From an optimization exercise on the open Yosys and OpenROAD flow, aimed at small area; shortcuts taken in it are not production practice.
Only simulation tests tie the RTL to the original design; equivalence was not proved.
Some runs may be left out. An edit can pass the tests and still lose a function that they never use.
The clock port is modelled as an ideal driver; clocking choices that lean on that would not hold on a real chip.

## design/flow/config.mk

```make
export PLATFORM = sky130hd
export DESIGN_NAME = sc_axi_slave
export DESIGN_NICKNAME = sc_axi_slave
export VERILOG_FILES = /design/flow/design.v
export SDC_FILE = /design/flow/constraint.sdc
export NUM_CORES = 4
export LEC_CHECK = 0
export CAP_MARGIN = 20
export CORE_MARGIN = 2
export CORE_UTILIZATION = 40
export SLEW_MARGIN = 20
```

## design/flow/constraint.sdc

```tcl
create_clock -name core_clock -period 5.0 [get_ports {S_AXI_ACLK}]
set_input_delay 1.0000 -clock core_clock [delete_from_list [all_inputs] [get_ports {S_AXI_ACLK}]]
set_output_delay 1.0000 -clock core_clock [all_outputs]
set_load 0.01 [all_outputs]
```

## design/flow/design.v

```verilog
module sc_axi_slave # (
  parameter P_AD_W = 32,
  parameter P_DT_W = 32,
  parameter P_ID_W = 8
) (
  input S_AXI_ACLK,
  input S_AXI_ARESETN,
  input [P_ID_W-1:0] S_AXI_AWID,
  input [P_AD_W-1:0] S_AXI_AWADDR,
  input [7:0] S_AXI_AWLEN,
  input [2:0] S_AXI_AWSIZE,
  input [1:0] S_AXI_AWBURST,
  input S_AXI_AWLOCK,
  input [3:0] S_AXI_AWCACHE,
  input [2:0] S_AXI_AWPROT,
  input S_AXI_AWVALID,
  output reg S_AXI_AWREADY,
  input [P_DT_W-1:0] S_AXI_WDATA,
  input [P_DT_W/8-1:0] S_AXI_WSTRB,
  input S_AXI_WLAST,
  input S_AXI_WVALID,
  output reg S_AXI_WREADY,
  output reg [P_ID_W-1:0] S_AXI_BID,
  output reg [1:0] S_AXI_BRESP,
  output reg S_AXI_BVALID,
  input S_AXI_BREADY,
  input [P_ID_W-1:0] S_AXI_ARID,
  input [P_AD_W-1:0] S_AXI_ARADDR,
  input [7:0] S_AXI_ARLEN,
  input [2:0] S_AXI_ARSIZE,
  input [1:0] S_AXI_ARBURST,
  input S_AXI_ARLOCK,
  input [3:0] S_AXI_ARCACHE,
  input [2:0] S_AXI_ARPROT,
  input S_AXI_ARVALID,
  output reg S_AXI_ARREADY,
  output reg [P_ID_W-1:0] S_AXI_RID,
  output reg [P_DT_W-1:0] S_AXI_RDATA,
  output reg [1:0] S_AXI_RRESP,
  output reg S_AXI_RLAST,
  output reg S_AXI_RVALID,
  input S_AXI_RREADY,
  output reg REG_WEN,
  output reg [P_AD_W-1:0] REG_WADDR,
  output reg [P_DT_W/8-1:0] REG_WBTEN,
  output reg [P_DT_W-1:0] REG_WDATA,
  output reg REG_REN,
  output reg [P_AD_W-1:0] REG_RADDR,
  input [P_DT_W-1:0] REG_RDATA,
  input REG_WACCERR,
  input REG_RACCERR,
  input REG_RWAIT
);
parameter [2:0] p_bank_width = (P_DT_W == (2 << 4)) ? 3'h2 :
                               (P_DT_W == (2 << 5)) ? 3'h3 :
                               (P_DT_W == (2 << 6)) ? 3'h4 :
                               (P_DT_W == (2 << 7)) ? 3'h5 :
                               (P_DT_W == (2 << 8)) ? 3'h6 :
                               (P_DT_W == (2 << 9)) ? 3'h7 :
                                                      3'h1 ;
reg [2:0] r_rstn_retim;
reg r_rstn_pedge;
wire w_axi_awen;
wire w_axi_wen;
wire w_axi_ben;
reg [1:0] r_wch_status;
reg r_aw_lat_wflg;
reg [P_ID_W-1:0] r_awid_lat [0:1];
reg [P_AD_W-1:0] r_awaddr_lat [0:1];
reg [7:0] r_awlen_lat [0:1];
reg [2:0] r_awsize_lat [0:1];
reg [1:0] r_awburst_lat [0:1];
reg r_aw_lat_full;
reg [P_DT_W-1:0] r_wdata_lat;
reg [P_DT_W/8-1:0] r_wstrb_lat;
reg r_aw_lat_rflg;
reg r_wstate;
reg [P_ID_W-1:0] r_wid;
reg [1:0] r_wburst;
reg [7:0] r_wlen;
wire w_axi_aren;
wire w_axi_ren;
reg [P_ID_W-1:0] r_arid_lat;
reg [P_DT_W/8-1:0] r_reg_rbten;
reg r_rstate;
reg [1:0] r_rburst;
reg [7:0] r_rlen;
reg [7:0] r_rlen_cnt;
reg r_wait_flg;
reg [3:0] r_wait_cnt;
reg [3:0] r_read_extend_cnt;
integer i;
always @ (posedge S_AXI_ACLK or negedge S_AXI_ARESETN) begin
  if (!S_AXI_ARESETN) begin
    r_rstn_retim <= 0;
    r_rstn_pedge <= 0;
  end else begin
    r_rstn_retim <= {r_rstn_retim[1:0], 1'b1};
    r_rstn_pedge <= r_rstn_retim[1] & ~r_rstn_retim[2];
  end
end
assign w_axi_awen = S_AXI_AWVALID & S_AXI_AWREADY;
assign w_axi_wen  = S_AXI_WVALID  & S_AXI_WREADY;
assign w_axi_ben  = S_AXI_BVALID  & S_AXI_BREADY;
always @ (posedge S_AXI_ACLK or negedge S_AXI_ARESETN) begin
  if (!S_AXI_ARESETN) begin
    r_wch_status <= 2'b01;
  end else if (w_axi_awen & (w_axi_wen & S_AXI_WLAST)) begin
    r_wch_status <= r_wch_status;
  end else if (w_axi_awen) begin
    r_wch_status <= r_wch_status + 2'b01;
  end else if (w_axi_wen & S_AXI_WLAST) begin
    r_wch_status <= r_wch_status - 2'b01;
  end
end
always @ (posedge S_AXI_ACLK or negedge S_AXI_ARESETN) begin
  if (!S_AXI_ARESETN) begin
    S_AXI_AWREADY <= 0;
  end else if (r_rstn_pedge) begin
    S_AXI_AWREADY <= 1;
  end else if (w_axi_wen & S_AXI_WLAST) begin
    S_AXI_AWREADY <= 1;
  end else if (r_wch_status >= 2'b10 & w_axi_awen) begin
    S_AXI_AWREADY <= 0;
  end
end
always @ (posedge S_AXI_ACLK or negedge S_AXI_ARESETN) begin
  if (!S_AXI_ARESETN) begin
    S_AXI_WREADY <= 0;
  end else if (r_rstn_pedge) begin
    S_AXI_WREADY <= 1;
  end else if (w_axi_awen) begin
    S_AXI_WREADY <= 1;
  end else if (r_wch_status <= 2'b01 & w_axi_wen) begin
    S_AXI_WREADY <= 0;
  end
end
always @ (posedge S_AXI_ACLK or negedge S_AXI_ARESETN) begin
  if (!S_AXI_ARESETN) begin
    S_AXI_BVALID <= 0;
    S_AXI_BRESP  <= 0;
    S_AXI_BID    <= 0;
  end else if (((w_axi_awen | r_wch_status >= 2'b10) & (w_axi_wen & S_AXI_WLAST)) |
                (w_axi_awen & r_wch_status == 2'b00)) begin
    S_AXI_BVALID <= 1;
    S_AXI_BRESP  <= {REG_WACCERR, 1'b0};
    if (r_wch_status >= 2'b10) begin
      if (r_wstate)
        S_AXI_BID <= r_wid;
      else
        S_AXI_BID <= r_awid_lat[r_aw_lat_rflg];
    end else begin
      S_AXI_BID <= S_AXI_AWID;
    end
  end else if (S_AXI_BREADY) begin
    S_AXI_BVALID <= 0;
    S_AXI_BRESP  <= 0;
    S_AXI_BID    <= 0;
  end
end
always @ (posedge S_AXI_ACLK or negedge S_AXI_ARESETN) begin
  if (!S_AXI_ARESETN) begin
    r_aw_lat_wflg    <= 0;
    r_awid_lat[0]    <= 0;
    r_awid_lat[1]    <= 0;
    r_awaddr_lat[0]  <= 0;
    r_awaddr_lat[1]  <= 0;
    r_awlen_lat[0]   <= 0;
    r_awlen_lat[1]   <= 0;
    r_awsize_lat[0]  <= 0;
    r_awsize_lat[1]  <= 0;
    r_awburst_lat[0] <= 0;
    r_awburst_lat[1] <= 0;
  end else if (w_axi_awen & (r_wch_status >= 2'b10 |
                            (r_wch_status == 2'b01 & ~S_AXI_WVALID))) begin
    r_aw_lat_wflg                <= ~r_aw_lat_wflg;
    r_awid_lat[r_aw_lat_wflg]    <= S_AXI_AWID;
    r_awaddr_lat[r_aw_lat_wflg]  <= S_AXI_AWADDR;
    r_awlen_lat[r_aw_lat_wflg]   <= S_AXI_AWLEN;
    r_awsize_lat[r_aw_lat_wflg]  <= S_AXI_AWSIZE;
    r_awburst_lat[r_aw_lat_wflg] <= S_AXI_AWBURST;
  end
end
always @ (posedge S_AXI_ACLK or negedge S_AXI_ARESETN) begin
  if (!S_AXI_ARESETN) begin
    r_aw_lat_full <= 0;
  end else if (r_aw_lat_wflg != r_aw_lat_rflg & w_axi_awen & ~S_AXI_WVALID) begin
    r_aw_lat_full <= 1;
  end else if (S_AXI_WVALID & ~w_axi_awen) begin
    r_aw_lat_full <= 0;
  end
end
always @ (posedge S_AXI_ACLK or negedge S_AXI_ARESETN) begin
  if (!S_AXI_ARESETN) begin
    r_wdata_lat <= 0;
    r_wstrb_lat <= 0;
  end else if (w_axi_wen) begin
    r_wdata_lat <= S_AXI_WDATA;
    r_wstrb_lat <= S_AXI_WSTRB;
  end
end
always @ (posedge S_AXI_ACLK or negedge S_AXI_ARESETN) begin
  if (!S_AXI_ARESETN) begin
    r_aw_lat_rflg <= 0;
    r_wstate      <= 0;
    r_wid         <= 0;
    r_wburst      <= 0;
    r_wlen        <= 0;
    REG_WEN       <= 0;
    REG_WADDR     <= 0;
    REG_WBTEN     <= 0;
    REG_WDATA     <= 0;
  end else if (~r_wstate) begin
    if (w_axi_wen) begin
      if (r_aw_lat_wflg != r_aw_lat_rflg | r_aw_lat_full) begin
        r_aw_lat_rflg <= ~r_aw_lat_rflg;
        r_wstate      <= 1;
        r_wid         <= r_awid_lat[r_aw_lat_rflg];
        r_wburst      <= r_awburst_lat[r_aw_lat_rflg];
        r_wlen        <= r_awlen_lat[r_aw_lat_rflg];
        REG_WEN       <= 1;
        REG_WADDR     <= r_awaddr_lat[r_aw_lat_rflg];
        if ((1 << r_awsize_lat[r_aw_lat_rflg]) > (P_DT_W/8)) begin
          REG_WBTEN     <= {(P_DT_W/8){1'b1}};
        end else begin
          case (r_awsize_lat[r_aw_lat_rflg])
            0:       REG_WBTEN <= (  {1{1'b1}} << r_awaddr_lat[r_aw_lat_rflg][p_bank_width-1:0]) & S_AXI_WSTRB;
            1:       REG_WBTEN <= (  {2{1'b1}} << r_awaddr_lat[r_aw_lat_rflg][p_bank_width-1:0]) & S_AXI_WSTRB;
            2:       REG_WBTEN <= (  {4{1'b1}} << r_awaddr_lat[r_aw_lat_rflg][p_bank_width-1:0]) & S_AXI_WSTRB;
            3:       REG_WBTEN <= (  {8{1'b1}} << r_awaddr_lat[r_aw_lat_rflg][p_bank_width-1:0]) & S_AXI_WSTRB;
            4:       REG_WBTEN <= ( {16{1'b1}} << r_awaddr_lat[r_aw_lat_rflg][p_bank_width-1:0]) & S_AXI_WSTRB;
            5:       REG_WBTEN <= ( {32{1'b1}} << r_awaddr_lat[r_aw_lat_rflg][p_bank_width-1:0]) & S_AXI_WSTRB;
            6:       REG_WBTEN <= ( {64{1'b1}} << r_awaddr_lat[r_aw_lat_rflg][p_bank_width-1:0]) & S_AXI_WSTRB;
            default: REG_WBTEN <= ({128{1'b1}} << r_awaddr_lat[r_aw_lat_rflg][p_bank_width-1:0]) & S_AXI_WSTRB;
          endcase
        end
        REG_WDATA     <= S_AXI_WDATA;
      end else if (w_axi_awen) begin
        r_wstate      <= 1;
        r_wid         <= S_AXI_AWID;
        r_wburst      <= S_AXI_AWBURST;
        r_wlen        <= S_AXI_AWLEN;
        REG_WEN       <= 1;
        REG_WADDR     <= S_AXI_AWADDR;
        if ((1 << S_AXI_AWSIZE) > (P_DT_W/8)) begin
          REG_WBTEN     <= {(P_DT_W/8){1'b1}};
        end else begin
          case (S_AXI_AWSIZE)
            0:       REG_WBTEN <= (  {1{1'b1}} << S_AXI_AWADDR[p_bank_width-1:0]) & S_AXI_WSTRB;
            1:       REG_WBTEN <= (  {2{1'b1}} << S_AXI_AWADDR[p_bank_width-1:0]) & S_AXI_WSTRB;
            2:       REG_WBTEN <= (  {4{1'b1}} << S_AXI_AWADDR[p_bank_width-1:0]) & S_AXI_WSTRB;
            3:       REG_WBTEN <= (  {8{1'b1}} << S_AXI_AWADDR[p_bank_width-1:0]) & S_AXI_WSTRB;
            4:       REG_WBTEN <= ( {16{1'b1}} << S_AXI_AWADDR[p_bank_width-1:0]) & S_AXI_WSTRB;
            5:       REG_WBTEN <= ( {32{1'b1}} << S_AXI_AWADDR[p_bank_width-1:0]) & S_AXI_WSTRB;
            6:       REG_WBTEN <= ( {64{1'b1}} << S_AXI_AWADDR[p_bank_width-1:0]) & S_AXI_WSTRB;
            default: REG_WBTEN <= ({128{1'b1}} << S_AXI_AWADDR[p_bank_width-1:0]) & S_AXI_WSTRB;
          endcase
        end
        REG_WDATA     <= S_AXI_WDATA;
      end
    end else if (w_axi_awen & ~S_AXI_WREADY) begin
      r_wstate      <= 1;
      r_wid         <= S_AXI_AWID;
      r_wburst      <= S_AXI_AWBURST;
      r_wlen        <= S_AXI_AWLEN;
      REG_WEN       <= 1;
      REG_WADDR     <= S_AXI_AWADDR;
      if ((1 << S_AXI_AWSIZE) > (P_DT_W/8)) begin
        REG_WBTEN     <= {(P_DT_W/8){1'b1}};
      end else begin
        case (S_AXI_AWSIZE)
          0:       REG_WBTEN <= (  {1{1'b1}} << S_AXI_AWADDR[p_bank_width-1:0]) & r_wstrb_lat;
          1:       REG_WBTEN <= (  {2{1'b1}} << S_AXI_AWADDR[p_bank_width-1:0]) & r_wstrb_lat;
          2:       REG_WBTEN <= (  {4{1'b1}} << S_AXI_AWADDR[p_bank_width-1:0]) & r_wstrb_lat;
          3:       REG_WBTEN <= (  {8{1'b1}} << S_AXI_AWADDR[p_bank_width-1:0]) & r_wstrb_lat;
          4:       REG_WBTEN <= ( {16{1'b1}} << S_AXI_AWADDR[p_bank_width-1:0]) & r_wstrb_lat;
          5:       REG_WBTEN <= ( {32{1'b1}} << S_AXI_AWADDR[p_bank_width-1:0]) & r_wstrb_lat;
          6:       REG_WBTEN <= ( {64{1'b1}} << S_AXI_AWADDR[p_bank_width-1:0]) & r_wstrb_lat;
          default: REG_WBTEN <= ({128{1'b1}} << S_AXI_AWADDR[p_bank_width-1:0]) & r_wstrb_lat;
        endcase
      end
      REG_WDATA     <= r_wdata_lat;
    end
  end else if (w_axi_ben) begin
    r_wstate      <= 0;
    r_wid         <= 0;
    r_wburst      <= 0;
    r_wlen        <= 0;
    REG_WEN       <= 0;
    REG_WADDR     <= 0;
    REG_WBTEN     <= 0;
    REG_WDATA     <= 0;
  end else if (w_axi_wen) begin
    REG_WEN <= 1;
    if (r_wburst == 2'b10) begin
      if (r_wlen == 8'h01 & REG_WADDR[p_bank_width])
        REG_WADDR <= {REG_WADDR[P_AD_W-1:p_bank_width+1], {p_bank_width+1{1'b0}}};
      else if (r_wlen == 8'h03 & (&REG_WADDR[p_bank_width +: 2]))
        REG_WADDR <= {REG_WADDR[P_AD_W-1:p_bank_width+2], {p_bank_width+2{1'b0}}};
      else if (r_wlen == 8'h07 & (&REG_WADDR[p_bank_width +: 3]))
        REG_WADDR <= {REG_WADDR[P_AD_W-1:p_bank_width+3], {p_bank_width+3{1'b0}}};
      else if (r_wlen == 8'h0F & (&REG_WADDR[p_bank_width +: 4]))
        REG_WADDR <= {REG_WADDR[P_AD_W-1:p_bank_width+4], {p_bank_width+4{1'b0}}};
      else
        REG_WADDR <= REG_WADDR + (1 << p_bank_width);
    end else if (r_wburst == 2'b01) begin
      REG_WADDR <= REG_WADDR + (1 << p_bank_width);
    end
    REG_WDATA <= S_AXI_WDATA;
  end else begin
    REG_WEN       <= 0;
    REG_WADDR     <= 0;
    REG_WBTEN     <= 0;
    REG_WDATA     <= 0;
  end
end
assign w_axi_aren = S_AXI_ARVALID & S_AXI_ARREADY;
assign w_axi_ren  = S_AXI_RVALID  & S_AXI_RREADY;
always @ (posedge S_AXI_ACLK or negedge S_AXI_ARESETN) begin
  if (!S_AXI_ARESETN) begin
    S_AXI_ARREADY <= 0;
  end else if (r_rstn_pedge) begin
    S_AXI_ARREADY <= 1;
  end else if (w_axi_ren & S_AXI_RLAST) begin
    S_AXI_ARREADY <= 1;
  end else if (w_axi_aren) begin
    S_AXI_ARREADY <= 0;
  end
end
always @ (posedge S_AXI_ACLK or negedge S_AXI_ARESETN) begin
  if (!S_AXI_ARESETN) begin
    r_rstate      <= 0;
    r_rburst      <= 0;
    r_rlen        <= 0;
    r_rlen_cnt    <= 0;
    r_arid_lat    <= 0;
    REG_REN       <= 0;
    REG_RADDR     <= 0;
    r_reg_rbten   <= 0;
  end else if (~r_rstate & w_axi_aren) begin
    r_rstate      <= 1;
    r_rburst      <= S_AXI_ARBURST;
    r_rlen        <= S_AXI_ARLEN;
    r_rlen_cnt    <= 0;
    r_arid_lat    <= S_AXI_ARID;
    REG_REN       <= 1;
    REG_RADDR     <= S_AXI_ARADDR;
    if ((1 << S_AXI_ARSIZE) > (P_DT_W/8)) begin
      r_reg_rbten   <= {(P_DT_W/8){1'b1}};
    end else begin
      case (S_AXI_ARSIZE)
        0:       r_reg_rbten <=   {1{1'b1}} << S_AXI_ARADDR[p_bank_width-1:0];
        1:       r_reg_rbten <=   {2{1'b1}} << S_AXI_ARADDR[p_bank_width-1:0];
        2:       r_reg_rbten <=   {4{1'b1}} << S_AXI_ARADDR[p_bank_width-1:0];
        3:       r_reg_rbten <=   {8{1'b1}} << S_AXI_ARADDR[p_bank_width-1:0];
        4:       r_reg_rbten <=  {16{1'b1}} << S_AXI_ARADDR[p_bank_width-1:0];
        5:       r_reg_rbten <=  {32{1'b1}} << S_AXI_ARADDR[p_bank_width-1:0];
        6:       r_reg_rbten <=  {64{1'b1}} << S_AXI_ARADDR[p_bank_width-1:0];
        default: r_reg_rbten <= {128{1'b1}} << S_AXI_ARADDR[p_bank_width-1:0];
      endcase
    end
  end else if (r_rstate) begin
    if (r_rlen_cnt >= r_rlen) begin
      r_rstate      <= 0;
      r_rburst      <= 0;
      r_rlen        <= 0;
      r_rlen_cnt    <= 0;
      REG_REN       <= 0;
      REG_RADDR     <= 0;
    end else begin
      r_rlen_cnt    <= r_rlen_cnt + 8'h1;
      if (r_rburst == 2'b10) begin
        if (r_rlen == 8'h01 & REG_RADDR[p_bank_width])
          REG_RADDR <= {REG_RADDR[P_AD_W-1:p_bank_width+1], {p_bank_width+1{1'b0}}};
        else if (r_rlen == 8'h03 & (&REG_RADDR[p_bank_width +: 2]))
          REG_RADDR <= {REG_RADDR[P_AD_W-1:p_bank_width+2], {p_bank_width+2{1'b0}}};
        else if (r_rlen == 8'h07 & (&REG_RADDR[p_bank_width +: 3]))
          REG_RADDR <= {REG_RADDR[P_AD_W-1:p_bank_width+3], {p_bank_width+3{1'b0}}};
        else if (r_rlen == 8'h0F & (&REG_RADDR[p_bank_width +: 4]))
          REG_RADDR <= {REG_RADDR[P_AD_W-1:p_bank_width+4], {p_bank_width+4{1'b0}}};
        else
          REG_RADDR <= REG_RADDR + (1 << p_bank_width);
      end else if (r_rburst == 2'b01) begin
        REG_RADDR <= REG_RADDR + (1 << p_bank_width);
      end
    end
  end
end
always @ (posedge S_AXI_ACLK or negedge S_AXI_ARESETN) begin
  if (!S_AXI_ARESETN) begin
    r_wait_flg <= 0;
    r_wait_cnt <= 0;
  end else if (REG_RWAIT) begin
    r_wait_flg <= 1;
    r_wait_cnt <= r_wait_cnt + 1;
  end else if (~REG_REN & r_read_extend_cnt >= r_wait_cnt - 1) begin
    r_wait_flg <= 0;
    r_wait_cnt <= 0;
  end
end
always @ (posedge S_AXI_ACLK or negedge S_AXI_ARESETN) begin
  if (!S_AXI_ARESETN) begin
    r_read_extend_cnt <= 0;
  end else if (~REG_REN & r_wait_flg) begin
    if (~REG_RWAIT & r_read_extend_cnt >= r_wait_cnt - 1)
      r_read_extend_cnt <= 0;
    else
      r_read_extend_cnt <= r_read_extend_cnt + 1;
  end else begin
    r_read_extend_cnt <= 0;
  end
end
always @ (posedge S_AXI_ACLK or negedge S_AXI_ARESETN) begin
  if (!S_AXI_ARESETN) begin
    S_AXI_RID    <= 0;
    S_AXI_RDATA  <= 0;
    S_AXI_RVALID <= 0;
    S_AXI_RLAST  <= 0;
    S_AXI_RRESP  <= 0;
  end else begin
    if (S_AXI_RREADY) begin
      if ((REG_REN | r_wait_flg) & ~REG_RWAIT) begin
        S_AXI_RVALID <= 1'b1;
        S_AXI_RID    <= r_arid_lat;
        S_AXI_RRESP  <= {REG_RACCERR, 1'b0};
      end else begin
        S_AXI_RVALID <= 0;
        S_AXI_RID    <= 0;
        S_AXI_RRESP  <= 0;
      end
      for (i=0; i<P_DT_W/8; i=i+1) begin
        S_AXI_RDATA[i*8 +: 8] <= REG_RDATA[i*8 +: 8] & {8{r_reg_rbten[i]}};
      end
      S_AXI_RLAST  <= ~REG_RWAIT &
                      ((~r_wait_flg &  REG_REN & r_rlen_cnt        >= r_rlen) |
                       ( r_wait_flg & ~REG_REN & r_read_extend_cnt >= r_wait_cnt - 1));
    end
  end
end
endmodule
```

## design/flow/run.sh

```bash
#!/bin/bash
# synth_recipe.tcl (not shown) runs the flow's synth.tcl, then flattens the netlist and writes it again
# the make line also repeats each setting of config.mk as NAME=value (left out here)
make -C /OpenROAD-flow-scripts/flow DESIGN_CONFIG=/design/flow/config.mk WORK_HOME=/design/flow/orfs CLKGATE_MAP_FILE= SYNTH_SCRIPT=/design/flow/synth_recipe.tcl finish
```

Run 1, floorplan with the power grid:
Scale: 2 px per um. Pins as bars on the die edge.
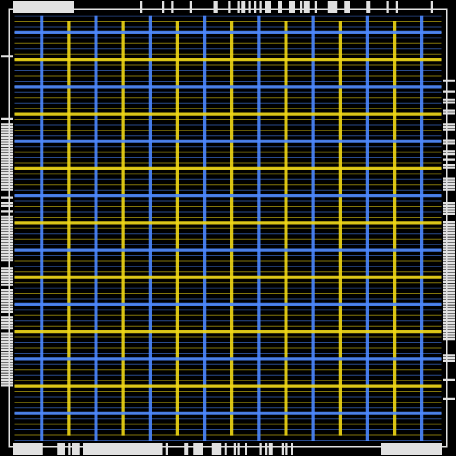
[VSS] blue
[VDD] yellow
met1 rails: 79
signal pins: 361

Run 1, routed clock nets over the placement:
Scale: 1.5 px per um.
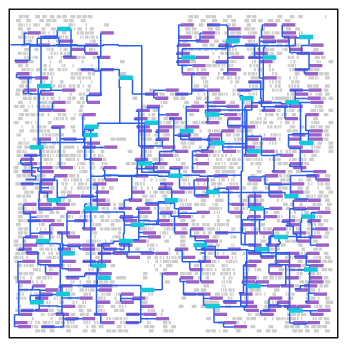
[clock drivers] cyan | count: 43
[clock wires] blue | length: 5,200 um
[flip-flops] purple | count: 368
flops lie: all over the die
routed clock nets: 44

==> impl_metrics.env, run 1 <==
export IMPL_status="no timing/DRC/antenna violations"
export IMPL_path_buf_inv=3
export IMPL_grt_remaining_overflow=0
export IMPL_worst_path_stages=8
export IMPL_cp_data_required_time_ns=5.44
export IMPL_nets=2312
export IMPL_ys_types=85
export IMPL_synth_xor_area_frac=0.00663
export IMPL_multi_input_area_share=0.353
export IMPL_grtUsageMet2=0.346
export IMPL_cts_tree="yes"
export IMPL_synthAdderAreaFrac=0.0169
export IMPL_n_clock_buffer=68
export IMPL_wl_per_cell_um=18.6
export IMPL_combinationalPowerShare=0.444
export IMPL_ios=361
export IMPL_power_mw=15.0
export IMPL_area_growth_pct=29.4
export IMPL_yosysTopAreaCell="dfrtp_1"
export IMPL_top_layer_used="met5"
export IMPL_rsz0062_at_grt="no"
export IMPL_largest_class="registers"
export IMPL_seq_share=0.389
export IMPL_drc=0
export IMPL_cts_hold_buf=0
export IMPL_grt_pass1_vias=14800
export IMPL_reg2reg_slack_ns=1.85
export IMPL_min_period_ns=3.15
export IMPL_pre_cts_slack_ns=1.15
export IMPL_hp_class="register to register"
export IMPL_syn_inst=1789
export IMPL_tap_cells=600
export IMPL_yosysSeqAreaShare=0.503
export IMPL_largest_reg_flops=64
export IMPL_die_h_um=218
export IMPL_postSynth_asyncResetShare=1.00
export IMPL_hold_viol=0
export IMPL_powerDensity_nw_per_um2=634
export IMPL_clkTransAtPathRegs_ns=0.05
export IMPL_fmax_ghz=0.318
export IMPL_area_share_clock_buf_inv=0.0595
export IMPL_pg_clk_mw=3.13
export IMPL_drt_initial_drc_count=1079
export IMPL_synth_area_top_cells="dfrtp_1 50%, mux2_2 9.4%, nand2_1 3.3%"
export IMPL_synth_simple_area_share=0.126
export IMPL_worstPathArrival_ns=3.59
export IMPL_timing_rr_end="r_awaddr_lat[1][15]"
export IMPL_synth_warnings=6
export IMPL_postRouteAntennaNets=0
export IMPL_period_share=0.629
export IMPL_holdPathStages=0
Run 1, top view of the die:
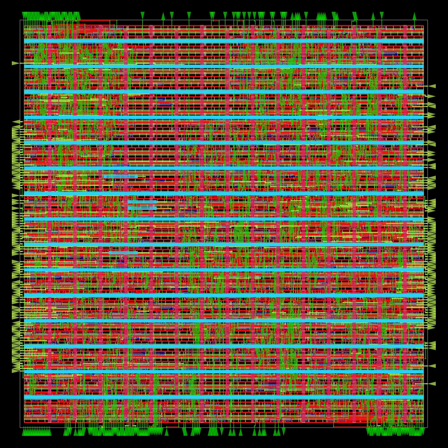
FP Rows: 78
Post-Layout Cell Count: 2,718
Final Cell Area: 23,700 um2
Die ar.: 47,500 um2

Run 1, placement by cell class:
Scale: 2 px per um.
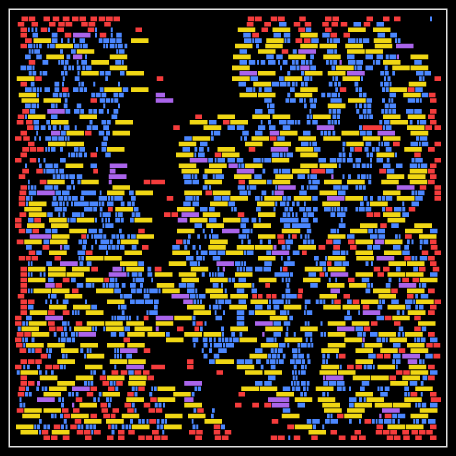
[remaining buffers and delay cells] red | cells: 367 | share of their area: 16%
[clock drivers and dummy loads] purple | cells: 75 | share of their area: 6.1%
[combinational and other logic] blue | cells: 1,307 | share of their area: 38%
[sequential cells] yellow | cells: 368 | share of their area: 40%

Run 1, wiring by layer:
Scale: 2 px per um.
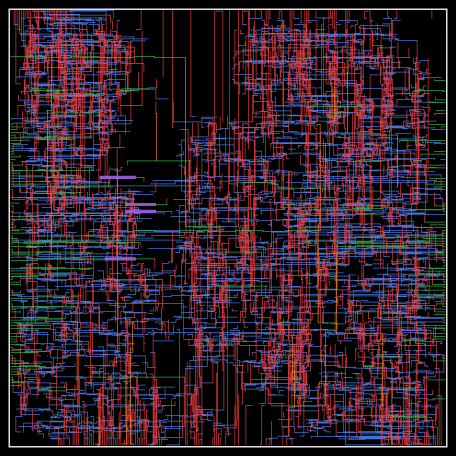

==> run 2: a larger rewrite; changed files in full <==
==> design/flow/design.v <==
module sc_axi_slave # (
  parameter P_AD_W = 32,
  parameter P_DT_W = 32,
  parameter P_ID_W = 8
) (
  input S_AXI_ACLK,
  input S_AXI_ARESETN,
  input [P_ID_W-1:0] S_AXI_AWID,
  input [P_AD_W-1:0] S_AXI_AWADDR,
  input [7:0] S_AXI_AWLEN,
  input [2:0] S_AXI_AWSIZE,
  input [1:0] S_AXI_AWBURST,
  input S_AXI_AWLOCK,
  input [3:0] S_AXI_AWCACHE,
  input [2:0] S_AXI_AWPROT,
  input S_AXI_AWVALID,
  output reg S_AXI_AWREADY,
  input [P_DT_W-1:0] S_AXI_WDATA,
  input [P_DT_W/8-1:0] S_AXI_WSTRB,
  input S_AXI_WLAST,
  input S_AXI_WVALID,
  output reg S_AXI_WREADY,
  output reg [P_ID_W-1:0] S_AXI_BID,
  output [1:0] S_AXI_BRESP,
  output reg S_AXI_BVALID,
  input S_AXI_BREADY,
  input [P_ID_W-1:0] S_AXI_ARID,
  input [P_AD_W-1:0] S_AXI_ARADDR,
  input [7:0] S_AXI_ARLEN,
  input [2:0] S_AXI_ARSIZE,
  input [1:0] S_AXI_ARBURST,
  input S_AXI_ARLOCK,
  input [3:0] S_AXI_ARCACHE,
  input [2:0] S_AXI_ARPROT,
  input S_AXI_ARVALID,
  output reg S_AXI_ARREADY,
  output reg [P_ID_W-1:0] S_AXI_RID,
  output reg [P_DT_W-1:0] S_AXI_RDATA,
  output [1:0] S_AXI_RRESP,
  output reg S_AXI_RLAST,
  output reg S_AXI_RVALID,
  input S_AXI_RREADY,
  output reg REG_WEN,
  output reg [P_AD_W-1:0] REG_WADDR,
  output reg [P_DT_W/8-1:0] REG_WBTEN,
  output [P_DT_W-1:0] REG_WDATA,
  output reg REG_REN,
  output reg [P_AD_W-1:0] REG_RADDR,
  input [P_DT_W-1:0] REG_RDATA,
  input REG_WACCERR,
  input REG_RACCERR,
  input REG_RWAIT
);
localparam [2:0] M_HOLD = 3'd0,   
                 M_W2   = 3'd1,   
                 M_W4   = 3'd2,
                 M_W8   = 3'd3,
                 M_W16  = 3'd4,
                 M_INCR = 3'd5;   
function [2:0] f_mode;
  input [1:0] burst;
  input [7:0] len;
  begin
    if (burst == 2'b01)
      f_mode = M_INCR;
    else if (burst == 2'b10)
      case (len)
        8'h01:   f_mode = M_W2;
        8'h03:   f_mode = M_W4;
        8'h07:   f_mode = M_W8;
        8'h0F:   f_mode = M_W16;
        default: f_mode = M_INCR;
      endcase
    else
      f_mode = M_HOLD;
  end
endfunction
function [1:0] f_size;
  input [2:0] size;
  f_size = size[2] ? 2'd3 : size[1:0];
endfunction
function [3:0] f_bten;
  input [1:0] szc;
  input [1:0] a;
  case (szc)
    2'd0:    f_bten = 4'b0001 << a;
    2'd1:    f_bten = 4'b0011 << a;
    2'd2:    f_bten = 4'b1111 << a;
    default: f_bten = 4'b1111;
  endcase
endfunction
function [P_AD_W-1:0] f_step;
  input [2:0] mode;
  input [P_AD_W-1:0] a;
  reg [P_AD_W-3:0] inc;
  reg [P_AD_W-3:0] lim;
  reg wrap;
  integer k;
  begin
    inc = a[P_AD_W-1:2] + 1'b1;
    case (mode)
      M_W2:    begin lim = 1;  wrap = a[2];      end
      M_W4:    begin lim = 3;  wrap = &a[3:2];   end
      M_W8:    begin lim = 7;  wrap = &a[4:2];   end
      M_W16:   begin lim = 15; wrap = &a[5:2];   end
      M_INCR:  begin lim = {(P_AD_W-2){1'b1}}; wrap = 1'b0; end
      default: begin lim = 0;  wrap = 1'b0;      end
    endcase
    for (k = 0; k < P_AD_W-2; k = k + 1)
      f_step[k+2] = lim[k] ? inc[k] : a[k+2];
    f_step[1:0] = wrap ? 2'b00 : a[1:0];
  end
endfunction
reg [2:0] r_rstn_retim;
reg r_rstn_pedge;
wire w_axi_awen;
wire w_axi_wen;
wire w_axi_ben;
reg [1:0] r_wch_status;
reg r_aw_lat_wflg;
reg [P_ID_W-1:0] r_awid_lat0, r_awid_lat1;
reg [P_AD_W-1:0] r_awaddr_lat0, r_awaddr_lat1;
reg [2:0] r_awmode_lat0, r_awmode_lat1;
reg [1:0] r_awsize_lat0, r_awsize_lat1;
reg r_aw_lat_full;
reg [P_DT_W-1:0] r_wdata_lat;
reg [P_DT_W/8-1:0] r_wstrb_lat;
reg r_aw_lat_rflg;
reg r_wstate;
reg [P_ID_W-1:0] r_wid;
reg [2:0] r_wmode;
reg r_bresp;
wire w_axi_aren;
wire w_axi_ren;
reg [P_ID_W-1:0] r_arid_lat;
reg [P_DT_W/8-1:0] r_reg_rbten;
reg [2:0] r_rmode;
reg [7:0] r_rrem;
reg r_wait_flg;
reg [3:0] r_wait_cnt;
reg [3:0] r_read_extend_cnt;
reg r_rresp;
assign S_AXI_BRESP = {r_bresp, 1'b0};
assign S_AXI_RRESP = {r_rresp, 1'b0};
assign REG_WDATA   = r_wdata_lat;
always @ (posedge S_AXI_ACLK or negedge S_AXI_ARESETN) begin
  if (!S_AXI_ARESETN) begin
    r_rstn_retim <= 0;
    r_rstn_pedge <= 0;
  end else begin
    r_rstn_retim <= {r_rstn_retim[1:0], 1'b1};
    r_rstn_pedge <= r_rstn_retim[1] & ~r_rstn_retim[2];
  end
end
assign w_axi_awen = S_AXI_AWVALID & S_AXI_AWREADY;
assign w_axi_wen  = S_AXI_WVALID  & S_AXI_WREADY;
assign w_axi_ben  = S_AXI_BVALID  & S_AXI_BREADY;
always @ (posedge S_AXI_ACLK or negedge S_AXI_ARESETN) begin
  if (!S_AXI_ARESETN) begin
    r_wch_status <= 2'b01;
  end else if (w_axi_awen & (w_axi_wen & S_AXI_WLAST)) begin
    r_wch_status <= r_wch_status;
  end else if (w_axi_awen) begin
    r_wch_status <= r_wch_status + 2'b01;
  end else if (w_axi_wen & S_AXI_WLAST) begin
    r_wch_status <= r_wch_status - 2'b01;
  end
end
always @ (posedge S_AXI_ACLK or negedge S_AXI_ARESETN) begin
  if (!S_AXI_ARESETN) begin
    S_AXI_AWREADY <= 0;
  end else if (r_rstn_pedge) begin
    S_AXI_AWREADY <= 1;
  end else if (w_axi_wen & S_AXI_WLAST) begin
    S_AXI_AWREADY <= 1;
  end else if (r_wch_status >= 2'b10 & w_axi_awen) begin
    S_AXI_AWREADY <= 0;
  end
end
always @ (posedge S_AXI_ACLK or negedge S_AXI_ARESETN) begin
  if (!S_AXI_ARESETN) begin
    S_AXI_WREADY <= 0;
  end else if (r_rstn_pedge) begin
    S_AXI_WREADY <= 1;
  end else if (w_axi_awen) begin
    S_AXI_WREADY <= 1;
  end else if (r_wch_status <= 2'b01 & w_axi_wen) begin
    S_AXI_WREADY <= 0;
  end
end
wire w_bset = ((w_axi_awen | r_wch_status >= 2'b10) & (w_axi_wen & S_AXI_WLAST)) |
              (w_axi_awen & r_wch_status == 2'b00);
always @ (posedge S_AXI_ACLK or negedge S_AXI_ARESETN) begin
  if (!S_AXI_ARESETN) begin
    S_AXI_BVALID <= 0;
  end else if (w_bset) begin
    S_AXI_BVALID <= 1;
  end else if (S_AXI_BREADY) begin
    S_AXI_BVALID <= 0;
  end
end
wire [P_ID_W-1:0] w_lat_id   = r_aw_lat_rflg ? r_awid_lat1   : r_awid_lat0;
wire [P_AD_W-1:0] w_lat_addr = r_aw_lat_rflg ? r_awaddr_lat1 : r_awaddr_lat0;
wire [2:0]        w_lat_mode = r_aw_lat_rflg ? r_awmode_lat1 : r_awmode_lat0;
wire [1:0]        w_lat_size = r_aw_lat_rflg ? r_awsize_lat1 : r_awsize_lat0;
wire [2:0] w_aw_mode = f_mode(S_AXI_AWBURST, S_AXI_AWLEN);
wire [1:0] w_aw_size = f_size(S_AXI_AWSIZE);
always @ (posedge S_AXI_ACLK) begin
  if (w_bset) begin
    r_bresp <= REG_WACCERR;
    if (r_wch_status >= 2'b10) begin
      if (r_wstate)
        S_AXI_BID <= r_wid;
      else
        S_AXI_BID <= w_lat_id;
    end else begin
      S_AXI_BID <= S_AXI_AWID;
    end
  end
end
wire w_lat_we = w_axi_awen & (r_wch_status >= 2'b10 |
                              (r_wch_status == 2'b01 & ~S_AXI_WVALID));
always @ (posedge S_AXI_ACLK or negedge S_AXI_ARESETN) begin
  if (!S_AXI_ARESETN) begin
    r_aw_lat_wflg <= 0;
    r_awid_lat0   <= 0;
    r_awid_lat1   <= 0;
    r_awaddr_lat0 <= 0;
    r_awaddr_lat1 <= 0;
    r_awmode_lat0 <= M_HOLD;
    r_awmode_lat1 <= M_HOLD;
    r_awsize_lat0 <= 0;
    r_awsize_lat1 <= 0;
  end else if (w_lat_we) begin
    r_aw_lat_wflg <= ~r_aw_lat_wflg;
    if (r_aw_lat_wflg) begin
      r_awid_lat1   <= S_AXI_AWID;
      r_awaddr_lat1 <= S_AXI_AWADDR;
      r_awmode_lat1 <= w_aw_mode;
      r_awsize_lat1 <= w_aw_size;
    end else begin
      r_awid_lat0   <= S_AXI_AWID;
      r_awaddr_lat0 <= S_AXI_AWADDR;
      r_awmode_lat0 <= w_aw_mode;
      r_awsize_lat0 <= w_aw_size;
    end
  end
end
always @ (posedge S_AXI_ACLK or negedge S_AXI_ARESETN) begin
  if (!S_AXI_ARESETN) begin
    r_aw_lat_full <= 0;
  end else if (r_aw_lat_wflg != r_aw_lat_rflg & w_axi_awen & ~S_AXI_WVALID) begin
    r_aw_lat_full <= 1;
  end else if (S_AXI_WVALID & ~w_axi_awen) begin
    r_aw_lat_full <= 0;
  end
end
always @ (posedge S_AXI_ACLK) begin
  if (w_axi_wen) begin
    r_wdata_lat <= S_AXI_WDATA;
    r_wstrb_lat <= S_AXI_WSTRB;
  end
end
wire w_lat_valid = r_aw_lat_wflg != r_aw_lat_rflg | r_aw_lat_full;
wire w_start_lat = w_axi_wen & w_lat_valid;
wire w_wstart    = w_start_lat | (w_axi_wen & w_axi_awen) |
                   (w_axi_awen & ~S_AXI_WREADY);
wire [P_AD_W-1:0] w_src_addr = w_start_lat ? w_lat_addr : S_AXI_AWADDR;
wire [2:0]        w_src_mode = w_start_lat ? w_lat_mode : w_aw_mode;
wire [1:0]        w_src_size = w_start_lat ? w_lat_size : w_aw_size;
wire [P_ID_W-1:0] w_src_id   = w_start_lat ? w_lat_id   : S_AXI_AWID;
wire [3:0]        w_src_strb = w_axi_wen ? S_AXI_WSTRB : r_wstrb_lat;
always @ (posedge S_AXI_ACLK or negedge S_AXI_ARESETN) begin
  if (!S_AXI_ARESETN) begin
    r_aw_lat_rflg <= 0;
    r_wstate      <= 0;
    REG_WEN       <= 0;
  end else if (~r_wstate) begin
    if (w_start_lat)
      r_aw_lat_rflg <= ~r_aw_lat_rflg;
    r_wstate <= w_wstart;
    REG_WEN  <= w_wstart;
  end else if (w_axi_ben) begin
    r_wstate <= 0;
    REG_WEN  <= 0;
  end else begin
    REG_WEN  <= w_axi_wen;
  end
end
always @ (posedge S_AXI_ACLK) begin
  if (~r_wstate) begin
    r_wid     <= w_src_id;
    r_wmode   <= w_src_mode;
    REG_WADDR <= w_src_addr;
    REG_WBTEN <= f_bten(w_src_size, w_src_addr[1:0]) &
                 (w_src_size == 2'd3 ? 4'b1111 : w_src_strb);
  end else begin
    REG_WADDR <= w_axi_wen ? f_step(r_wmode, REG_WADDR) : {P_AD_W{1'b0}};
    REG_WBTEN <= w_axi_wen ? REG_WBTEN : 4'b0000;
  end
end
assign w_axi_aren = S_AXI_ARVALID & S_AXI_ARREADY;
assign w_axi_ren  = S_AXI_RVALID  & S_AXI_RREADY;
always @ (posedge S_AXI_ACLK or negedge S_AXI_ARESETN) begin
  if (!S_AXI_ARESETN) begin
    S_AXI_ARREADY <= 0;
  end else if (r_rstn_pedge) begin
    S_AXI_ARREADY <= 1;
  end else if (w_axi_ren & S_AXI_RLAST) begin
    S_AXI_ARREADY <= 1;
  end else if (w_axi_aren) begin
    S_AXI_ARREADY <= 0;
  end
end
wire w_rlast_beat = r_rrem == 8'h00;
always @ (posedge S_AXI_ACLK or negedge S_AXI_ARESETN) begin
  if (!S_AXI_ARESETN) begin
    REG_REN     <= 0;
    r_arid_lat  <= 0;
    r_reg_rbten <= 0;
  end else if (~REG_REN) begin
    if (w_axi_aren) begin
      REG_REN     <= 1;
      r_arid_lat  <= S_AXI_ARID;
      r_reg_rbten <= f_bten(f_size(S_AXI_ARSIZE), S_AXI_ARADDR[1:0]);
    end
  end else if (w_rlast_beat) begin
    REG_REN <= 0;
  end
end
always @ (posedge S_AXI_ACLK) begin
  if (~REG_REN) begin
    r_rmode   <= f_mode(S_AXI_ARBURST, S_AXI_ARLEN);
    r_rrem    <= S_AXI_ARLEN;
    REG_RADDR <= S_AXI_ARADDR;
  end else begin
    r_rrem    <= r_rrem - 8'h01;
    REG_RADDR <= f_step(r_rmode, REG_RADDR);
  end
end
always @ (posedge S_AXI_ACLK or negedge S_AXI_ARESETN) begin
  if (!S_AXI_ARESETN) begin
    r_wait_flg <= 0;
    r_wait_cnt <= 0;
  end else if (REG_RWAIT) begin
    r_wait_flg <= 1;
    r_wait_cnt <= r_wait_cnt + 1;
  end else if (~REG_REN & r_read_extend_cnt >= r_wait_cnt - 1) begin
    r_wait_flg <= 0;
    r_wait_cnt <= 0;
  end
end
always @ (posedge S_AXI_ACLK or negedge S_AXI_ARESETN) begin
  if (!S_AXI_ARESETN) begin
    r_read_extend_cnt <= 0;
  end else if (~REG_REN & r_wait_flg) begin
    if (~REG_RWAIT & r_read_extend_cnt >= r_wait_cnt - 1)
      r_read_extend_cnt <= 0;
    else
      r_read_extend_cnt <= r_read_extend_cnt + 1;
  end else begin
    r_read_extend_cnt <= 0;
  end
end
always @ (posedge S_AXI_ACLK or negedge S_AXI_ARESETN) begin
  if (!S_AXI_ARESETN) begin
    S_AXI_RVALID <= 0;
  end else if (S_AXI_RREADY) begin
    S_AXI_RVALID <= (REG_REN | r_wait_flg) & ~REG_RWAIT;
  end
end
always @ (posedge S_AXI_ACLK) begin
  if (S_AXI_RREADY) begin
    S_AXI_RID   <= r_arid_lat;
    r_rresp     <= REG_RACCERR;
    S_AXI_RDATA <= REG_RDATA & {{8{r_reg_rbten[3]}}, {8{r_reg_rbten[2]}},
                                {8{r_reg_rbten[1]}}, {8{r_reg_rbten[0]}}};
    S_AXI_RLAST <= ~REG_RWAIT &
                   ((~r_wait_flg &  REG_REN & w_rlast_beat) |
                    ( r_wait_flg & ~REG_REN & r_read_extend_cnt >= r_wait_cnt - 1));
  end
end
endmodule
Run 2, wiring by layer:
Scale: 2 px per um.
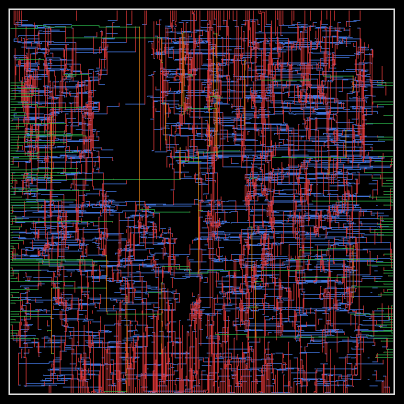
[metal 4] orange | wire length: 728 um
[metal 2] red | wire length: 16,300 um
[metal 1] blue | wire length: 14,500 um
[metal 3] green | wire length: 2,230 um

Run 2, top view of the die:
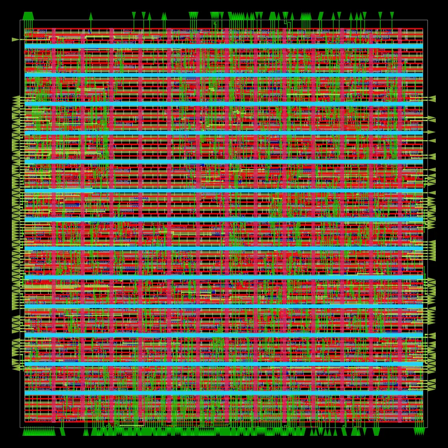
I/O pin total: 361
Die Wd: 192 um
post-route core utilization: 0.552
WL final: 33.7 mm
Post-Layout Cell Count: 1,961

Run 2, placement by cell class:
Scale: 2 px per um.
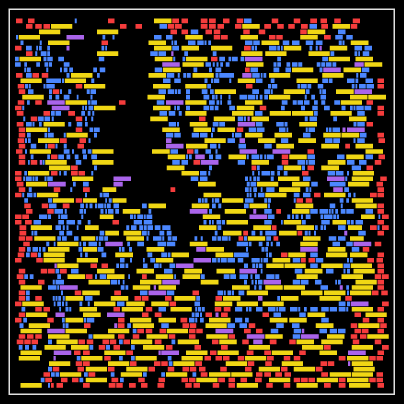
[sequential cells] yellow | cells: 305 | share of their area: 45%
[remaining buffers and delay cells] red | cells: 354 | share of their area: 19%
[combinational and other logic] blue | cells: 781 | share of their area: 29%
[clock drivers and dummy loads] purple | cells: 66 | share of their area: 6.3%

==> impl_metrics.env, run 2 <==
export IMPL_status="no timing/DRC/antenna violations"
export IMPL_power_mw=10.7
export IMPL_n_clock_buffer=56
export IMPL_top_layer_used="met4"
export IMPL_die_area_um2=36800
export IMPL_cp_end_kind="output pin"
export IMPL_grt_remaining_overflow=0
export IMPL_synth_simple_area_share=0.110
export IMPL_area_share_clock_buf_inv=0.0606
export IMPL_period_share=0.641
export IMPL_synth_area_top_cells="edfxtp_1 35%, dfrtp_1 23%, mux2_2 9.0%"
export IMPL_nets=1701
export IMPL_worst_path_stages=2
export IMPL_pre_cts_slack_ns=1.48
export IMPL_hold_viol=0
export IMPL_worstPathArrival_ns=2.20
export IMPL_dp_hpwl_mm=23.3
export IMPL_path_buf_inv=2
export IMPL_yosysSeqAreaShare=0.595
export IMPL_reg2reg_slack_ns=2.02
export IMPL_switching_share=0.321
export IMPL_drt_initial_drc_count=425
export IMPL_syn_inst=1141
export IMPL_synth_warnings=1
export IMPL_postLayoutCellArea_um2=19100
export IMPL_largest_class="registers"
export IMPL_rows=68
export IMPL_grtUsageMet2=0.304
export IMPL_multi_input_area_share=0.281
export IMPL_area_growth_pct=35.4
export IMPL_cp_data_required_time_ns=4.00
export IMPL_vias=9828
export IMPL_synthAdderAreaFrac=0.0195
export IMPL_grt_pass1_vias=9757
export IMPL_grt_pass1_wl_mm=52.8
export IMPL_postRouteAntennaNets=0
export IMPL_min_period_ns=3.20
export IMPL_pg_clk_mw=2.53
export IMPL_postSynth_asyncResetShare=0.420
export IMPL_timing_rr_end="r_awaddr_lat1[25]"
export IMPL_tap_cells=455
export IMPL_combinationalPowerShare=0.352
export IMPL_cts_hold_buf=0
export IMPL_fmax_ghz=0.312
export IMPL_grt_start_max_net_pins=86
export IMPL_cts_tree="yes"
export IMPL_synth_xor_area_frac=0.0459
export IMPL_seq_share=0.440
export IMPL_holdPathStages=0
export IMPL_wl_per_cell_um=17.2
export IMPL_yosysTopAreaCell="edfxtp_1"
Run 2, floorplan with the power grid:
Scale: 2 px per um. Pins as bars on the die edge.
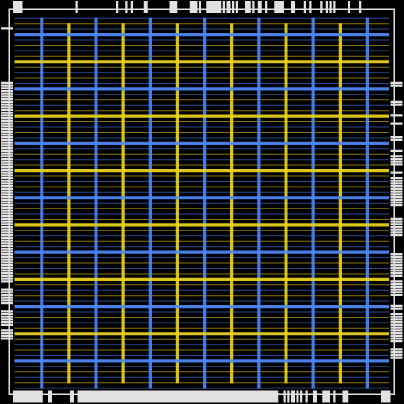

==> inputs of run 3 (changes only) <==
--- a/design/flow/config.mk
+++ b/design/flow/config.mk
@@ -7,5 +7,6 @@
 export LEC_CHECK = 0
 export CAP_MARGIN = 20
 export CORE_MARGIN = 2
-export CORE_UTILIZATION = 40
+export CORE_UTILIZATION = 65
+export CTS_BUF_LIST = sky130_fd_sc_hd__clkbuf_4
 export SLEW_MARGIN = 20
Run 3, floorplan with the power grid:
Scale: 3 px per um. Pins as bars on the die edge.
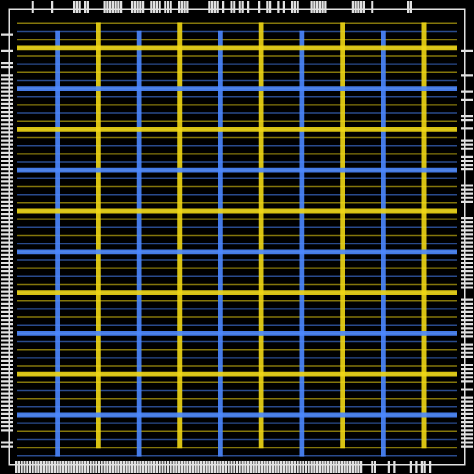
[VSS] blue
[VDD] yellow
met4 straps: 10
met5 straps: 10
signal pins: 361
met1 rails: 54
rows: 53

Run 3, top view of the die:
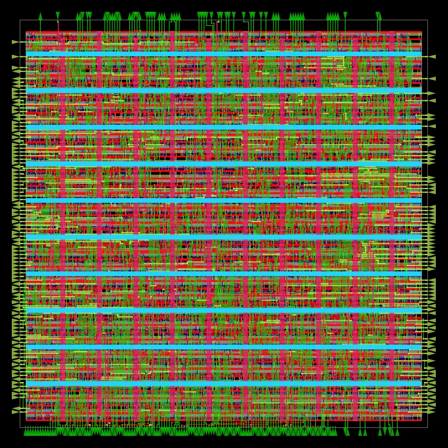
Final Cell Area: 18,800 um2
FP Rows: 53
Die ar.: 22,900 um2
post-route core utilization: 0.887
Die Wd: 151 um

==> impl_metrics.env, run 3 <==
export IMPL_path_buf_inv=1
export IMPL_timing_rr_end="REG_WADDR[15]"
export IMPL_period_share=0.643
export IMPL_worst_path_stages=6
export IMPL_htreeDepth=3
export IMPL_synthAdderAreaFrac=0.0195
export IMPL_synth_xor_area_frac=0.0459
export IMPL_synth_simple_area_share=0.110
export IMPL_pg_seq_mw=4.49
export IMPL_drt_initial_drc_count=614
export IMPL_dp_hpwl_mm=24.3
export IMPL_cts_tree="yes"
export IMPL_grt_remaining_overflow=0
export IMPL_worstPathArrival_ns=3.64
export IMPL_power_mw=10.5
export IMPL_yosysTopAreaCell="edfxtp_1"
export IMPL_pg_clk_mw=2.22
export IMPL_grt_pass1_vias=11000
export IMPL_seq_share=0.448
export IMPL_stdcell_count=1860
export IMPL_yosysSeqAreaShare=0.595
export IMPL_multi_input_area_share=0.286
export IMPL_cts_hold_buf=0
export IMPL_area_growth_pct=33.0
export IMPL_synthFlopType="edfxtp_1"
export IMPL_wl_met3_mm=3.04
export IMPL_wl_mm=36.1
export IMPL_syn_inst=1141
export IMPL_status="no timing/DRC/antenna violations"
export IMPL_largest_class="registers"
export IMPL_synth_warnings=1
export IMPL_reg2reg_slack_ns=1.78
export IMPL_fmax_ghz=0.311
export IMPL_vias=10700
export IMPL_cp_end_kind="register"
export IMPL_layout_common_cells="340 x clkdlybuf4s50_1, 165 x edfxtp_1, 126 x clkbuf_4"
export IMPL_top_layer_used="met4"
export IMPL_p_int_mw=6.93
export IMPL_pre_cts_slack_ns=1.43
export IMPL_grt_start_max_net_pins=94
export IMPL_n_clock_buffer=126
export IMPL_synth_area_top_cells="edfxtp_1 35%, dfrtp_1 23%, mux2_2 9.0%"
export IMPL_wl_met2_mm=18.6
export IMPL_cts_buffers=78
export IMPL_nets=1741
export IMPL_combinationalPowerShare=0.362
export IMPL_hold_viol=0
export IMPL_postSynth_asyncResetShare=0.420
export IMPL_cp_data_required_time_ns=5.42
export IMPL_area_share_clock_buf_inv=0.0558
export IMPL_grtUsageMet2=0.555
export IMPL_holdPathStages=0
export IMPL_postRouteAntennaNets=0
export IMPL_multi_input_gates=755
export IMPL_cts_num_sinks=305
export IMPL_switching_share=0.341
export IMPL_wl_per_cell_um=19.4
Run 3, wiring by layer:
Scale: 3 px per um.
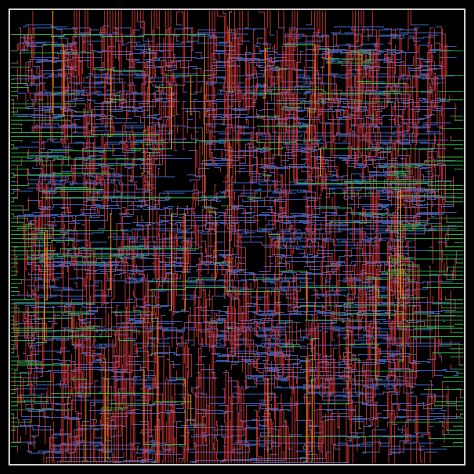
[metal 4] orange | wire length: 1,220 um
[metal 3] green | wire length: 3,040 um
[metal 2] red | wire length: 18,600 um
[metal 1] blue | wire length: 13,300 um

Run 3, placement by cell class:
Scale: 3 px per um.
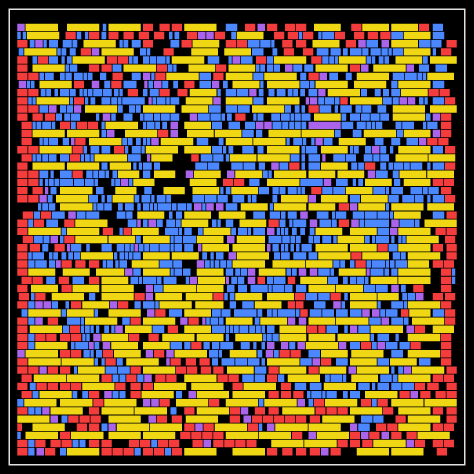

==> inputs of run 4 (changes only) <==
--- a/design/flow/design.v
+++ b/design/flow/design.v
@@ -118,6 +118,7 @@
 wire w_axi_ben;
 reg [1:0] r_wch_status;
 reg r_aw_lat_wflg;
+reg r_aw_lat_vld0, r_aw_lat_vld1;   
 reg [P_ID_W-1:0] r_awid_lat0, r_awid_lat1;
 reg [P_AD_W-1:0] r_awaddr_lat0, r_awaddr_lat1;
 reg [2:0] r_awmode_lat0, r_awmode_lat1;
@@ -199,10 +200,12 @@
     S_AXI_BVALID <= 0;
   end
 end
-wire [P_ID_W-1:0] w_lat_id   = r_aw_lat_rflg ? r_awid_lat1   : r_awid_lat0;
-wire [P_AD_W-1:0] w_lat_addr = r_aw_lat_rflg ? r_awaddr_lat1 : r_awaddr_lat0;
-wire [2:0]        w_lat_mode = r_aw_lat_rflg ? r_awmode_lat1 : r_awmode_lat0;
-wire [1:0]        w_lat_size = r_aw_lat_rflg ? r_awsize_lat1 : r_awsize_lat0;
+wire w_rd0 = ~r_aw_lat_rflg & r_aw_lat_vld0;
+wire w_rd1 =  r_aw_lat_rflg & r_aw_lat_vld1;
+wire [P_ID_W-1:0] w_lat_id   = ({P_ID_W{w_rd1}} & r_awid_lat1)   | ({P_ID_W{w_rd0}} & r_awid_lat0);
+wire [P_AD_W-1:0] w_lat_addr = ({P_AD_W{w_rd1}} & r_awaddr_lat1) | ({P_AD_W{w_rd0}} & r_awaddr_lat0);
+wire [2:0]        w_lat_mode = ({3{w_rd1}} & r_awmode_lat1) | ({3{w_rd0}} & r_awmode_lat0);
+wire [1:0]        w_lat_size = ({2{w_rd1}} & r_awsize_lat1) | ({2{w_rd0}} & r_awsize_lat0);
 wire [2:0] w_aw_mode = f_mode(S_AXI_AWBURST, S_AXI_AWLEN);
 wire [1:0] w_aw_size = f_size(S_AXI_AWSIZE);
 always @ (posedge S_AXI_ACLK) begin
@@ -223,16 +226,18 @@
 always @ (posedge S_AXI_ACLK or negedge S_AXI_ARESETN) begin
   if (!S_AXI_ARESETN) begin
     r_aw_lat_wflg <= 0;
-    r_awid_lat0   <= 0;
-    r_awid_lat1   <= 0;
-    r_awaddr_lat0 <= 0;
-    r_awaddr_lat1 <= 0;
-    r_awmode_lat0 <= M_HOLD;
-    r_awmode_lat1 <= M_HOLD;
-    r_awsize_lat0 <= 0;
-    r_awsize_lat1 <= 0;
+    r_aw_lat_vld0 <= 0;
+    r_aw_lat_vld1 <= 0;
   end else if (w_lat_we) begin
     r_aw_lat_wflg <= ~r_aw_lat_wflg;
+    if (r_aw_lat_wflg)
+      r_aw_lat_vld1 <= 1;
+    else
+      r_aw_lat_vld0 <= 1;
+  end
+end
+always @ (posedge S_AXI_ACLK) begin
+  if (w_lat_we) begin
     if (r_aw_lat_wflg) begin
       r_awid_lat1   <= S_AXI_AWID;
       r_awaddr_lat1 <= S_AXI_AWADDR;
==> design/flow/flow/run.sh (new file) <==
#!/bin/bash
# Standard ORFS layout, with the port buffers made of the smallest buffer cell.
set -o pipefail
export BUFFER_PORTS_ARGS="-buffer_cell sky130_fd_sc_hd__buf_1"
bash standard.sh > standard.log 2>&1
==> design/flow/standard.sh (new file) <==
#!/bin/bash
# synth_recipe.tcl (not shown) runs the flow's synth.tcl, then flattens the netlist and writes it again
# the make line also repeats each setting of config.mk as NAME=value (left out here)
make -C /OpenROAD-flow-scripts/flow DESIGN_CONFIG=/design/flow/config.mk WORK_HOME=/design/flow/orfs CLKGATE_MAP_FILE= SYNTH_SCRIPT=/design/flow/synth_recipe.tcl "${@:-finish}"
--- a/design/flow/config.mk
+++ b/design/flow/config.mk
@@ -7,6 +7,5 @@
 export LEC_CHECK = 0
 export CAP_MARGIN = 20
 export CORE_MARGIN = 2
-export CORE_UTILIZATION = 65
-export CTS_BUF_LIST = sky130_fd_sc_hd__clkbuf_4
+export CORE_UTILIZATION = 40
 export SLEW_MARGIN = 20
removed: design/flow/run.sh
Run 4, placement by cell class:
Scale: 2 px per um.
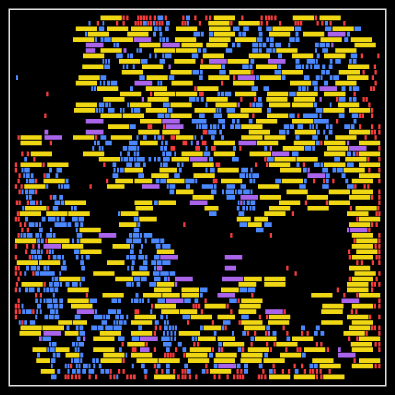
[remaining buffers and delay cells] red | cells: 355 | share of their area: 8.8%
[clock drivers and dummy loads] purple | cells: 63 | share of their area: 6.9%
[sequential cells] yellow | cells: 307 | share of their area: 56%
[combinational and other logic] blue | cells: 678 | share of their area: 28%

Run 4, wiring by layer:
Scale: 2 px per um.
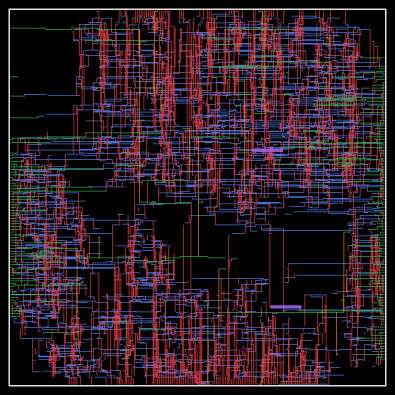
[metal 3] green | wire length: 2,340 um
[metal 4] orange | wire length: 664 um
[metal 5] purple | wire length: 27.6 um
[metal 1] blue | wire length: 14,300 um
[metal 2] red | wire length: 15,600 um

Run 4, routed clock nets over the placement:
Scale: 2 px per um.
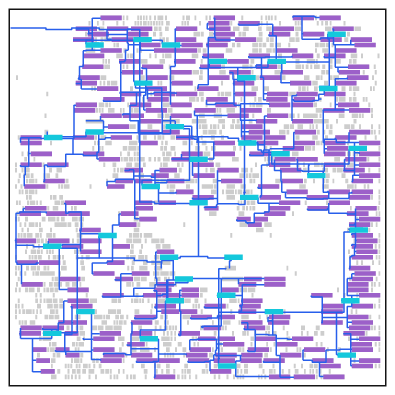
[clock drivers] cyan | count: 35
[flip-flops] purple | count: 307
[clock wires] blue | length: 3,970 um
routed clock nets: 36
flops lie: all over the die

==> impl_metrics.env, run 4 <==
export IMPL_rows=67
export IMPL_vias=9527
export IMPL_synthAdderAreaFrac=0.0204
export IMPL_yosysTopAreaCell="edfxtp_1"
export IMPL_nets=1600
export IMPL_postRouteAntennaNets=0
export IMPL_reg2reg_slack_ns=2.18
export IMPL_synthFlopType="edfxtp_1"
export IMPL_switching_share=0.346
export IMPL_stdcell_count=1851
export IMPL_pre_cts_slack_ns=1.45
export IMPL_synth_area_top_cells="edfxtp_1 57%, dfrtp_1 7.2%, a221o_1 2.5%"
export IMPL_cp_data_required_time_ns=5.32
export IMPL_top_layer_used="met5"
export IMPL_period_share=0.602
export IMPL_cts_num_sinks=307
export IMPL_pg_seq_mw=4.22
export IMPL_postSynth_asyncResetShare=0.130
export IMPL_pg_clk_mw=2.43
export IMPL_wl_met3_mm=2.34
export IMPL_area_share_clock_buf_inv=0.0670
export IMPL_worstPathArrival_ns=3.33
export IMPL_status="no timing/DRC/antenna violations"
export IMPL_postLayoutCellArea_um2=16300
export IMPL_post_route_util=0.490
export IMPL_synth_xor_area_frac=0.0442
export IMPL_grt_remaining_overflow=0
export IMPL_drt_initial_drc_count=545
export IMPL_path_buf_inv=4
export IMPL_syn_inst=1034
export IMPL_synth_simple_area_share=0.118
export IMPL_largest_class="registers"
export IMPL_n_clock_buffer=47
export IMPL_hold_viol=0
export IMPL_yosysSeqAreaShare=0.661
export IMPL_grt_pass1_vias=9488
export IMPL_cts_buffers=35
Run 4, top view of the die:
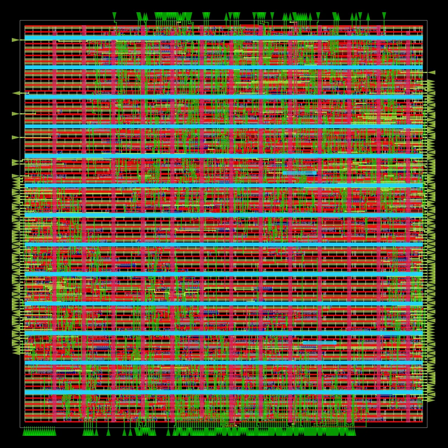

==> inputs of run 5 (changes only) <==
==> design/flow/run.sh (new file) <==
#!/bin/bash
# synth_recipe.tcl (not shown) runs the flow's synth.tcl, then flattens the netlist and writes it again
# the make line also repeats each setting of config.mk as NAME=value (left out here)
make -C /OpenROAD-flow-scripts/flow DESIGN_CONFIG=/design/flow/config.mk WORK_HOME=/design/flow/orfs CLKGATE_MAP_FILE= SYNTH_SCRIPT=/design/flow/synth_recipe.tcl finish
removed: design/flow/flow/run.sh
removed: design/flow/standard.sh
Run 5, top view of the die:
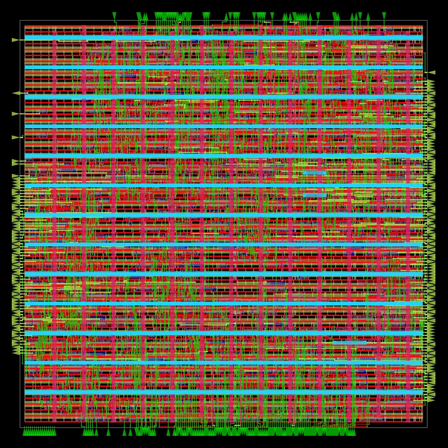
die height: 188 um
Post-Layout Cell Count: 1,853
Die Wd: 188 um
post-route core utilization: 0.554

Run 5, placement by cell class:
Scale: 2 px per um.
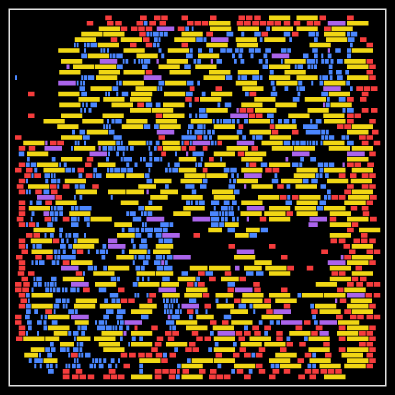
[remaining buffers and delay cells] red | cells: 356 | share of their area: 20%
[sequential cells] yellow | cells: 307 | share of their area: 50%
[clock drivers and dummy loads] purple | cells: 63 | share of their area: 6.2%
[combinational and other logic] blue | cells: 678 | share of their area: 25%

Run 5, floorplan with the power grid:
Scale: 2 px per um. Pins as bars on the die edge.
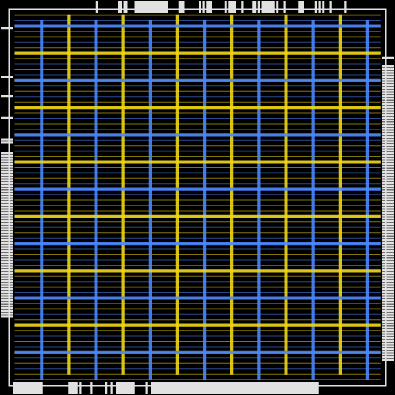
[VDD] yellow
[VSS] blue
met4 straps: 13
met5 straps: 13
rows: 67

==> impl_metrics.env, run 5 <==
export IMPL_status="no timing/DRC/antenna violations"
export IMPL_reg2reg_slack_ns=2.30
export IMPL_postLayoutCellArea_um2=18500
export IMPL_period_share=0.610
export IMPL_rows=67
export IMPL_cts_buffers=36
export IMPL_largest_class="registers"
export IMPL_vias=9646
export IMPL_pg_seq_mw=4.20
export IMPL_switching_share=0.328
export IMPL_synthAdderAreaFrac=0.0204
export IMPL_worstPathArrival_ns=3.27
export IMPL_top_layer_used="met5"
export IMPL_hold_viol=0
export IMPL_cp_data_required_time_ns=5.22
export IMPL_synth_xor_area_frac=0.0442
export IMPL_synthFlopType="edfxtp_1"
export IMPL_nets=1602
export IMPL_synth_simple_area_share=0.118
export IMPL_yosysTopAreaCell="edfxtp_1"
export IMPL_postSynth_asyncResetShare=0.130
export IMPL_yosysSeqAreaShare=0.661
export IMPL_pg_clk_mw=2.48
export IMPL_postRouteAntennaNets=0
export IMPL_fmax_ghz=0.328
export IMPL_path_buf_inv=2
export IMPL_combinationalPowerShare=0.331
export IMPL_seq_power_share=0.420
export IMPL_pre_cts_slack_ns=1.44
export IMPL_n_clock_buffer=45
export IMPL_synth_area_top_cells="edfxtp_1 57%, dfrtp_1 7.2%, a221o_1 2.5%"
export IMPL_grt_pass1_vias=9272
export IMPL_drt_initial_drc_count=582
export IMPL_grt_remaining_overflow=0
export IMPL_wl_met3_mm=2.95
export IMPL_cts_num_sinks=307
Run 5, routed clock nets over the placement:
Scale: 2 px per um.
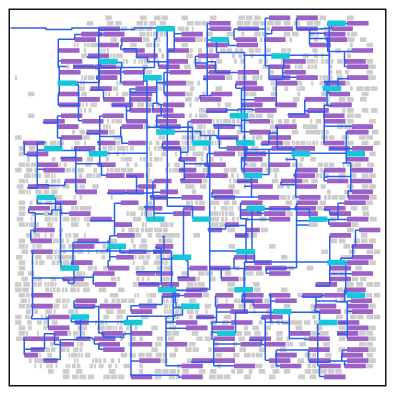

==> inputs of run 6 (changes only) <==
--- a/design/flow/design.v
+++ b/design/flow/design.v
@@ -92,12 +92,11 @@
 function [P_AD_W-1:0] f_step;
   input [2:0] mode;
   input [P_AD_W-1:0] a;
-  reg [P_AD_W-3:0] inc;
   reg [P_AD_W-3:0] lim;
+  reg c;
   reg wrap;
   integer k;
   begin
-    inc = a[P_AD_W-1:2] + 1'b1;
     case (mode)
       M_W2:    begin lim = 1;  wrap = a[2];      end
       M_W4:    begin lim = 3;  wrap = &a[3:2];   end
@@ -106,11 +105,26 @@
       M_INCR:  begin lim = {(P_AD_W-2){1'b1}}; wrap = 1'b0; end
       default: begin lim = 0;  wrap = 1'b0;      end
     endcase
-    for (k = 0; k < P_AD_W-2; k = k + 1)
-      f_step[k+2] = lim[k] ? inc[k] : a[k+2];
+    c = 1'b1;
+    for (k = 0; k < P_AD_W-2; k = k + 1) begin
+      f_step[k+2] = a[k+2] ^ (c & lim[k]);
+      c = c & a[k+2];
+    end
     f_step[1:0] = wrap ? 2'b00 : a[1:0];
   end
 endfunction
+function [7:0] f_dec8;
+  input [7:0] v;
+  reg b;
+  integer k;
+  begin
+    b = 1'b1;
+    for (k = 0; k < 8; k = k + 1) begin
+      f_dec8[k] = v[k] ^ b;
+      b = b & ~v[k];
+    end
+  end
+endfunction
 reg [2:0] r_rstn_retim;
 reg r_rstn_pedge;
 wire w_axi_awen;
@@ -147,12 +161,11 @@
 always @ (posedge S_AXI_ACLK or negedge S_AXI_ARESETN) begin
   if (!S_AXI_ARESETN) begin
     r_rstn_retim <= 0;
-    r_rstn_pedge <= 0;
   end else begin
-    r_rstn_retim <= {r_rstn_retim[1:0], 1'b1};
-    r_rstn_pedge <= r_rstn_retim[1] & ~r_rstn_retim[2];
+    r_rstn_retim <= {r_rstn_retim[1], r_rstn_retim[1] | r_rstn_retim[0], ~r_rstn_retim[2]};
   end
 end
+always @* r_rstn_pedge = r_rstn_retim[2] & r_rstn_retim[0];
 assign w_axi_awen = S_AXI_AWVALID & S_AXI_AWREADY;
 assign w_axi_wen  = S_AXI_WVALID  & S_AXI_WREADY;
 assign w_axi_ben  = S_AXI_BVALID  & S_AXI_BREADY;
@@ -339,10 +352,11 @@
     r_rrem    <= S_AXI_ARLEN;
     REG_RADDR <= S_AXI_ARADDR;
   end else begin
-    r_rrem    <= r_rrem - 8'h01;
+    r_rrem    <= f_dec8(r_rrem);
     REG_RADDR <= f_step(r_rmode, REG_RADDR);
   end
 end
+wire w_ext_done = (r_wait_cnt != 4'd0) & (r_read_extend_cnt >= r_wait_cnt - 4'd1);
 always @ (posedge S_AXI_ACLK or negedge S_AXI_ARESETN) begin
   if (!S_AXI_ARESETN) begin
     r_wait_flg <= 0;
@@ -350,7 +364,7 @@
   end else if (REG_RWAIT) begin
     r_wait_flg <= 1;
     r_wait_cnt <= r_wait_cnt + 1;
-  end else if (~REG_REN & r_read_extend_cnt >= r_wait_cnt - 1) begin
+  end else if (~REG_REN & w_ext_done) begin
     r_wait_flg <= 0;
     r_wait_cnt <= 0;
   end
@@ -359,7 +373,7 @@
   if (!S_AXI_ARESETN) begin
     r_read_extend_cnt <= 0;
   end else if (~REG_REN & r_wait_flg) begin
-    if (~REG_RWAIT & r_read_extend_cnt >= r_wait_cnt - 1)
+    if (~REG_RWAIT & w_ext_done)
       r_read_extend_cnt <= 0;
     else
       r_read_extend_cnt <= r_read_extend_cnt + 1;
@@ -382,7 +396,7 @@
                                 {8{r_reg_rbten[1]}}, {8{r_reg_rbten[0]}}};
     S_AXI_RLAST <= ~REG_RWAIT &
                    ((~r_wait_flg &  REG_REN & w_rlast_beat) |
-                    ( r_wait_flg & ~REG_REN & r_read_extend_cnt >= r_wait_cnt - 1));
+                    ( r_wait_flg & ~REG_REN & w_ext_done));
   end
 end
 endmodule
==> design/flow/flow/run.sh (new file) <==
#!/bin/bash
# Standard ORFS layout (standard.sh) with two changes:
#  - port buffers use the smallest buffer cell (sky130_fd_sc_hd__buf_1)
#  - clock tree: clkbuf_8 only, sink clusters of 20, no dummy loads
set -o pipefail
export BUFFER_PORTS_ARGS="-buffer_cell sky130_fd_sc_hd__buf_1"
export CTS_ARGS="-sink_clustering_enable -repair_clock_nets -dont_use_dummy_load -buf_list sky130_fd_sc_hd__clkbuf_8 -sink_clustering_size 20 -sink_clustering_max_diameter 50"
bash standard.sh > standard.log 2>&1
==> design/flow/standard.sh (new file) <==
#!/bin/bash
# synth_recipe.tcl (not shown) runs the flow's synth.tcl, then flattens the netlist and writes it again
# the make line also repeats each setting of config.mk as NAME=value (left out here)
make -C /OpenROAD-flow-scripts/flow DESIGN_CONFIG=/design/flow/config.mk WORK_HOME=/design/flow/orfs CLKGATE_MAP_FILE= SYNTH_SCRIPT=/design/flow/synth_recipe.tcl "${@:-finish}"
--- a/design/flow/config.mk
+++ b/design/flow/config.mk
@@ -7,5 +7,5 @@
 export LEC_CHECK = 0
 export CAP_MARGIN = 20
 export CORE_MARGIN = 2
-export CORE_UTILIZATION = 40
+export CORE_UTILIZATION = 70
 export SLEW_MARGIN = 20
removed: design/flow/run.sh
Run 6, routed clock nets over the placement:
Scale: 3 px per um.
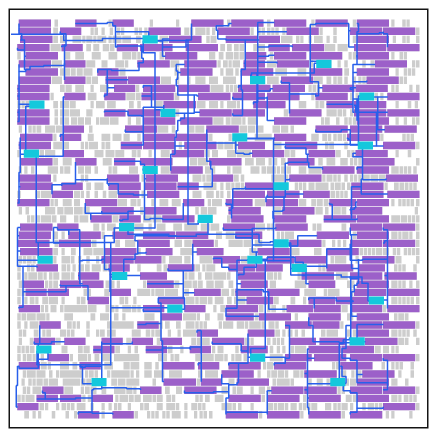
[clock wires] blue | length: 3,040 um
[flip-flops] purple | count: 306
[clock drivers] cyan | count: 25
flops lie: all over the die

Run 6, wiring by layer:
Scale: 3 px per um.
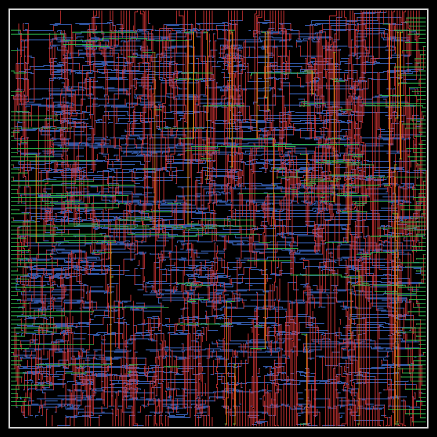
[metal 2] red | wire length: 15,000 um
[metal 1] blue | wire length: 11,500 um
[metal 4] orange | wire length: 1,030 um
[metal 3] green | wire length: 2,310 um

Run 6, floorplan with the power grid:
Scale: 3 px per um. Pins as bars on the die edge.
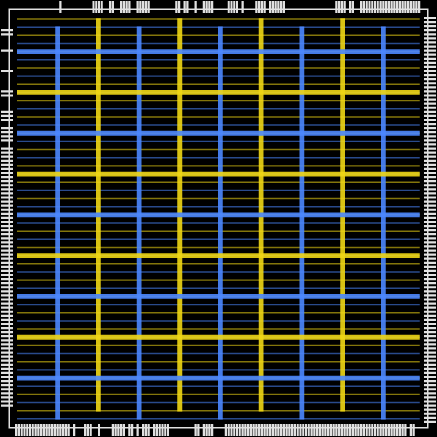
[VDD] yellow
[VSS] blue
met5 straps: 9
rows: 49
met1 rails: 50
met4 straps: 9

==> impl_metrics.env, run 6 <==
export IMPL_synth_most_common_cell="edfxtp_1"
export IMPL_yosysSeqAreaShare=0.649
export IMPL_seq_power_share=0.520
export IMPL_critPathKind="input pin to register"
export IMPL_p_comb_mw=2.44
export IMPL_grt_start_max_net_pins=76
export IMPL_pg_clk_mw=1.18
export IMPL_pre_cts_slack_ns=1.54
export IMPL_use_met3=0.0601
export IMPL_ios=361
export IMPL_die_h_um=139
export IMPL_synthAdderAreaFrac=0.0216
export IMPL_path_buf_inv=2
export IMPL_endpoint="REG_WBTEN[2]"
export IMPL_synth_area_top_cells="edfxtp_1 46%, dfxtp_1 11%, dfrtp_1 7.5%"
export IMPL_hold_viol=0
export IMPL_pg_seq_mw=3.92
export IMPL_fmax_ghz=0.341
export IMPL_nets=1585
export IMPL_dp_hpwl_mm=20.9
export IMPL_synth_xor_area_frac=0.0474
export IMPL_largest_class="registers"
export IMPL_die_width_um=139
export IMPL_status="no timing/DRC/antenna violations"
export IMPL_clk_latency_ns=0.56
export IMPL_area_growth_pct=14.3
export IMPL_vdd_ir_drop_max_uv=362
export IMPL_grt_remaining_overflow=0
export IMPL_cts_num_sinks=306
export IMPL_reg2reg_slack_ns=2.25
export IMPL_postSynth_asyncResetShare=0.127
export IMPL_synthFlopType="edfxtp_1"
export IMPL_synth_simple_area_share=0.131
export IMPL_yosys_register_bits=306
export IMPL_wl_met3_mm=2.31
export IMPL_rows=49
export IMPL_stdcell_count=1594
export IMPL_yosysTopAreaCell="edfxtp_1"
export IMPL_period_share=0.587
export IMPL_cp_end_kind="register"
export IMPL_vias=9265
export IMPL_cts_buffers=25
export IMPL_drt_vias_per_instance=5.81
export IMPL_grtUsageMet2=0.522
export IMPL_top_layer_used="met4"
export IMPL_cp_data_required_time_ns=5.39
export IMPL_switching_share=0.365
export IMPL_postLayoutCellArea_um2=14600
export IMPL_worstPathArrival_ns=3.32
export IMPL_n_clock_buffer=25
export IMPL_postRouteAntennaNets=0
export IMPL_combinationalPowerShare=0.323
export IMPL_drt_initial_drc_count=759
Run 6, placement by cell class:
Scale: 3 px per um.
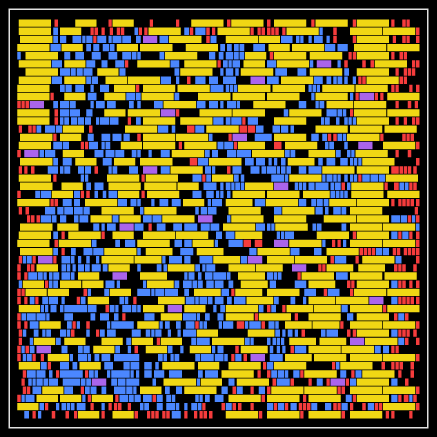

==> inputs of run 7 (changes only) <==
--- a/design/flow/design.v
+++ b/design/flow/design.v
@@ -221,17 +221,16 @@
 wire [1:0]        w_lat_size = ({2{w_rd1}} & r_awsize_lat1) | ({2{w_rd0}} & r_awsize_lat0);
 wire [2:0] w_aw_mode = f_mode(S_AXI_AWBURST, S_AXI_AWLEN);
 wire [1:0] w_aw_size = f_size(S_AXI_AWSIZE);
+wire w_st2      = r_wch_status >= 2'b10;
+wire w_bsel_wid = w_st2 & r_wstate;
+wire w_bsel_l1  = w_st2 & ~r_wstate & w_rd1;
+wire w_bsel_l0  = w_st2 & ~r_wstate & w_rd0;
+wire w_bsel_aw  = ~w_st2;
 always @ (posedge S_AXI_ACLK) begin
   if (w_bset) begin
     r_bresp <= REG_WACCERR;
-    if (r_wch_status >= 2'b10) begin
-      if (r_wstate)
-        S_AXI_BID <= r_wid;
-      else
-        S_AXI_BID <= w_lat_id;
-    end else begin
-      S_AXI_BID <= S_AXI_AWID;
-    end
+    S_AXI_BID <= ({P_ID_W{w_bsel_wid}} & r_wid) | ({P_ID_W{w_bsel_l1}} & r_awid_lat1) |
+                 ({P_ID_W{w_bsel_l0}} & r_awid_lat0) | ({P_ID_W{w_bsel_aw}} & S_AXI_AWID);
   end
 end
 wire w_lat_we = w_axi_awen & (r_wch_status >= 2'b10 |
@@ -309,14 +308,20 @@
   if (~r_wstate) begin
     r_wid     <= w_src_id;
     r_wmode   <= w_src_mode;
-    REG_WADDR <= w_src_addr;
     REG_WBTEN <= f_bten(w_src_size, w_src_addr[1:0]) &
                  (w_src_size == 2'd3 ? 4'b1111 : w_src_strb);
   end else begin
-    REG_WADDR <= w_axi_wen ? f_step(r_wmode, REG_WADDR) : {P_AD_W{1'b0}};
     REG_WBTEN <= w_axi_wen ? REG_WBTEN : 4'b0000;
   end
 end
+wire w_sa1 = ~r_wstate & w_start_lat & w_rd1;
+wire w_sa0 = ~r_wstate & w_start_lat & w_rd0;
+wire w_saw = ~r_wstate & ~w_start_lat;
+wire w_sst =  r_wstate & w_axi_wen;
+always @ (posedge S_AXI_ACLK) begin
+  REG_WADDR <= ({P_AD_W{w_sa1}} & r_awaddr_lat1) | ({P_AD_W{w_sa0}} & r_awaddr_lat0) |
+               ({P_AD_W{w_saw}} & S_AXI_AWADDR)  | ({P_AD_W{w_sst}} & f_step(r_wmode, REG_WADDR));
+end
 assign w_axi_aren = S_AXI_ARVALID & S_AXI_ARREADY;
 assign w_axi_ren  = S_AXI_RVALID  & S_AXI_RREADY;
 always @ (posedge S_AXI_ACLK or negedge S_AXI_ARESETN) begin
Run 7, placement by cell class:
Scale: 3 px per um.
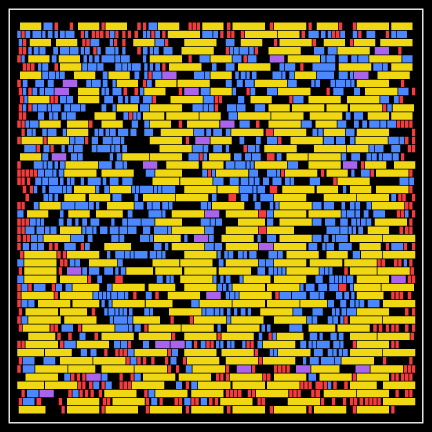
[clock drivers] purple | cells: 25 | share of their area: 2.5%
[remaining buffers and delay cells] red | cells: 351 | share of their area: 9.7%
[sequential cells] yellow | cells: 306 | share of their area: 59%
[combinational and other logic] blue | cells: 644 | share of their area: 29%

Run 7, top view of the die:
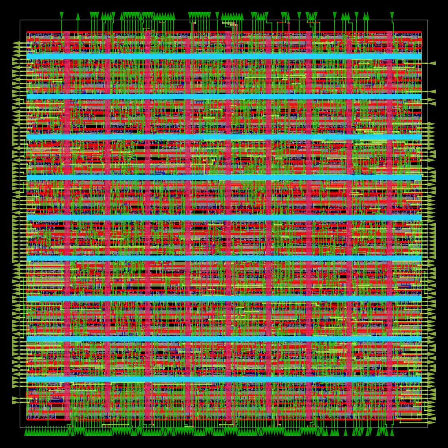
Die Wd: 137 um
Final Cell Area: 14,300 um2
die height: 137 um
Post-Layout Cell Count: 1,551
post-route core utilization: 0.823

Run 7, wiring by layer:
Scale: 3 px per um.
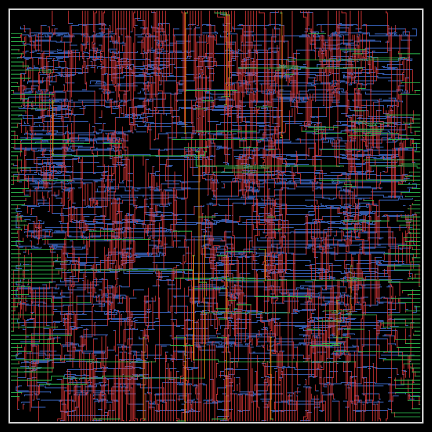
[metal 4] orange | wire length: 454 um
[metal 3] green | wire length: 2,150 um
[metal 1] blue | wire length: 9,960 um
[metal 2] red | wire length: 13,800 um

==> impl_metrics.env, run 7 <==
export IMPL_status="no timing/DRC/antenna violations"
export IMPL_reg2reg_slack_ns=2.24
export IMPL_grt_start_max_net_pins=75
export IMPL_n_clock_buffer=25
export IMPL_nets=1551
export IMPL_use_met3=0.0563
export IMPL_rows=48
export IMPL_vias=8847
export IMPL_cp_data_required_time_ns=5.44
export IMPL_largest_class="registers"
export IMPL_cts_buffers=25
export IMPL_cts_num_sinks=306
export IMPL_dp_hpwl_mm=18.5
export IMPL_cp_end_kind="register"
export IMPL_pg_seq_mw=3.90
export IMPL_area_growth_pct=14.7
export IMPL_drt_vias_per_instance=5.70
export IMPL_hold_viol=0
export IMPL_synthAdderAreaFrac=0.0221
export IMPL_pre_cts_slack_ns=1.79
export IMPL_grtUsageMet2=0.487
export IMPL_grt_remaining_overflow=0
export IMPL_synthFlopType="edfxtp_1"
export IMPL_path_buf_inv=2
export IMPL_synth_xor_area_frac=0.0507
export IMPL_synth_area_top_cells="edfxtp_1 47%, dfxtp_1 12%, dfrtp_1 7.6%"
export IMPL_yosysTopAreaCell="edfxtp_1"
export IMPL_critPathKind="register to register"
export IMPL_yosysSeqAreaShare=0.663
export IMPL_clk_latency_ns=0.56
export IMPL_p_comb_mw=2.15
Run 7, routed clock nets over the placement:
Scale: 3 px per um.
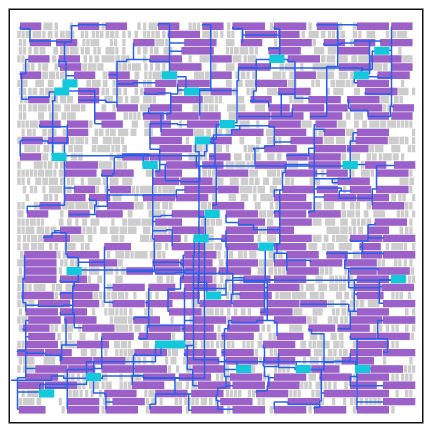

==> inputs of run 8 (changes only) <==
==> design/flow/flow/run.sh (replaced) <==
#!/bin/bash
# Layout flow: the standard synthesis and ORFS layout (standard.sh), with
#  - the combinational logic of the synthesized netlist re-mapped by ABC for area
#    (registers untouched; the result is proven equivalent, else the standard
#    netlist is kept)
#  - port buffers made of the smallest buffer cell (sky130_fd_sc_hd__buf_1)
#  - clock tree of clkbuf_8 with sink clusters of 20, no dummy loads
# Each tool's output goes to a log file of its own in this folder.
set -uo pipefail
W=$PWD
F=$W/flow
R=$W/orfs/results/sky130hd/sc_axi_slave/base
LIB=$FLOW_HOME/platforms/sky130hd/lib/sky130_fd_sc_hd__tt_025C_1v80.lib
YOSYS=$FLOW_HOME/../tools/install/yosys/bin/yosys
command -v "$YOSYS" >/dev/null 2>&1 || YOSYS=yosys
DONTUSE=$(grep -A100 "DONT_USE_CELLS" $FLOW_HOME/platforms/sky130hd/config.mk | grep -o "sky130_fd_sc_hd__[a-z0-9_]*" | sed 's/^/-dont_use /' | tr '\n' ' ')

export BUFFER_PORTS_ARGS="-buffer_cell sky130_fd_sc_hd__buf_1"
export CTS_ARGS="-sink_clustering_enable -repair_clock_nets -dont_use_dummy_load -buf_list sky130_fd_sc_hd__clkbuf_8 -sink_clustering_size 20 -sink_clustering_max_diameter 50"

bash standard.sh synth > standard_synth.log 2>&1 || exit 1

cp $R/1_2_yosys.v $W/standard_netlist.v
sed -e "s#LIBFILE#$LIB#g" -e "s#IN_V#$W/standard_netlist.v#" -e "s#OUT_V#$W/reabc_netlist.v#" \
    -e "s#DONTUSE#$DONTUSE#" -e "s#ABCSCRIPT#$F/area.abc#" $F/reabc.ys > $W/reabc.ys
sed -e "s#LIBFILE#$LIB#g" -e "s#IN_V#$W/standard_netlist.v#" -e "s#OUT_V#$W/reabc_netlist.v#" \
    $F/eq.ys > $W/eq.ys
if "$YOSYS" -l $W/reabc.log -q $W/reabc.ys > /dev/null 2>&1 && \
   "$YOSYS" -l $W/eq.log -q $W/eq.ys > /dev/null 2>&1; then
  echo "re-mapped netlist proven equivalent; using it" > $W/reabc_status.log
  cp $W/reabc_netlist.v $R/1_2_yosys.v
  rm -f $R/1_synth.odb $R/1_synth.sdc
else
  echo "re-mapping failed or not proven; keeping the standard netlist" > $W/reabc_status.log
fi

bash standard.sh > standard.log 2>&1
==> design/flow/flow/area.abc (new file) <==
&get -n
&st
&deepsyn -T 60
&dch
&nf -R 1000 -p
&put
==> design/flow/flow/eq.ys (new file) <==
# Prove the re-mapped netlist equals the standard one (registers paired by name).
read_liberty -ignore_miss_func LIBFILE
setattr -mod -set keep_hierarchy 1 sky130_fd_sc_hd__df* sky130_fd_sc_hd__edf* sky130_fd_sc_hd__conb*
read_verilog IN_V
rename sc_axi_slave gold
read_verilog OUT_V
rename sc_axi_slave gate
flatten gold gate
equiv_make gold gate eq
hierarchy -top eq
equiv_simple
equiv_status -assert
==> design/flow/flow/reabc.ys (new file) <==
# Re-map the combinational logic of the standard synthesis netlist for area.
# Registers and tie cells are kept as they are (same instances, names and cells).
read_liberty -ignore_miss_func LIBFILE
read_verilog IN_V
hierarchy -top sc_axi_slave
setattr -mod -set keep_hierarchy 1 sky130_fd_sc_hd__df* sky130_fd_sc_hd__edf* sky130_fd_sc_hd__conb*
flatten
rename -hide w:*.*
opt_clean -purge
abc -liberty LIBFILE DONTUSE -script ABCSCRIPT
opt_clean -purge
hilomap -singleton -hicell sky130_fd_sc_hd__conb_1 HI -locell sky130_fd_sc_hd__conb_1 LO
splitnets
opt_clean -purge
insbuf -buf sky130_fd_sc_hd__buf_4 A X
opt_clean -purge
select sc_axi_slave
write_verilog -noattr -nohex -nodec -selected OUT_V
Run 8, routed clock nets over the placement:
Scale: 3 px per um.
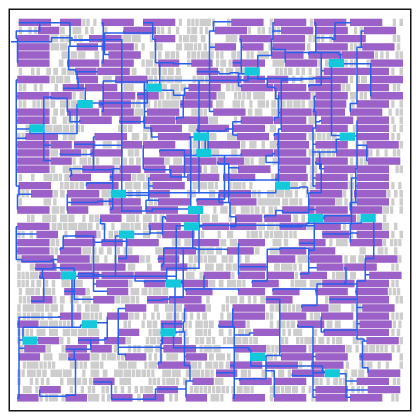
[clock wires] blue | length: 2,920 um
[clock drivers] cyan | count: 22
[flip-flops] purple | count: 306
flops lie: all over the die

Run 8, wiring by layer:
Scale: 4 px per um.
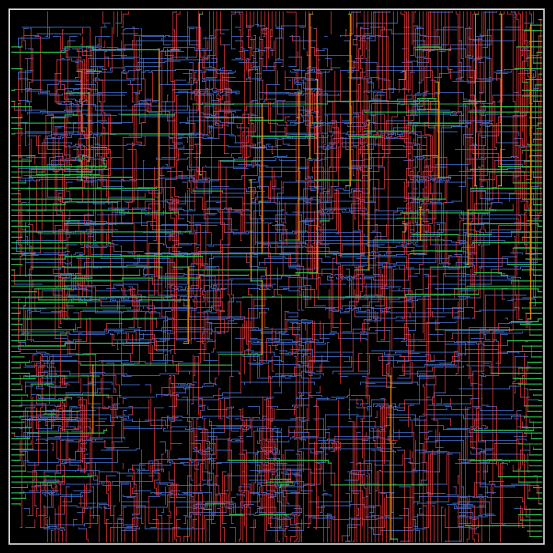
[metal 4] orange | wire length: 698 um
[metal 1] blue | wire length: 10,000 um
[metal 3] green | wire length: 2,500 um
[metal 2] red | wire length: 13,600 um

==> impl_metrics.env, run 8 <==
export IMPL_crit_fanout=6
export IMPL_cts_buffers=22
export IMPL_maxPowerGroup="sequential cells"
export IMPL_n_clock_buffer=22
export IMPL_pre_cts_slack_ns=0.0403
export IMPL_grt_start_max_net_pins=53
export IMPL_ctsRootBufferMaster="clkbuf_8"
export IMPL_postLayoutCellArea_um2=13700
export IMPL_vias=8585
export IMPL_cp_data_required_time_ns=5.43
export IMPL_area_growth_pct=17.3
export IMPL_mostFrequentLayoutCell="buf_1"
export IMPL_largest_class="registers"
export IMPL_pg_seq_mw=4.05
export IMPL_rows=47
export IMPL_status="no timing/DRC/antenna violations"
export IMPL_clk_latency_ns=0.55
export IMPL_use_met3=0.0772
export IMPL_seq_share=0.601
export IMPL_cp_top_family="simple AND/OR/NAND/NOR gates"
export IMPL_cp_end_kind="register"
export IMPL_power_mw=7.34
export IMPL_nets=1476
export IMPL_post_route_util=0.834
export IMPL_grt_usage=0.294
export IMPL_reg2reg_slack_ns=0.39
export IMPL_seq_power_share=0.552
export IMPL_path_buf_inv=0
export IMPL_worstPathArrival_ns=5.04
export IMPL_firstDrtPassIters=7
export IMPL_drt_vias_per_instance=5.74
export IMPL_critPathKind="register to register"
export IMPL_cts_num_sinks=306
export IMPL_worstPathCellList="xor2_2 > and3_1 > nand3_1 > nor2_1 > and3_1 > and3_1 > and3_2 > and4_1 > nand3_1 > nor2b_2 > and3_1 > nand3_1 > nor2b_2 > and4_2 > and4_1 > and2_1 > and3_1 > a21oi_1 > o21ai_0 > nand3_1"
export IMPL_p_comb_mw=2.18
export IMPL_grt_remaining_overflow=0
export IMPL_grtUsageMet2=0.516
export IMPL_min_delay_start="r_rstn_retim[1]"
export IMPL_hp_class="register to register"
export IMPL_rr_startpoint="r_wmode[1]"
export IMPL_hold_viol=0
export IMPL_pg_clk_mw=1.11
export IMPL_dp_hpwl_mm=18.7
export IMPL_nNonClkInverters=18
export IMPL_drc=0
Run 8, top view of the die:
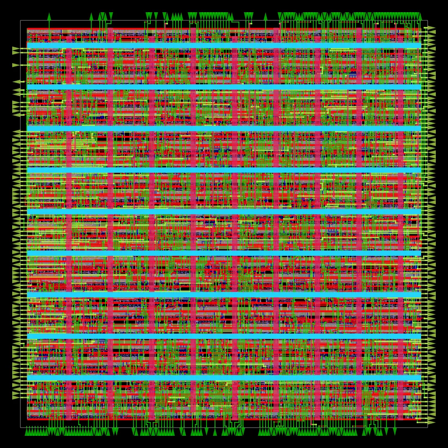
Die ar.: 17,800 um2
Post-Layout Cell Count: 1,495
Die Wd: 133 um

Run 8, placement by cell class:
Scale: 4 px per um.
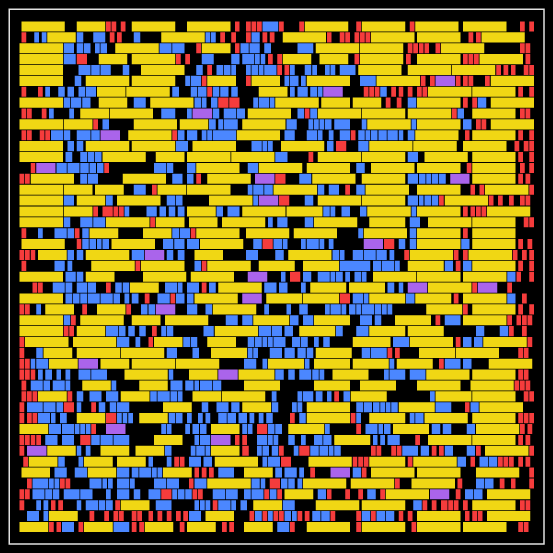

==> inputs of run 9 (changes only) <==
--- a/design/flow/flow/run.sh
+++ b/design/flow/flow/run.sh
@@ -4,7 +4,9 @@
 #    (registers untouched; the result is proven equivalent, else the standard
 #    netlist is kept)
 #  - port buffers made of the smallest buffer cell (sky130_fd_sc_hd__buf_1)
-#  - clock tree of clkbuf_8 with sink clusters of 20, no dummy loads
+#  - clock tree of clkbuf_8 with sink clusters of 20, no dummy loads; leaf
+#    buffers whose flip-flop clock pins see a slew over 100 ps are then
+#    upsized to clkbuf_16 (flow/upsize.tcl)
 # Each tool's output goes to a log file of its own in this folder.
 set -uo pipefail
 W=$PWD
@@ -34,4 +36,7 @@
   echo "re-mapping failed or not proven; keeping the standard netlist" > $W/reabc_status.log
 fi
 
+bash standard.sh cts > standard_cts.log 2>&1 || exit 1
+RDIR=$R CLK_SLEW_LIMIT=0.10 openroad -no_init -exit $F/upsize.tcl > $W/upsize.log 2>&1 || exit 1
+
 bash standard.sh > standard.log 2>&1
==> design/flow/flow/upsize.tcl (new file) <==
# Upsize clock-tree leaf buffers whose flip-flop clock pins see a slow slew.
set R $::env(RDIR)
read_db $R/4_cts.odb
read_liberty $::env(FLOW_HOME)/platforms/sky130hd/lib/sky130_fd_sc_hd__tt_025C_1v80.lib
read_sdc $R/4_cts.sdc
source $::env(FLOW_HOME)/platforms/sky130hd/setRC.tcl
set_propagated_clock [all_clocks]
estimate_parasitics -placement
set lim $::env(CLK_SLEW_LIMIT)
set big [[ord::get_db] findMaster sky130_fd_sc_hd__clkbuf_16]
set done {}
foreach p [get_pins -of_objects [all_registers] -filter "name==CLK"] {
  set s 0
  foreach k {slew_max_rise slew_max_fall} { set v [get_property $p $k]; if {$v > $s} {set s $v} }
  if {$s > $lim} {
    set net [get_nets -of_objects $p]
    foreach d [get_pins -of_objects $net -filter "direction==output"] {
      set inst [get_property $d full_name]
      set iname [get_property [get_cells -of_objects $d] full_name]
      if {[lsearch $done $iname] < 0} {
        set oi [[ord::get_db_block] findInst $iname]
        set m [[$oi getMaster] getName]
        puts "upsize $iname $m (clock pin slew [format %.3f $s])"
        if {[string match sky130_fd_sc_hd__clkbuf_* $m]} { $oi swapMaster $big }
        lappend done $iname
      }
    }
  }
}
puts "upsized [llength $done] buffers"
detailed_placement
check_placement
estimate_parasitics -placement
set worst 0
foreach p [get_pins -of_objects [all_registers] -filter "name==CLK"] {
  foreach k {slew_max_rise slew_max_fall} { set v [get_property $p $k]; if {$v > $worst} {set worst $v} }
}
puts "worst clock pin slew after upsizing: $worst"
write_db $R/4_cts.odb
Run 9, placement by cell class:
Scale: 4 px per um.
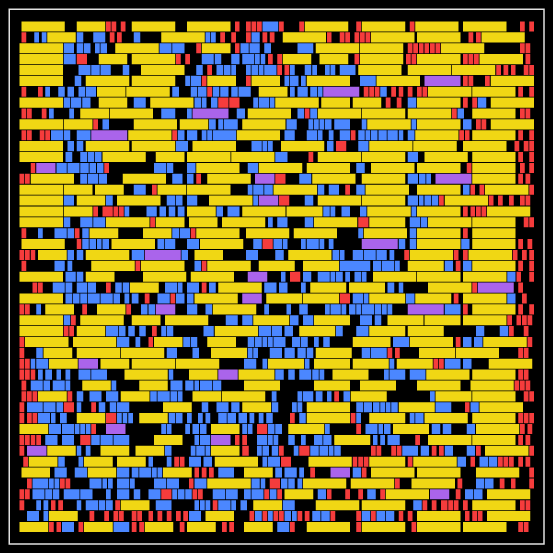
[sequential cells] yellow | cells: 306 | share of their area: 61%
[combinational and other logic] blue | cells: 584 | share of their area: 26%
[remaining buffers and delay cells] red | cells: 361 | share of their area: 11%
[clock drivers] purple | cells: 22 | share of their area: 3.0%

Run 9, top view of the die:
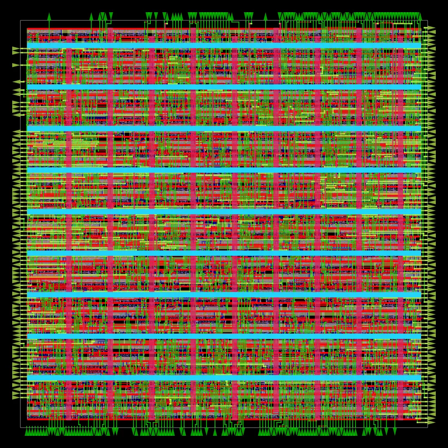
die height: 133 um
Post-Layout Cell Count: 1,494
FP Rows: 47
WL final: 27.1 mm

==> impl_metrics.env, run 9 <==
export IMPL_grt_remaining_overflow=0
export IMPL_die_width_um=133
export IMPL_clk_latency_ns=0.57
export IMPL_crit_fanout=6
export IMPL_cp_end_kind="register"
export IMPL_power_mw=7.52
export IMPL_ctsRootBufferMaster="clkbuf_8"
export IMPL_seq_power_share=0.539
export IMPL_drc=0
export IMPL_critPathKind="register to register"
export IMPL_area_growth_pct=18.2
export IMPL_hp_class="register to register"
export IMPL_postLayoutCellArea_um2=13800
export IMPL_nets=1476
export IMPL_grt_start_max_net_pins=53
export IMPL_drt_vias_per_instance=5.81
export IMPL_grtUsageMet2=0.522
export IMPL_path_buf_inv=0
export IMPL_largest_class="registers"
export IMPL_status="no timing/DRC/antenna violations"
export IMPL_use_met3=0.0780
export IMPL_post_route_util=0.840
export IMPL_dp_hpwl_mm=18.7
export IMPL_nNonClkInverters=18
export IMPL_cp_top_family="simple AND/OR/NAND/NOR gates"
export IMPL_worstPathArrival_ns=5.08
export IMPL_vias=8684
Run 9, routed clock nets over the placement:
Scale: 3 px per um.
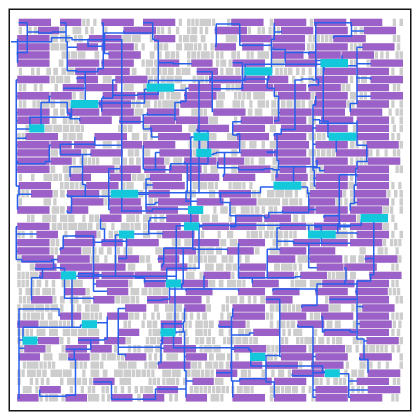
[clock drivers] cyan | count: 22
[flip-flops] purple | count: 306
[clock wires] blue | length: 2,890 um
flops lie: all over the die

Run 9, wiring by layer:
Scale: 4 px per um.
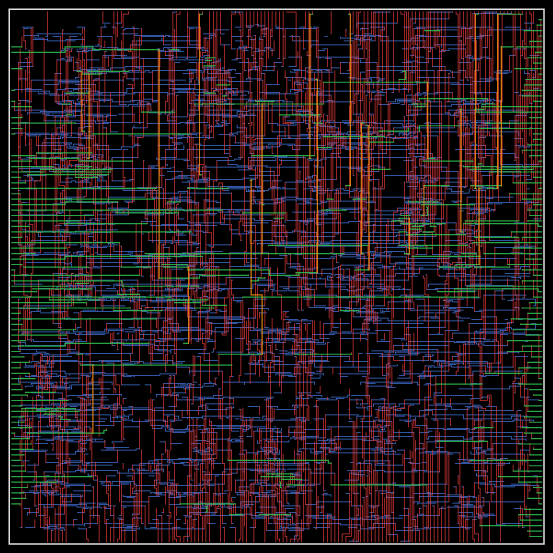

==> inputs of run 10 (changes only) <==
--- a/design/flow/config.mk
+++ b/design/flow/config.mk
@@ -5,7 +5,7 @@
 export SDC_FILE = /design/flow/constraint.sdc
 export NUM_CORES = 4
 export LEC_CHECK = 0
-export CAP_MARGIN = 20
+export CAP_MARGIN = 5
 export CORE_MARGIN = 2
 export CORE_UTILIZATION = 70
-export SLEW_MARGIN = 20
+export SLEW_MARGIN = 5
Run 10, wiring by layer:
Scale: 4 px per um.
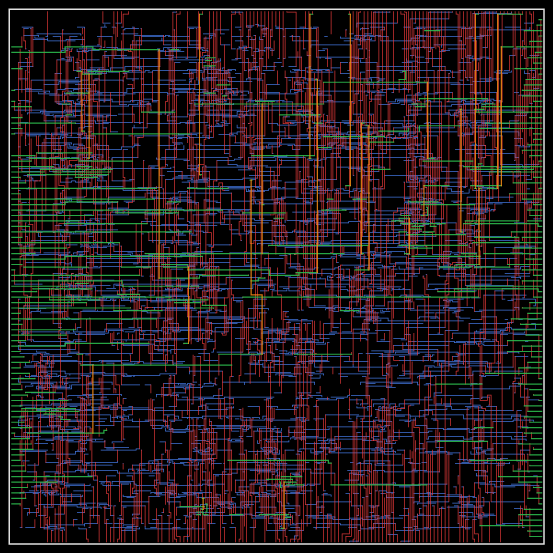
[metal 3] green | wire length: 2,650 um
[metal 1] blue | wire length: 9,970 um
[metal 2] red | wire length: 13,800 um
[metal 4] orange | wire length: 670 um

Run 10, top view of the die:
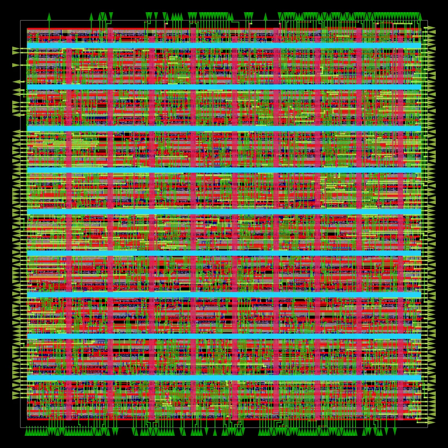
post-route core utilization: 0.840
WL final: 27.1 mm

==> impl_metrics.env, run 10 <==
export IMPL_die_h_um=133
export IMPL_grt_remaining_overflow=0
export IMPL_crit_fanout=6
export IMPL_die_width_um=133
export IMPL_area_growth_pct=18.2
export IMPL_drt_vias_per_instance=5.82
export IMPL_hp_class="register to register"
export IMPL_cts_tree="yes"
export IMPL_power_mw=7.52
export IMPL_vias=8702
export IMPL_grtUsageMet2=0.522
export IMPL_status="no timing/DRC/antenna violations"
export IMPL_drc=0
export IMPL_use_met3=0.0780
export IMPL_timing_rr_end="REG_WADDR[31]"
export IMPL_ctsRootBufferMaster="clkbuf_8"
export IMPL_nNonClkInverters=18
export IMPL_critPathKind="register to register"
export IMPL_cp_top_family="simple AND/OR/NAND/NOR gates"
export IMPL_clockBufferDepth=3
export IMPL_powerDensity_nw_per_um2=544
export IMPL_nets=1476
export IMPL_postLayoutCellArea_um2=13800
export IMPL_seq_power_share=0.539
export IMPL_grt_start_max_net_pins=53
export IMPL_cp_end_kind="register"
export IMPL_stdcell_count=1494
export IMPL_worstPathArrival_ns=5.08
export IMPL_dp_hpwl_mm=18.7
Run 10, routed clock nets over the placement:
Scale: 3 px per um.
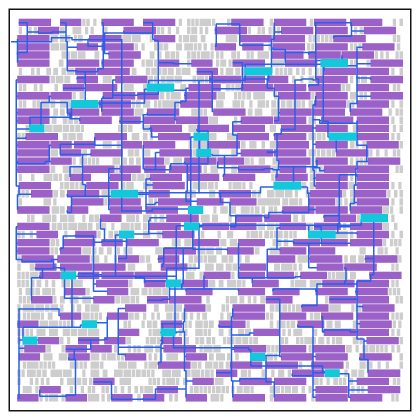
[flip-flops] purple | count: 306
[clock wires] blue | length: 2,890 um
[clock drivers] cyan | count: 22
routed clock nets: 23
flops lie: all over the die

==> inputs of run 11 (changes only) <==
--- a/design/flow/flow/run.sh
+++ b/design/flow/flow/run.sh
@@ -4,9 +4,9 @@
 #    (registers untouched; the result is proven equivalent, else the standard
 #    netlist is kept)
 #  - port buffers made of the smallest buffer cell (sky130_fd_sc_hd__buf_1)
-#  - clock tree of clkbuf_8 with sink clusters of 20, no dummy loads; leaf
-#    buffers whose flip-flop clock pins see a slew over 100 ps are then
-#    upsized to clkbuf_16 (flow/upsize.tcl)
+#  - clock tree of clkbuf_4 with sink clusters of 16, no dummy loads; buffers
+#    whose flip-flop clock pins see a slew over 100 ps are then upsized
+#    (clkbuf_4 -> 8 -> 16, flow/upsize.tcl)
 # Each tool's output goes to a log file of its own in this folder.
 set -uo pipefail
 W=$PWD
@@ -18,7 +18,7 @@
 DONTUSE=$(grep -A100 "DONT_USE_CELLS" $FLOW_HOME/platforms/sky130hd/config.mk | grep -o "sky130_fd_sc_hd__[a-z0-9_]*" | sed 's/^/-dont_use /' | tr '\n' ' ')
 
 export BUFFER_PORTS_ARGS="-buffer_cell sky130_fd_sc_hd__buf_1"
-export CTS_ARGS="-sink_clustering_enable -repair_clock_nets -dont_use_dummy_load -buf_list sky130_fd_sc_hd__clkbuf_8 -sink_clustering_size 20 -sink_clustering_max_diameter 50"
+export CTS_ARGS="-sink_clustering_enable -repair_clock_nets -dont_use_dummy_load -buf_list sky130_fd_sc_hd__clkbuf_4 -sink_clustering_size 16 -sink_clustering_max_diameter 50"
 
 bash standard.sh synth > standard_synth.log 2>&1 || exit 1
 
==> design/flow/flow/upsize.tcl (replaced) <==
# Upsize clock-tree buffers that drive flip-flop clock pins with a slow slew:
# clkbuf_4 -> clkbuf_8 -> clkbuf_16, re-timing after each pass.
set R $::env(RDIR)
read_db $R/4_cts.odb
read_liberty $::env(FLOW_HOME)/platforms/sky130hd/lib/sky130_fd_sc_hd__tt_025C_1v80.lib
read_sdc $R/4_cts.sdc
source $::env(FLOW_HOME)/platforms/sky130hd/setRC.tcl
set_propagated_clock [all_clocks]
set lim $::env(CLK_SLEW_LIMIT)
array set next {sky130_fd_sc_hd__clkbuf_2 sky130_fd_sc_hd__clkbuf_4
                sky130_fd_sc_hd__clkbuf_4 sky130_fd_sc_hd__clkbuf_8
                sky130_fd_sc_hd__clkbuf_8 sky130_fd_sc_hd__clkbuf_16}
proc worst_clk_slew {} {
  set worst 0
  foreach p [get_pins -of_objects [all_registers] -filter "name==CLK"] {
    foreach k {slew_max_rise slew_max_fall} { set v [get_property $p $k]; if {$v > $worst} {set worst $v} }
  }
  return $worst
}
set n 0
for {set pass 0} {$pass < 3} {incr pass} {
  estimate_parasitics -placement
  set todo {}
  foreach p [get_pins -of_objects [all_registers] -filter "name==CLK"] {
    set s 0
    foreach k {slew_max_rise slew_max_fall} { set v [get_property $p $k]; if {$v > $s} {set s $v} }
    if {$s > $lim} {
      foreach d [get_pins -of_objects [get_nets -of_objects $p] -filter "direction==output"] {
        set iname [get_property [get_cells -of_objects $d] full_name]
        if {[lsearch $todo $iname] < 0} { lappend todo $iname }
      }
    }
  }
  if {[llength $todo] == 0} break
  foreach iname $todo {
    set oi [[ord::get_db_block] findInst $iname]
    set m [[$oi getMaster] getName]
    if {[info exists next($m)]} {
      puts "pass $pass: upsize $iname $m -> $next($m)"
      $oi swapMaster [[ord::get_db] findMaster $next($m)]
      incr n
    }
  }
}
puts "upsized $n buffers"
detailed_placement
check_placement
estimate_parasitics -placement
puts "worst clock pin slew after upsizing: [worst_clk_slew]"
write_db $R/4_cts.odb
--- a/design/flow/config.mk
+++ b/design/flow/config.mk
@@ -5,7 +5,7 @@
 export SDC_FILE = /design/flow/constraint.sdc
 export NUM_CORES = 4
 export LEC_CHECK = 0
-export CAP_MARGIN = 5
+export CAP_MARGIN = 20
 export CORE_MARGIN = 2
 export CORE_UTILIZATION = 70
-export SLEW_MARGIN = 5
+export SLEW_MARGIN = 20
Run 11, floorplan with the power grid:
Scale: 4 px per um. Pins as bars on the die edge.
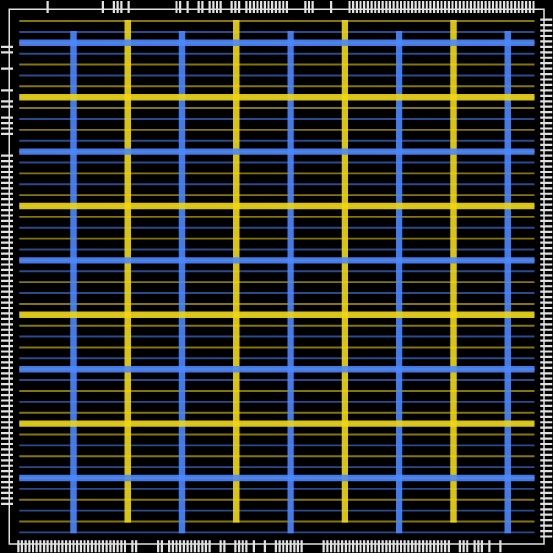
[VSS] blue
[VDD] yellow
met1 rails: 48
signal pins: 361
met4 straps: 9
rows: 47

Run 11, placement by cell class:
Scale: 4 px per um.
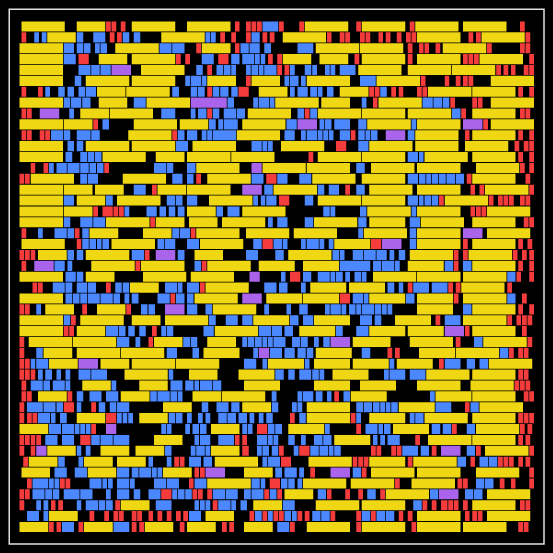
[remaining buffers and delay cells] red | cells: 361 | share of their area: 11%
[combinational and other logic] blue | cells: 584 | share of their area: 26%
[sequential cells] yellow | cells: 306 | share of their area: 61%
[clock drivers] purple | cells: 25 | share of their area: 2.4%

Run 11, routed clock nets over the placement:
Scale: 3 px per um.
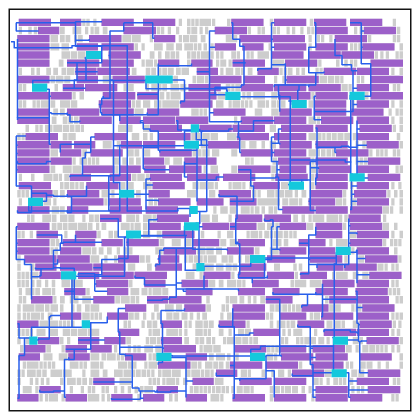
[flip-flops] purple | count: 306
[clock wires] blue | length: 2,890 um
[clock drivers] cyan | count: 25
routed clock nets: 26

==> impl_metrics.env, run 11 <==
export IMPL_status="no timing/DRC/antenna violations"
export IMPL_cp_top_family="simple AND/OR/NAND/NOR gates"
export IMPL_powerDensity_nw_per_um2=534
export IMPL_crit_start="r_wmode[1]"
export IMPL_dp_hpwl_mm=18.7
export IMPL_layout_common_cells="340 x buf_1, 193 x edfxtp_1, 88 x nand2_1"
export IMPL_drt_vias_per_instance=5.72
export IMPL_clockBufferDepth=3
export IMPL_post_route_util=0.835
export IMPL_grt_remaining_overflow=0
export IMPL_ctsRootBufferMaster="clkbuf_4"
export IMPL_multi_input_gates=566
export IMPL_reg2regPathDepth=20
export IMPL_nNonClkInverters=18
export IMPL_clkPwrFrac=0.154
export IMPL_power_mw=7.35
export IMPL_hp_class="register to register"
export IMPL_crit_path_start_kind="register"
export IMPL_seq_power_share=0.550
export IMPL_vias=8571
export IMPL_cts_resized=0
export IMPL_drc=0
export IMPL_holdPathStages=0
export IMPL_stdcell_count=1499
export IMPL_crit_fanout=6
export IMPL_hold_viol=0
export IMPL_use_met3=0.0685
export IMPL_grt_pass1_wl_mm=40.8
export IMPL_grt_start_max_net_pins=53
export IMPL_min_period_ns=4.60
export IMPL_worstMarginPinSlew_ns=1.06
export IMPL_period_share=0.920
export IMPL_fin_skew_ns=0.0717
export IMPL_worstPathCellList="xor2_2 > and3_1 > nand3_1 > nor2_1 > and3_1 > and3_1 > and3_2 > and4_1 > nand3_1 > nor2b_2 > and3_1 > nand3_1 > nor2b_2 > and4_2 > and4_1 > and2_1 > and3_1 > a21oi_1 > o21ai_0 > nand3_1"
export IMPL_worstPathArrival_ns=5.19
export IMPL_postLayoutCellArea_um2=13800
export IMPL_grtUsageMet2=0.506
export IMPL_nets=1479
export IMPL_holdPathEnd="r_rstn_retim[2]"
export IMPL_critPathKind="register to register"
export IMPL_timing_rr_end="REG_WADDR[31]"
export IMPL_cts_num_sinks=306
export IMPL_pg_clk_mw=1.13
export IMPL_wl_mm=26.3
export IMPL_cts_tree="yes"
export IMPL_seq_share=0.600
export IMPL_syn_area_um2=11700
export IMPL_crit_path_top_delay_cell="edfxtp_1"
export IMPL_area_share_clock_buf_inv=0.0236
export IMPL_die_h_um=133
export IMPL_seq_area_um2=8250
export IMPL_die_width_um=133
export IMPL_clk_latency_ns=0.71
export IMPL_cp_end_kind="register"
export IMPL_max_stage_delay_ns=0.45
export IMPL_clkTransAtPathRegs_ns=0.09
export IMPL_area_growth_pct=17.5
export IMPL_rr_startpoint="r_wmode[1]"
export IMPL_reg2reg_slack_ns=0.40
==> inputs of run 12 (changes only) <==
--- a/design/flow/config.mk
+++ b/design/flow/config.mk
@@ -7,5 +7,5 @@
 export LEC_CHECK = 0
 export CAP_MARGIN = 20
 export CORE_MARGIN = 2
-export CORE_UTILIZATION = 70
+export CORE_UTILIZATION = 85
 export SLEW_MARGIN = 20
==> impl_metrics.env, run 12 <==
export IMPL_initial_core_util=0.877
export IMPL_status="did not finish"
export IMPL_port_buffers=342
export IMPL_syn_area_um2=11700
export IMPL_syn_area_per_cell_um2=13.1
export IMPL_syn_inst=894
export IMPL_ios=361
export IMPL_error_line="[ERROR GPL-0301] Utilization 102.607 % exceeds 100%."
export IMPL_die_h_um=121
export IMPL_rows=42
export IMPL_die_width_um=121
export IMPL_flow_stopped_at="global placement"
export IMPL_synth_warnings=1
==> inputs of run 13 (changes only) <==
--- a/design/flow/config.mk
+++ b/design/flow/config.mk
@@ -7,5 +7,6 @@
 export LEC_CHECK = 0
 export CAP_MARGIN = 20
 export CORE_MARGIN = 2
-export CORE_UTILIZATION = 85
+export CORE_UTILIZATION = 70
+export PLACE_DENSITY = 0.85
 export SLEW_MARGIN = 20
Run 13, top view of the die:
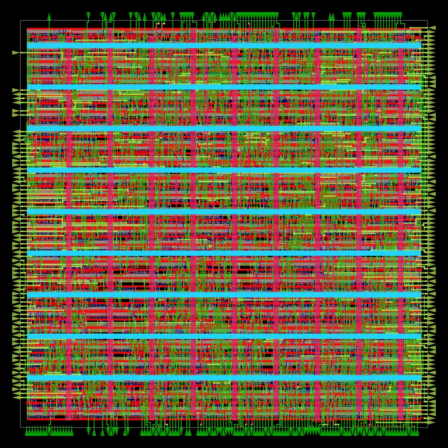
post-route core utilization: 0.836
WL final: 28.3 mm
Final Cell Area: 13,800 um2
Post-Layout Cell Count: 1,504

Run 13, placement by cell class:
Scale: 4 px per um.
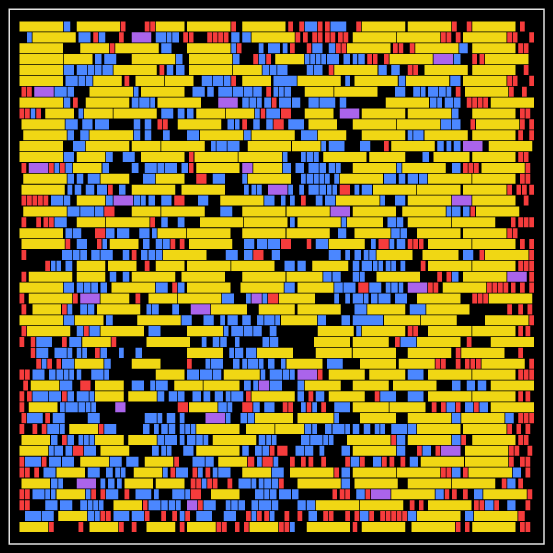
[clock drivers] purple | cells: 25 | share of their area: 2.3%
[sequential cells] yellow | cells: 306 | share of their area: 61%
[combinational and other logic] blue | cells: 584 | share of their area: 26%
[remaining buffers and delay cells] red | cells: 361 | share of their area: 11%

==> impl_metrics.env, run 13 <==
export IMPL_status="no timing/DRC/antenna violations"
export IMPL_wl_met1_mm=10.4
export IMPL_n_antenna_cell=8
export IMPL_syn_area_per_cell_um2=13.1
export IMPL_dp_hpwl_mm=19.8
export IMPL_power_mw=7.39
export IMPL_area_share_clock_buf_inv=0.0227
export IMPL_cts_hold_buf=0
export IMPL_syn_area_um2=11700
export IMPL_pg_seq_mw=4.07
export IMPL_path_buf_inv=0
export IMPL_die_area_um2=17800
export IMPL_n_clock_buffer=25
export IMPL_clockBufferDepth=3
export IMPL_seq_cells=306
export IMPL_rows=47
export IMPL_synth_warnings=1
export IMPL_syn_inst=894
export IMPL_hp_class="input pin to asynchronous set/reset pin"
export IMPL_p_leak_nw=4.87
export IMPL_initial_core_util=0.711
export IMPL_die_h_um=133
export IMPL_grt_busiest_layer="met2"
export IMPL_ios=361
export IMPL_clk_latency_ns=0.71
export IMPL_reg2regPathDepth=24
export IMPL_port_buffers=342
export IMPL_die_width_um=133
export IMPL_crit_fanout=6
Run 13, routed clock nets over the placement:
Scale: 3 px per um.
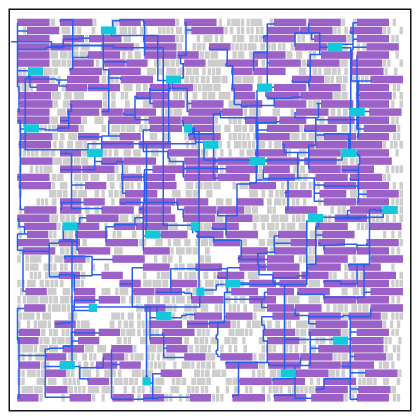
[clock wires] blue | length: 2,960 um
[clock drivers] cyan | count: 25
[flip-flops] purple | count: 306
routed clock nets: 26
flops lie: all over the die


==> gallery <==
Wiring by layer.
(a)
Scale: 4 px per um.
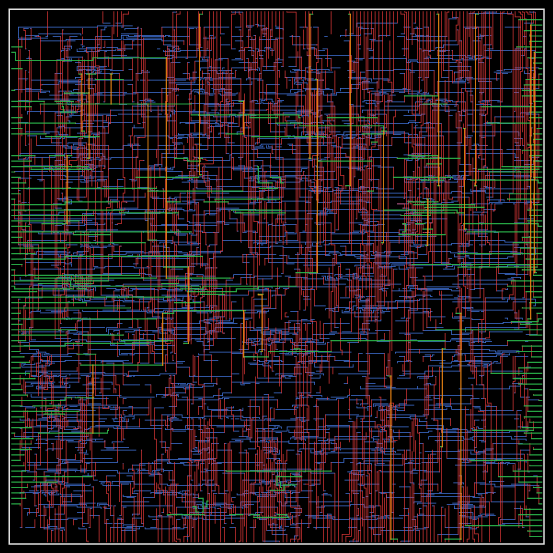
(b)
Scale: 2 px per um.
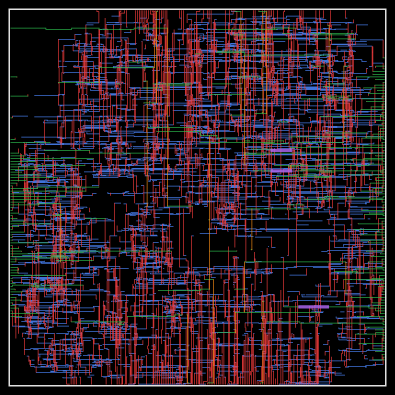
(c)
Scale: 4 px per um.
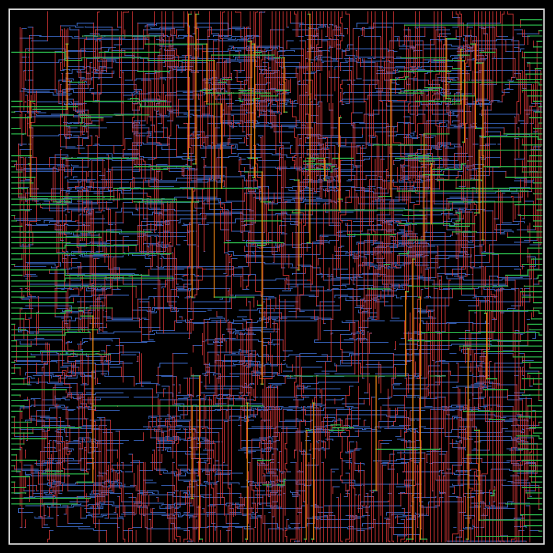
Of these, most wire: (b)
Of these, largest die: (b)
run 5: (b)
run 13: (c)
run 11: (a)

separate check: timing with driven ports:
The flow's constraints put no driver on any port. The routed layouts listed below were extracted and timed again, unchanged, in two steps.
Step 1 assumes that a clkbuf_16 drives the clock port and a buf_2 every other input.
Step 2 adds t to the input delays and takes it off the output delays; t is the mean of the earliest and latest rising clock arrival at the registers after step 1. Input paths then give back, and output paths get back, about the clock's delay inside the block.
a / b / c = ideal ports / drivers / drivers and shift; a / b = the first two.
run	shift t [ns]	setup WS [ns]	hold WS [ns]	latest minus earliest clock arrival (ns)	worst data-port slew with drivers (ns)
run 1	0.609	1.855 / 1.855 / 1.309	0.350 / 0.350 / 0.350	0.018 / 0.019	0.11
run 2	0.550	1.797 / 1.748 / 1.475	0.355 / 0.355 / 0.355	0.016 / 0.017	0.07
run 3	0.715	1.784 / 1.784 / 1.335	0.371 / 0.371 / 0.371	0.038 / 0.038	0.08
run 4	0.554	1.990 / 2.012 / 1.458	0.341 / 0.341 / 0.341	0.021 / 0.022	0.09
run 5	0.552	1.948 / 1.948 / 1.396	0.346 / 0.346 / 0.346	0.016 / 0.016	0.09
run 6	0.584	2.065 / 2.050 / 1.467	0.335 / 0.335 / 0.335	0.069 / 0.069	0.11
run 7	0.575	2.239 / 2.239 / 1.726	0.388 / 0.388 / 0.388	0.064 / 0.064	0.06
run 8	0.562	0.391 / 0.391 / 0.391	0.381 / 0.381 / 0.381	0.063 / 0.063	0.09
run 9	0.580	0.361 / 0.361 / 0.361	0.374 / 0.374 / 0.374	0.065 / 0.066	0.07
run 10	0.581	0.361 / 0.361 / 0.361	0.374 / 0.374 / 0.374	0.065 / 0.065	0.07
run 11	0.708	0.398 / 0.398 / 0.398	0.373 / 0.373 / 0.373	0.075 / 0.075	0.09
run 13	0.712	0.312 / 0.312 / 0.312	0.396 / 0.394 / 0.398	0.102 / 0.102	0.09
After both steps every run listed still meets setup and hold. For run 6, which loses most, drivers alone change the setup slack by -0.015 ns; drivers and shift together by -0.598 ns.
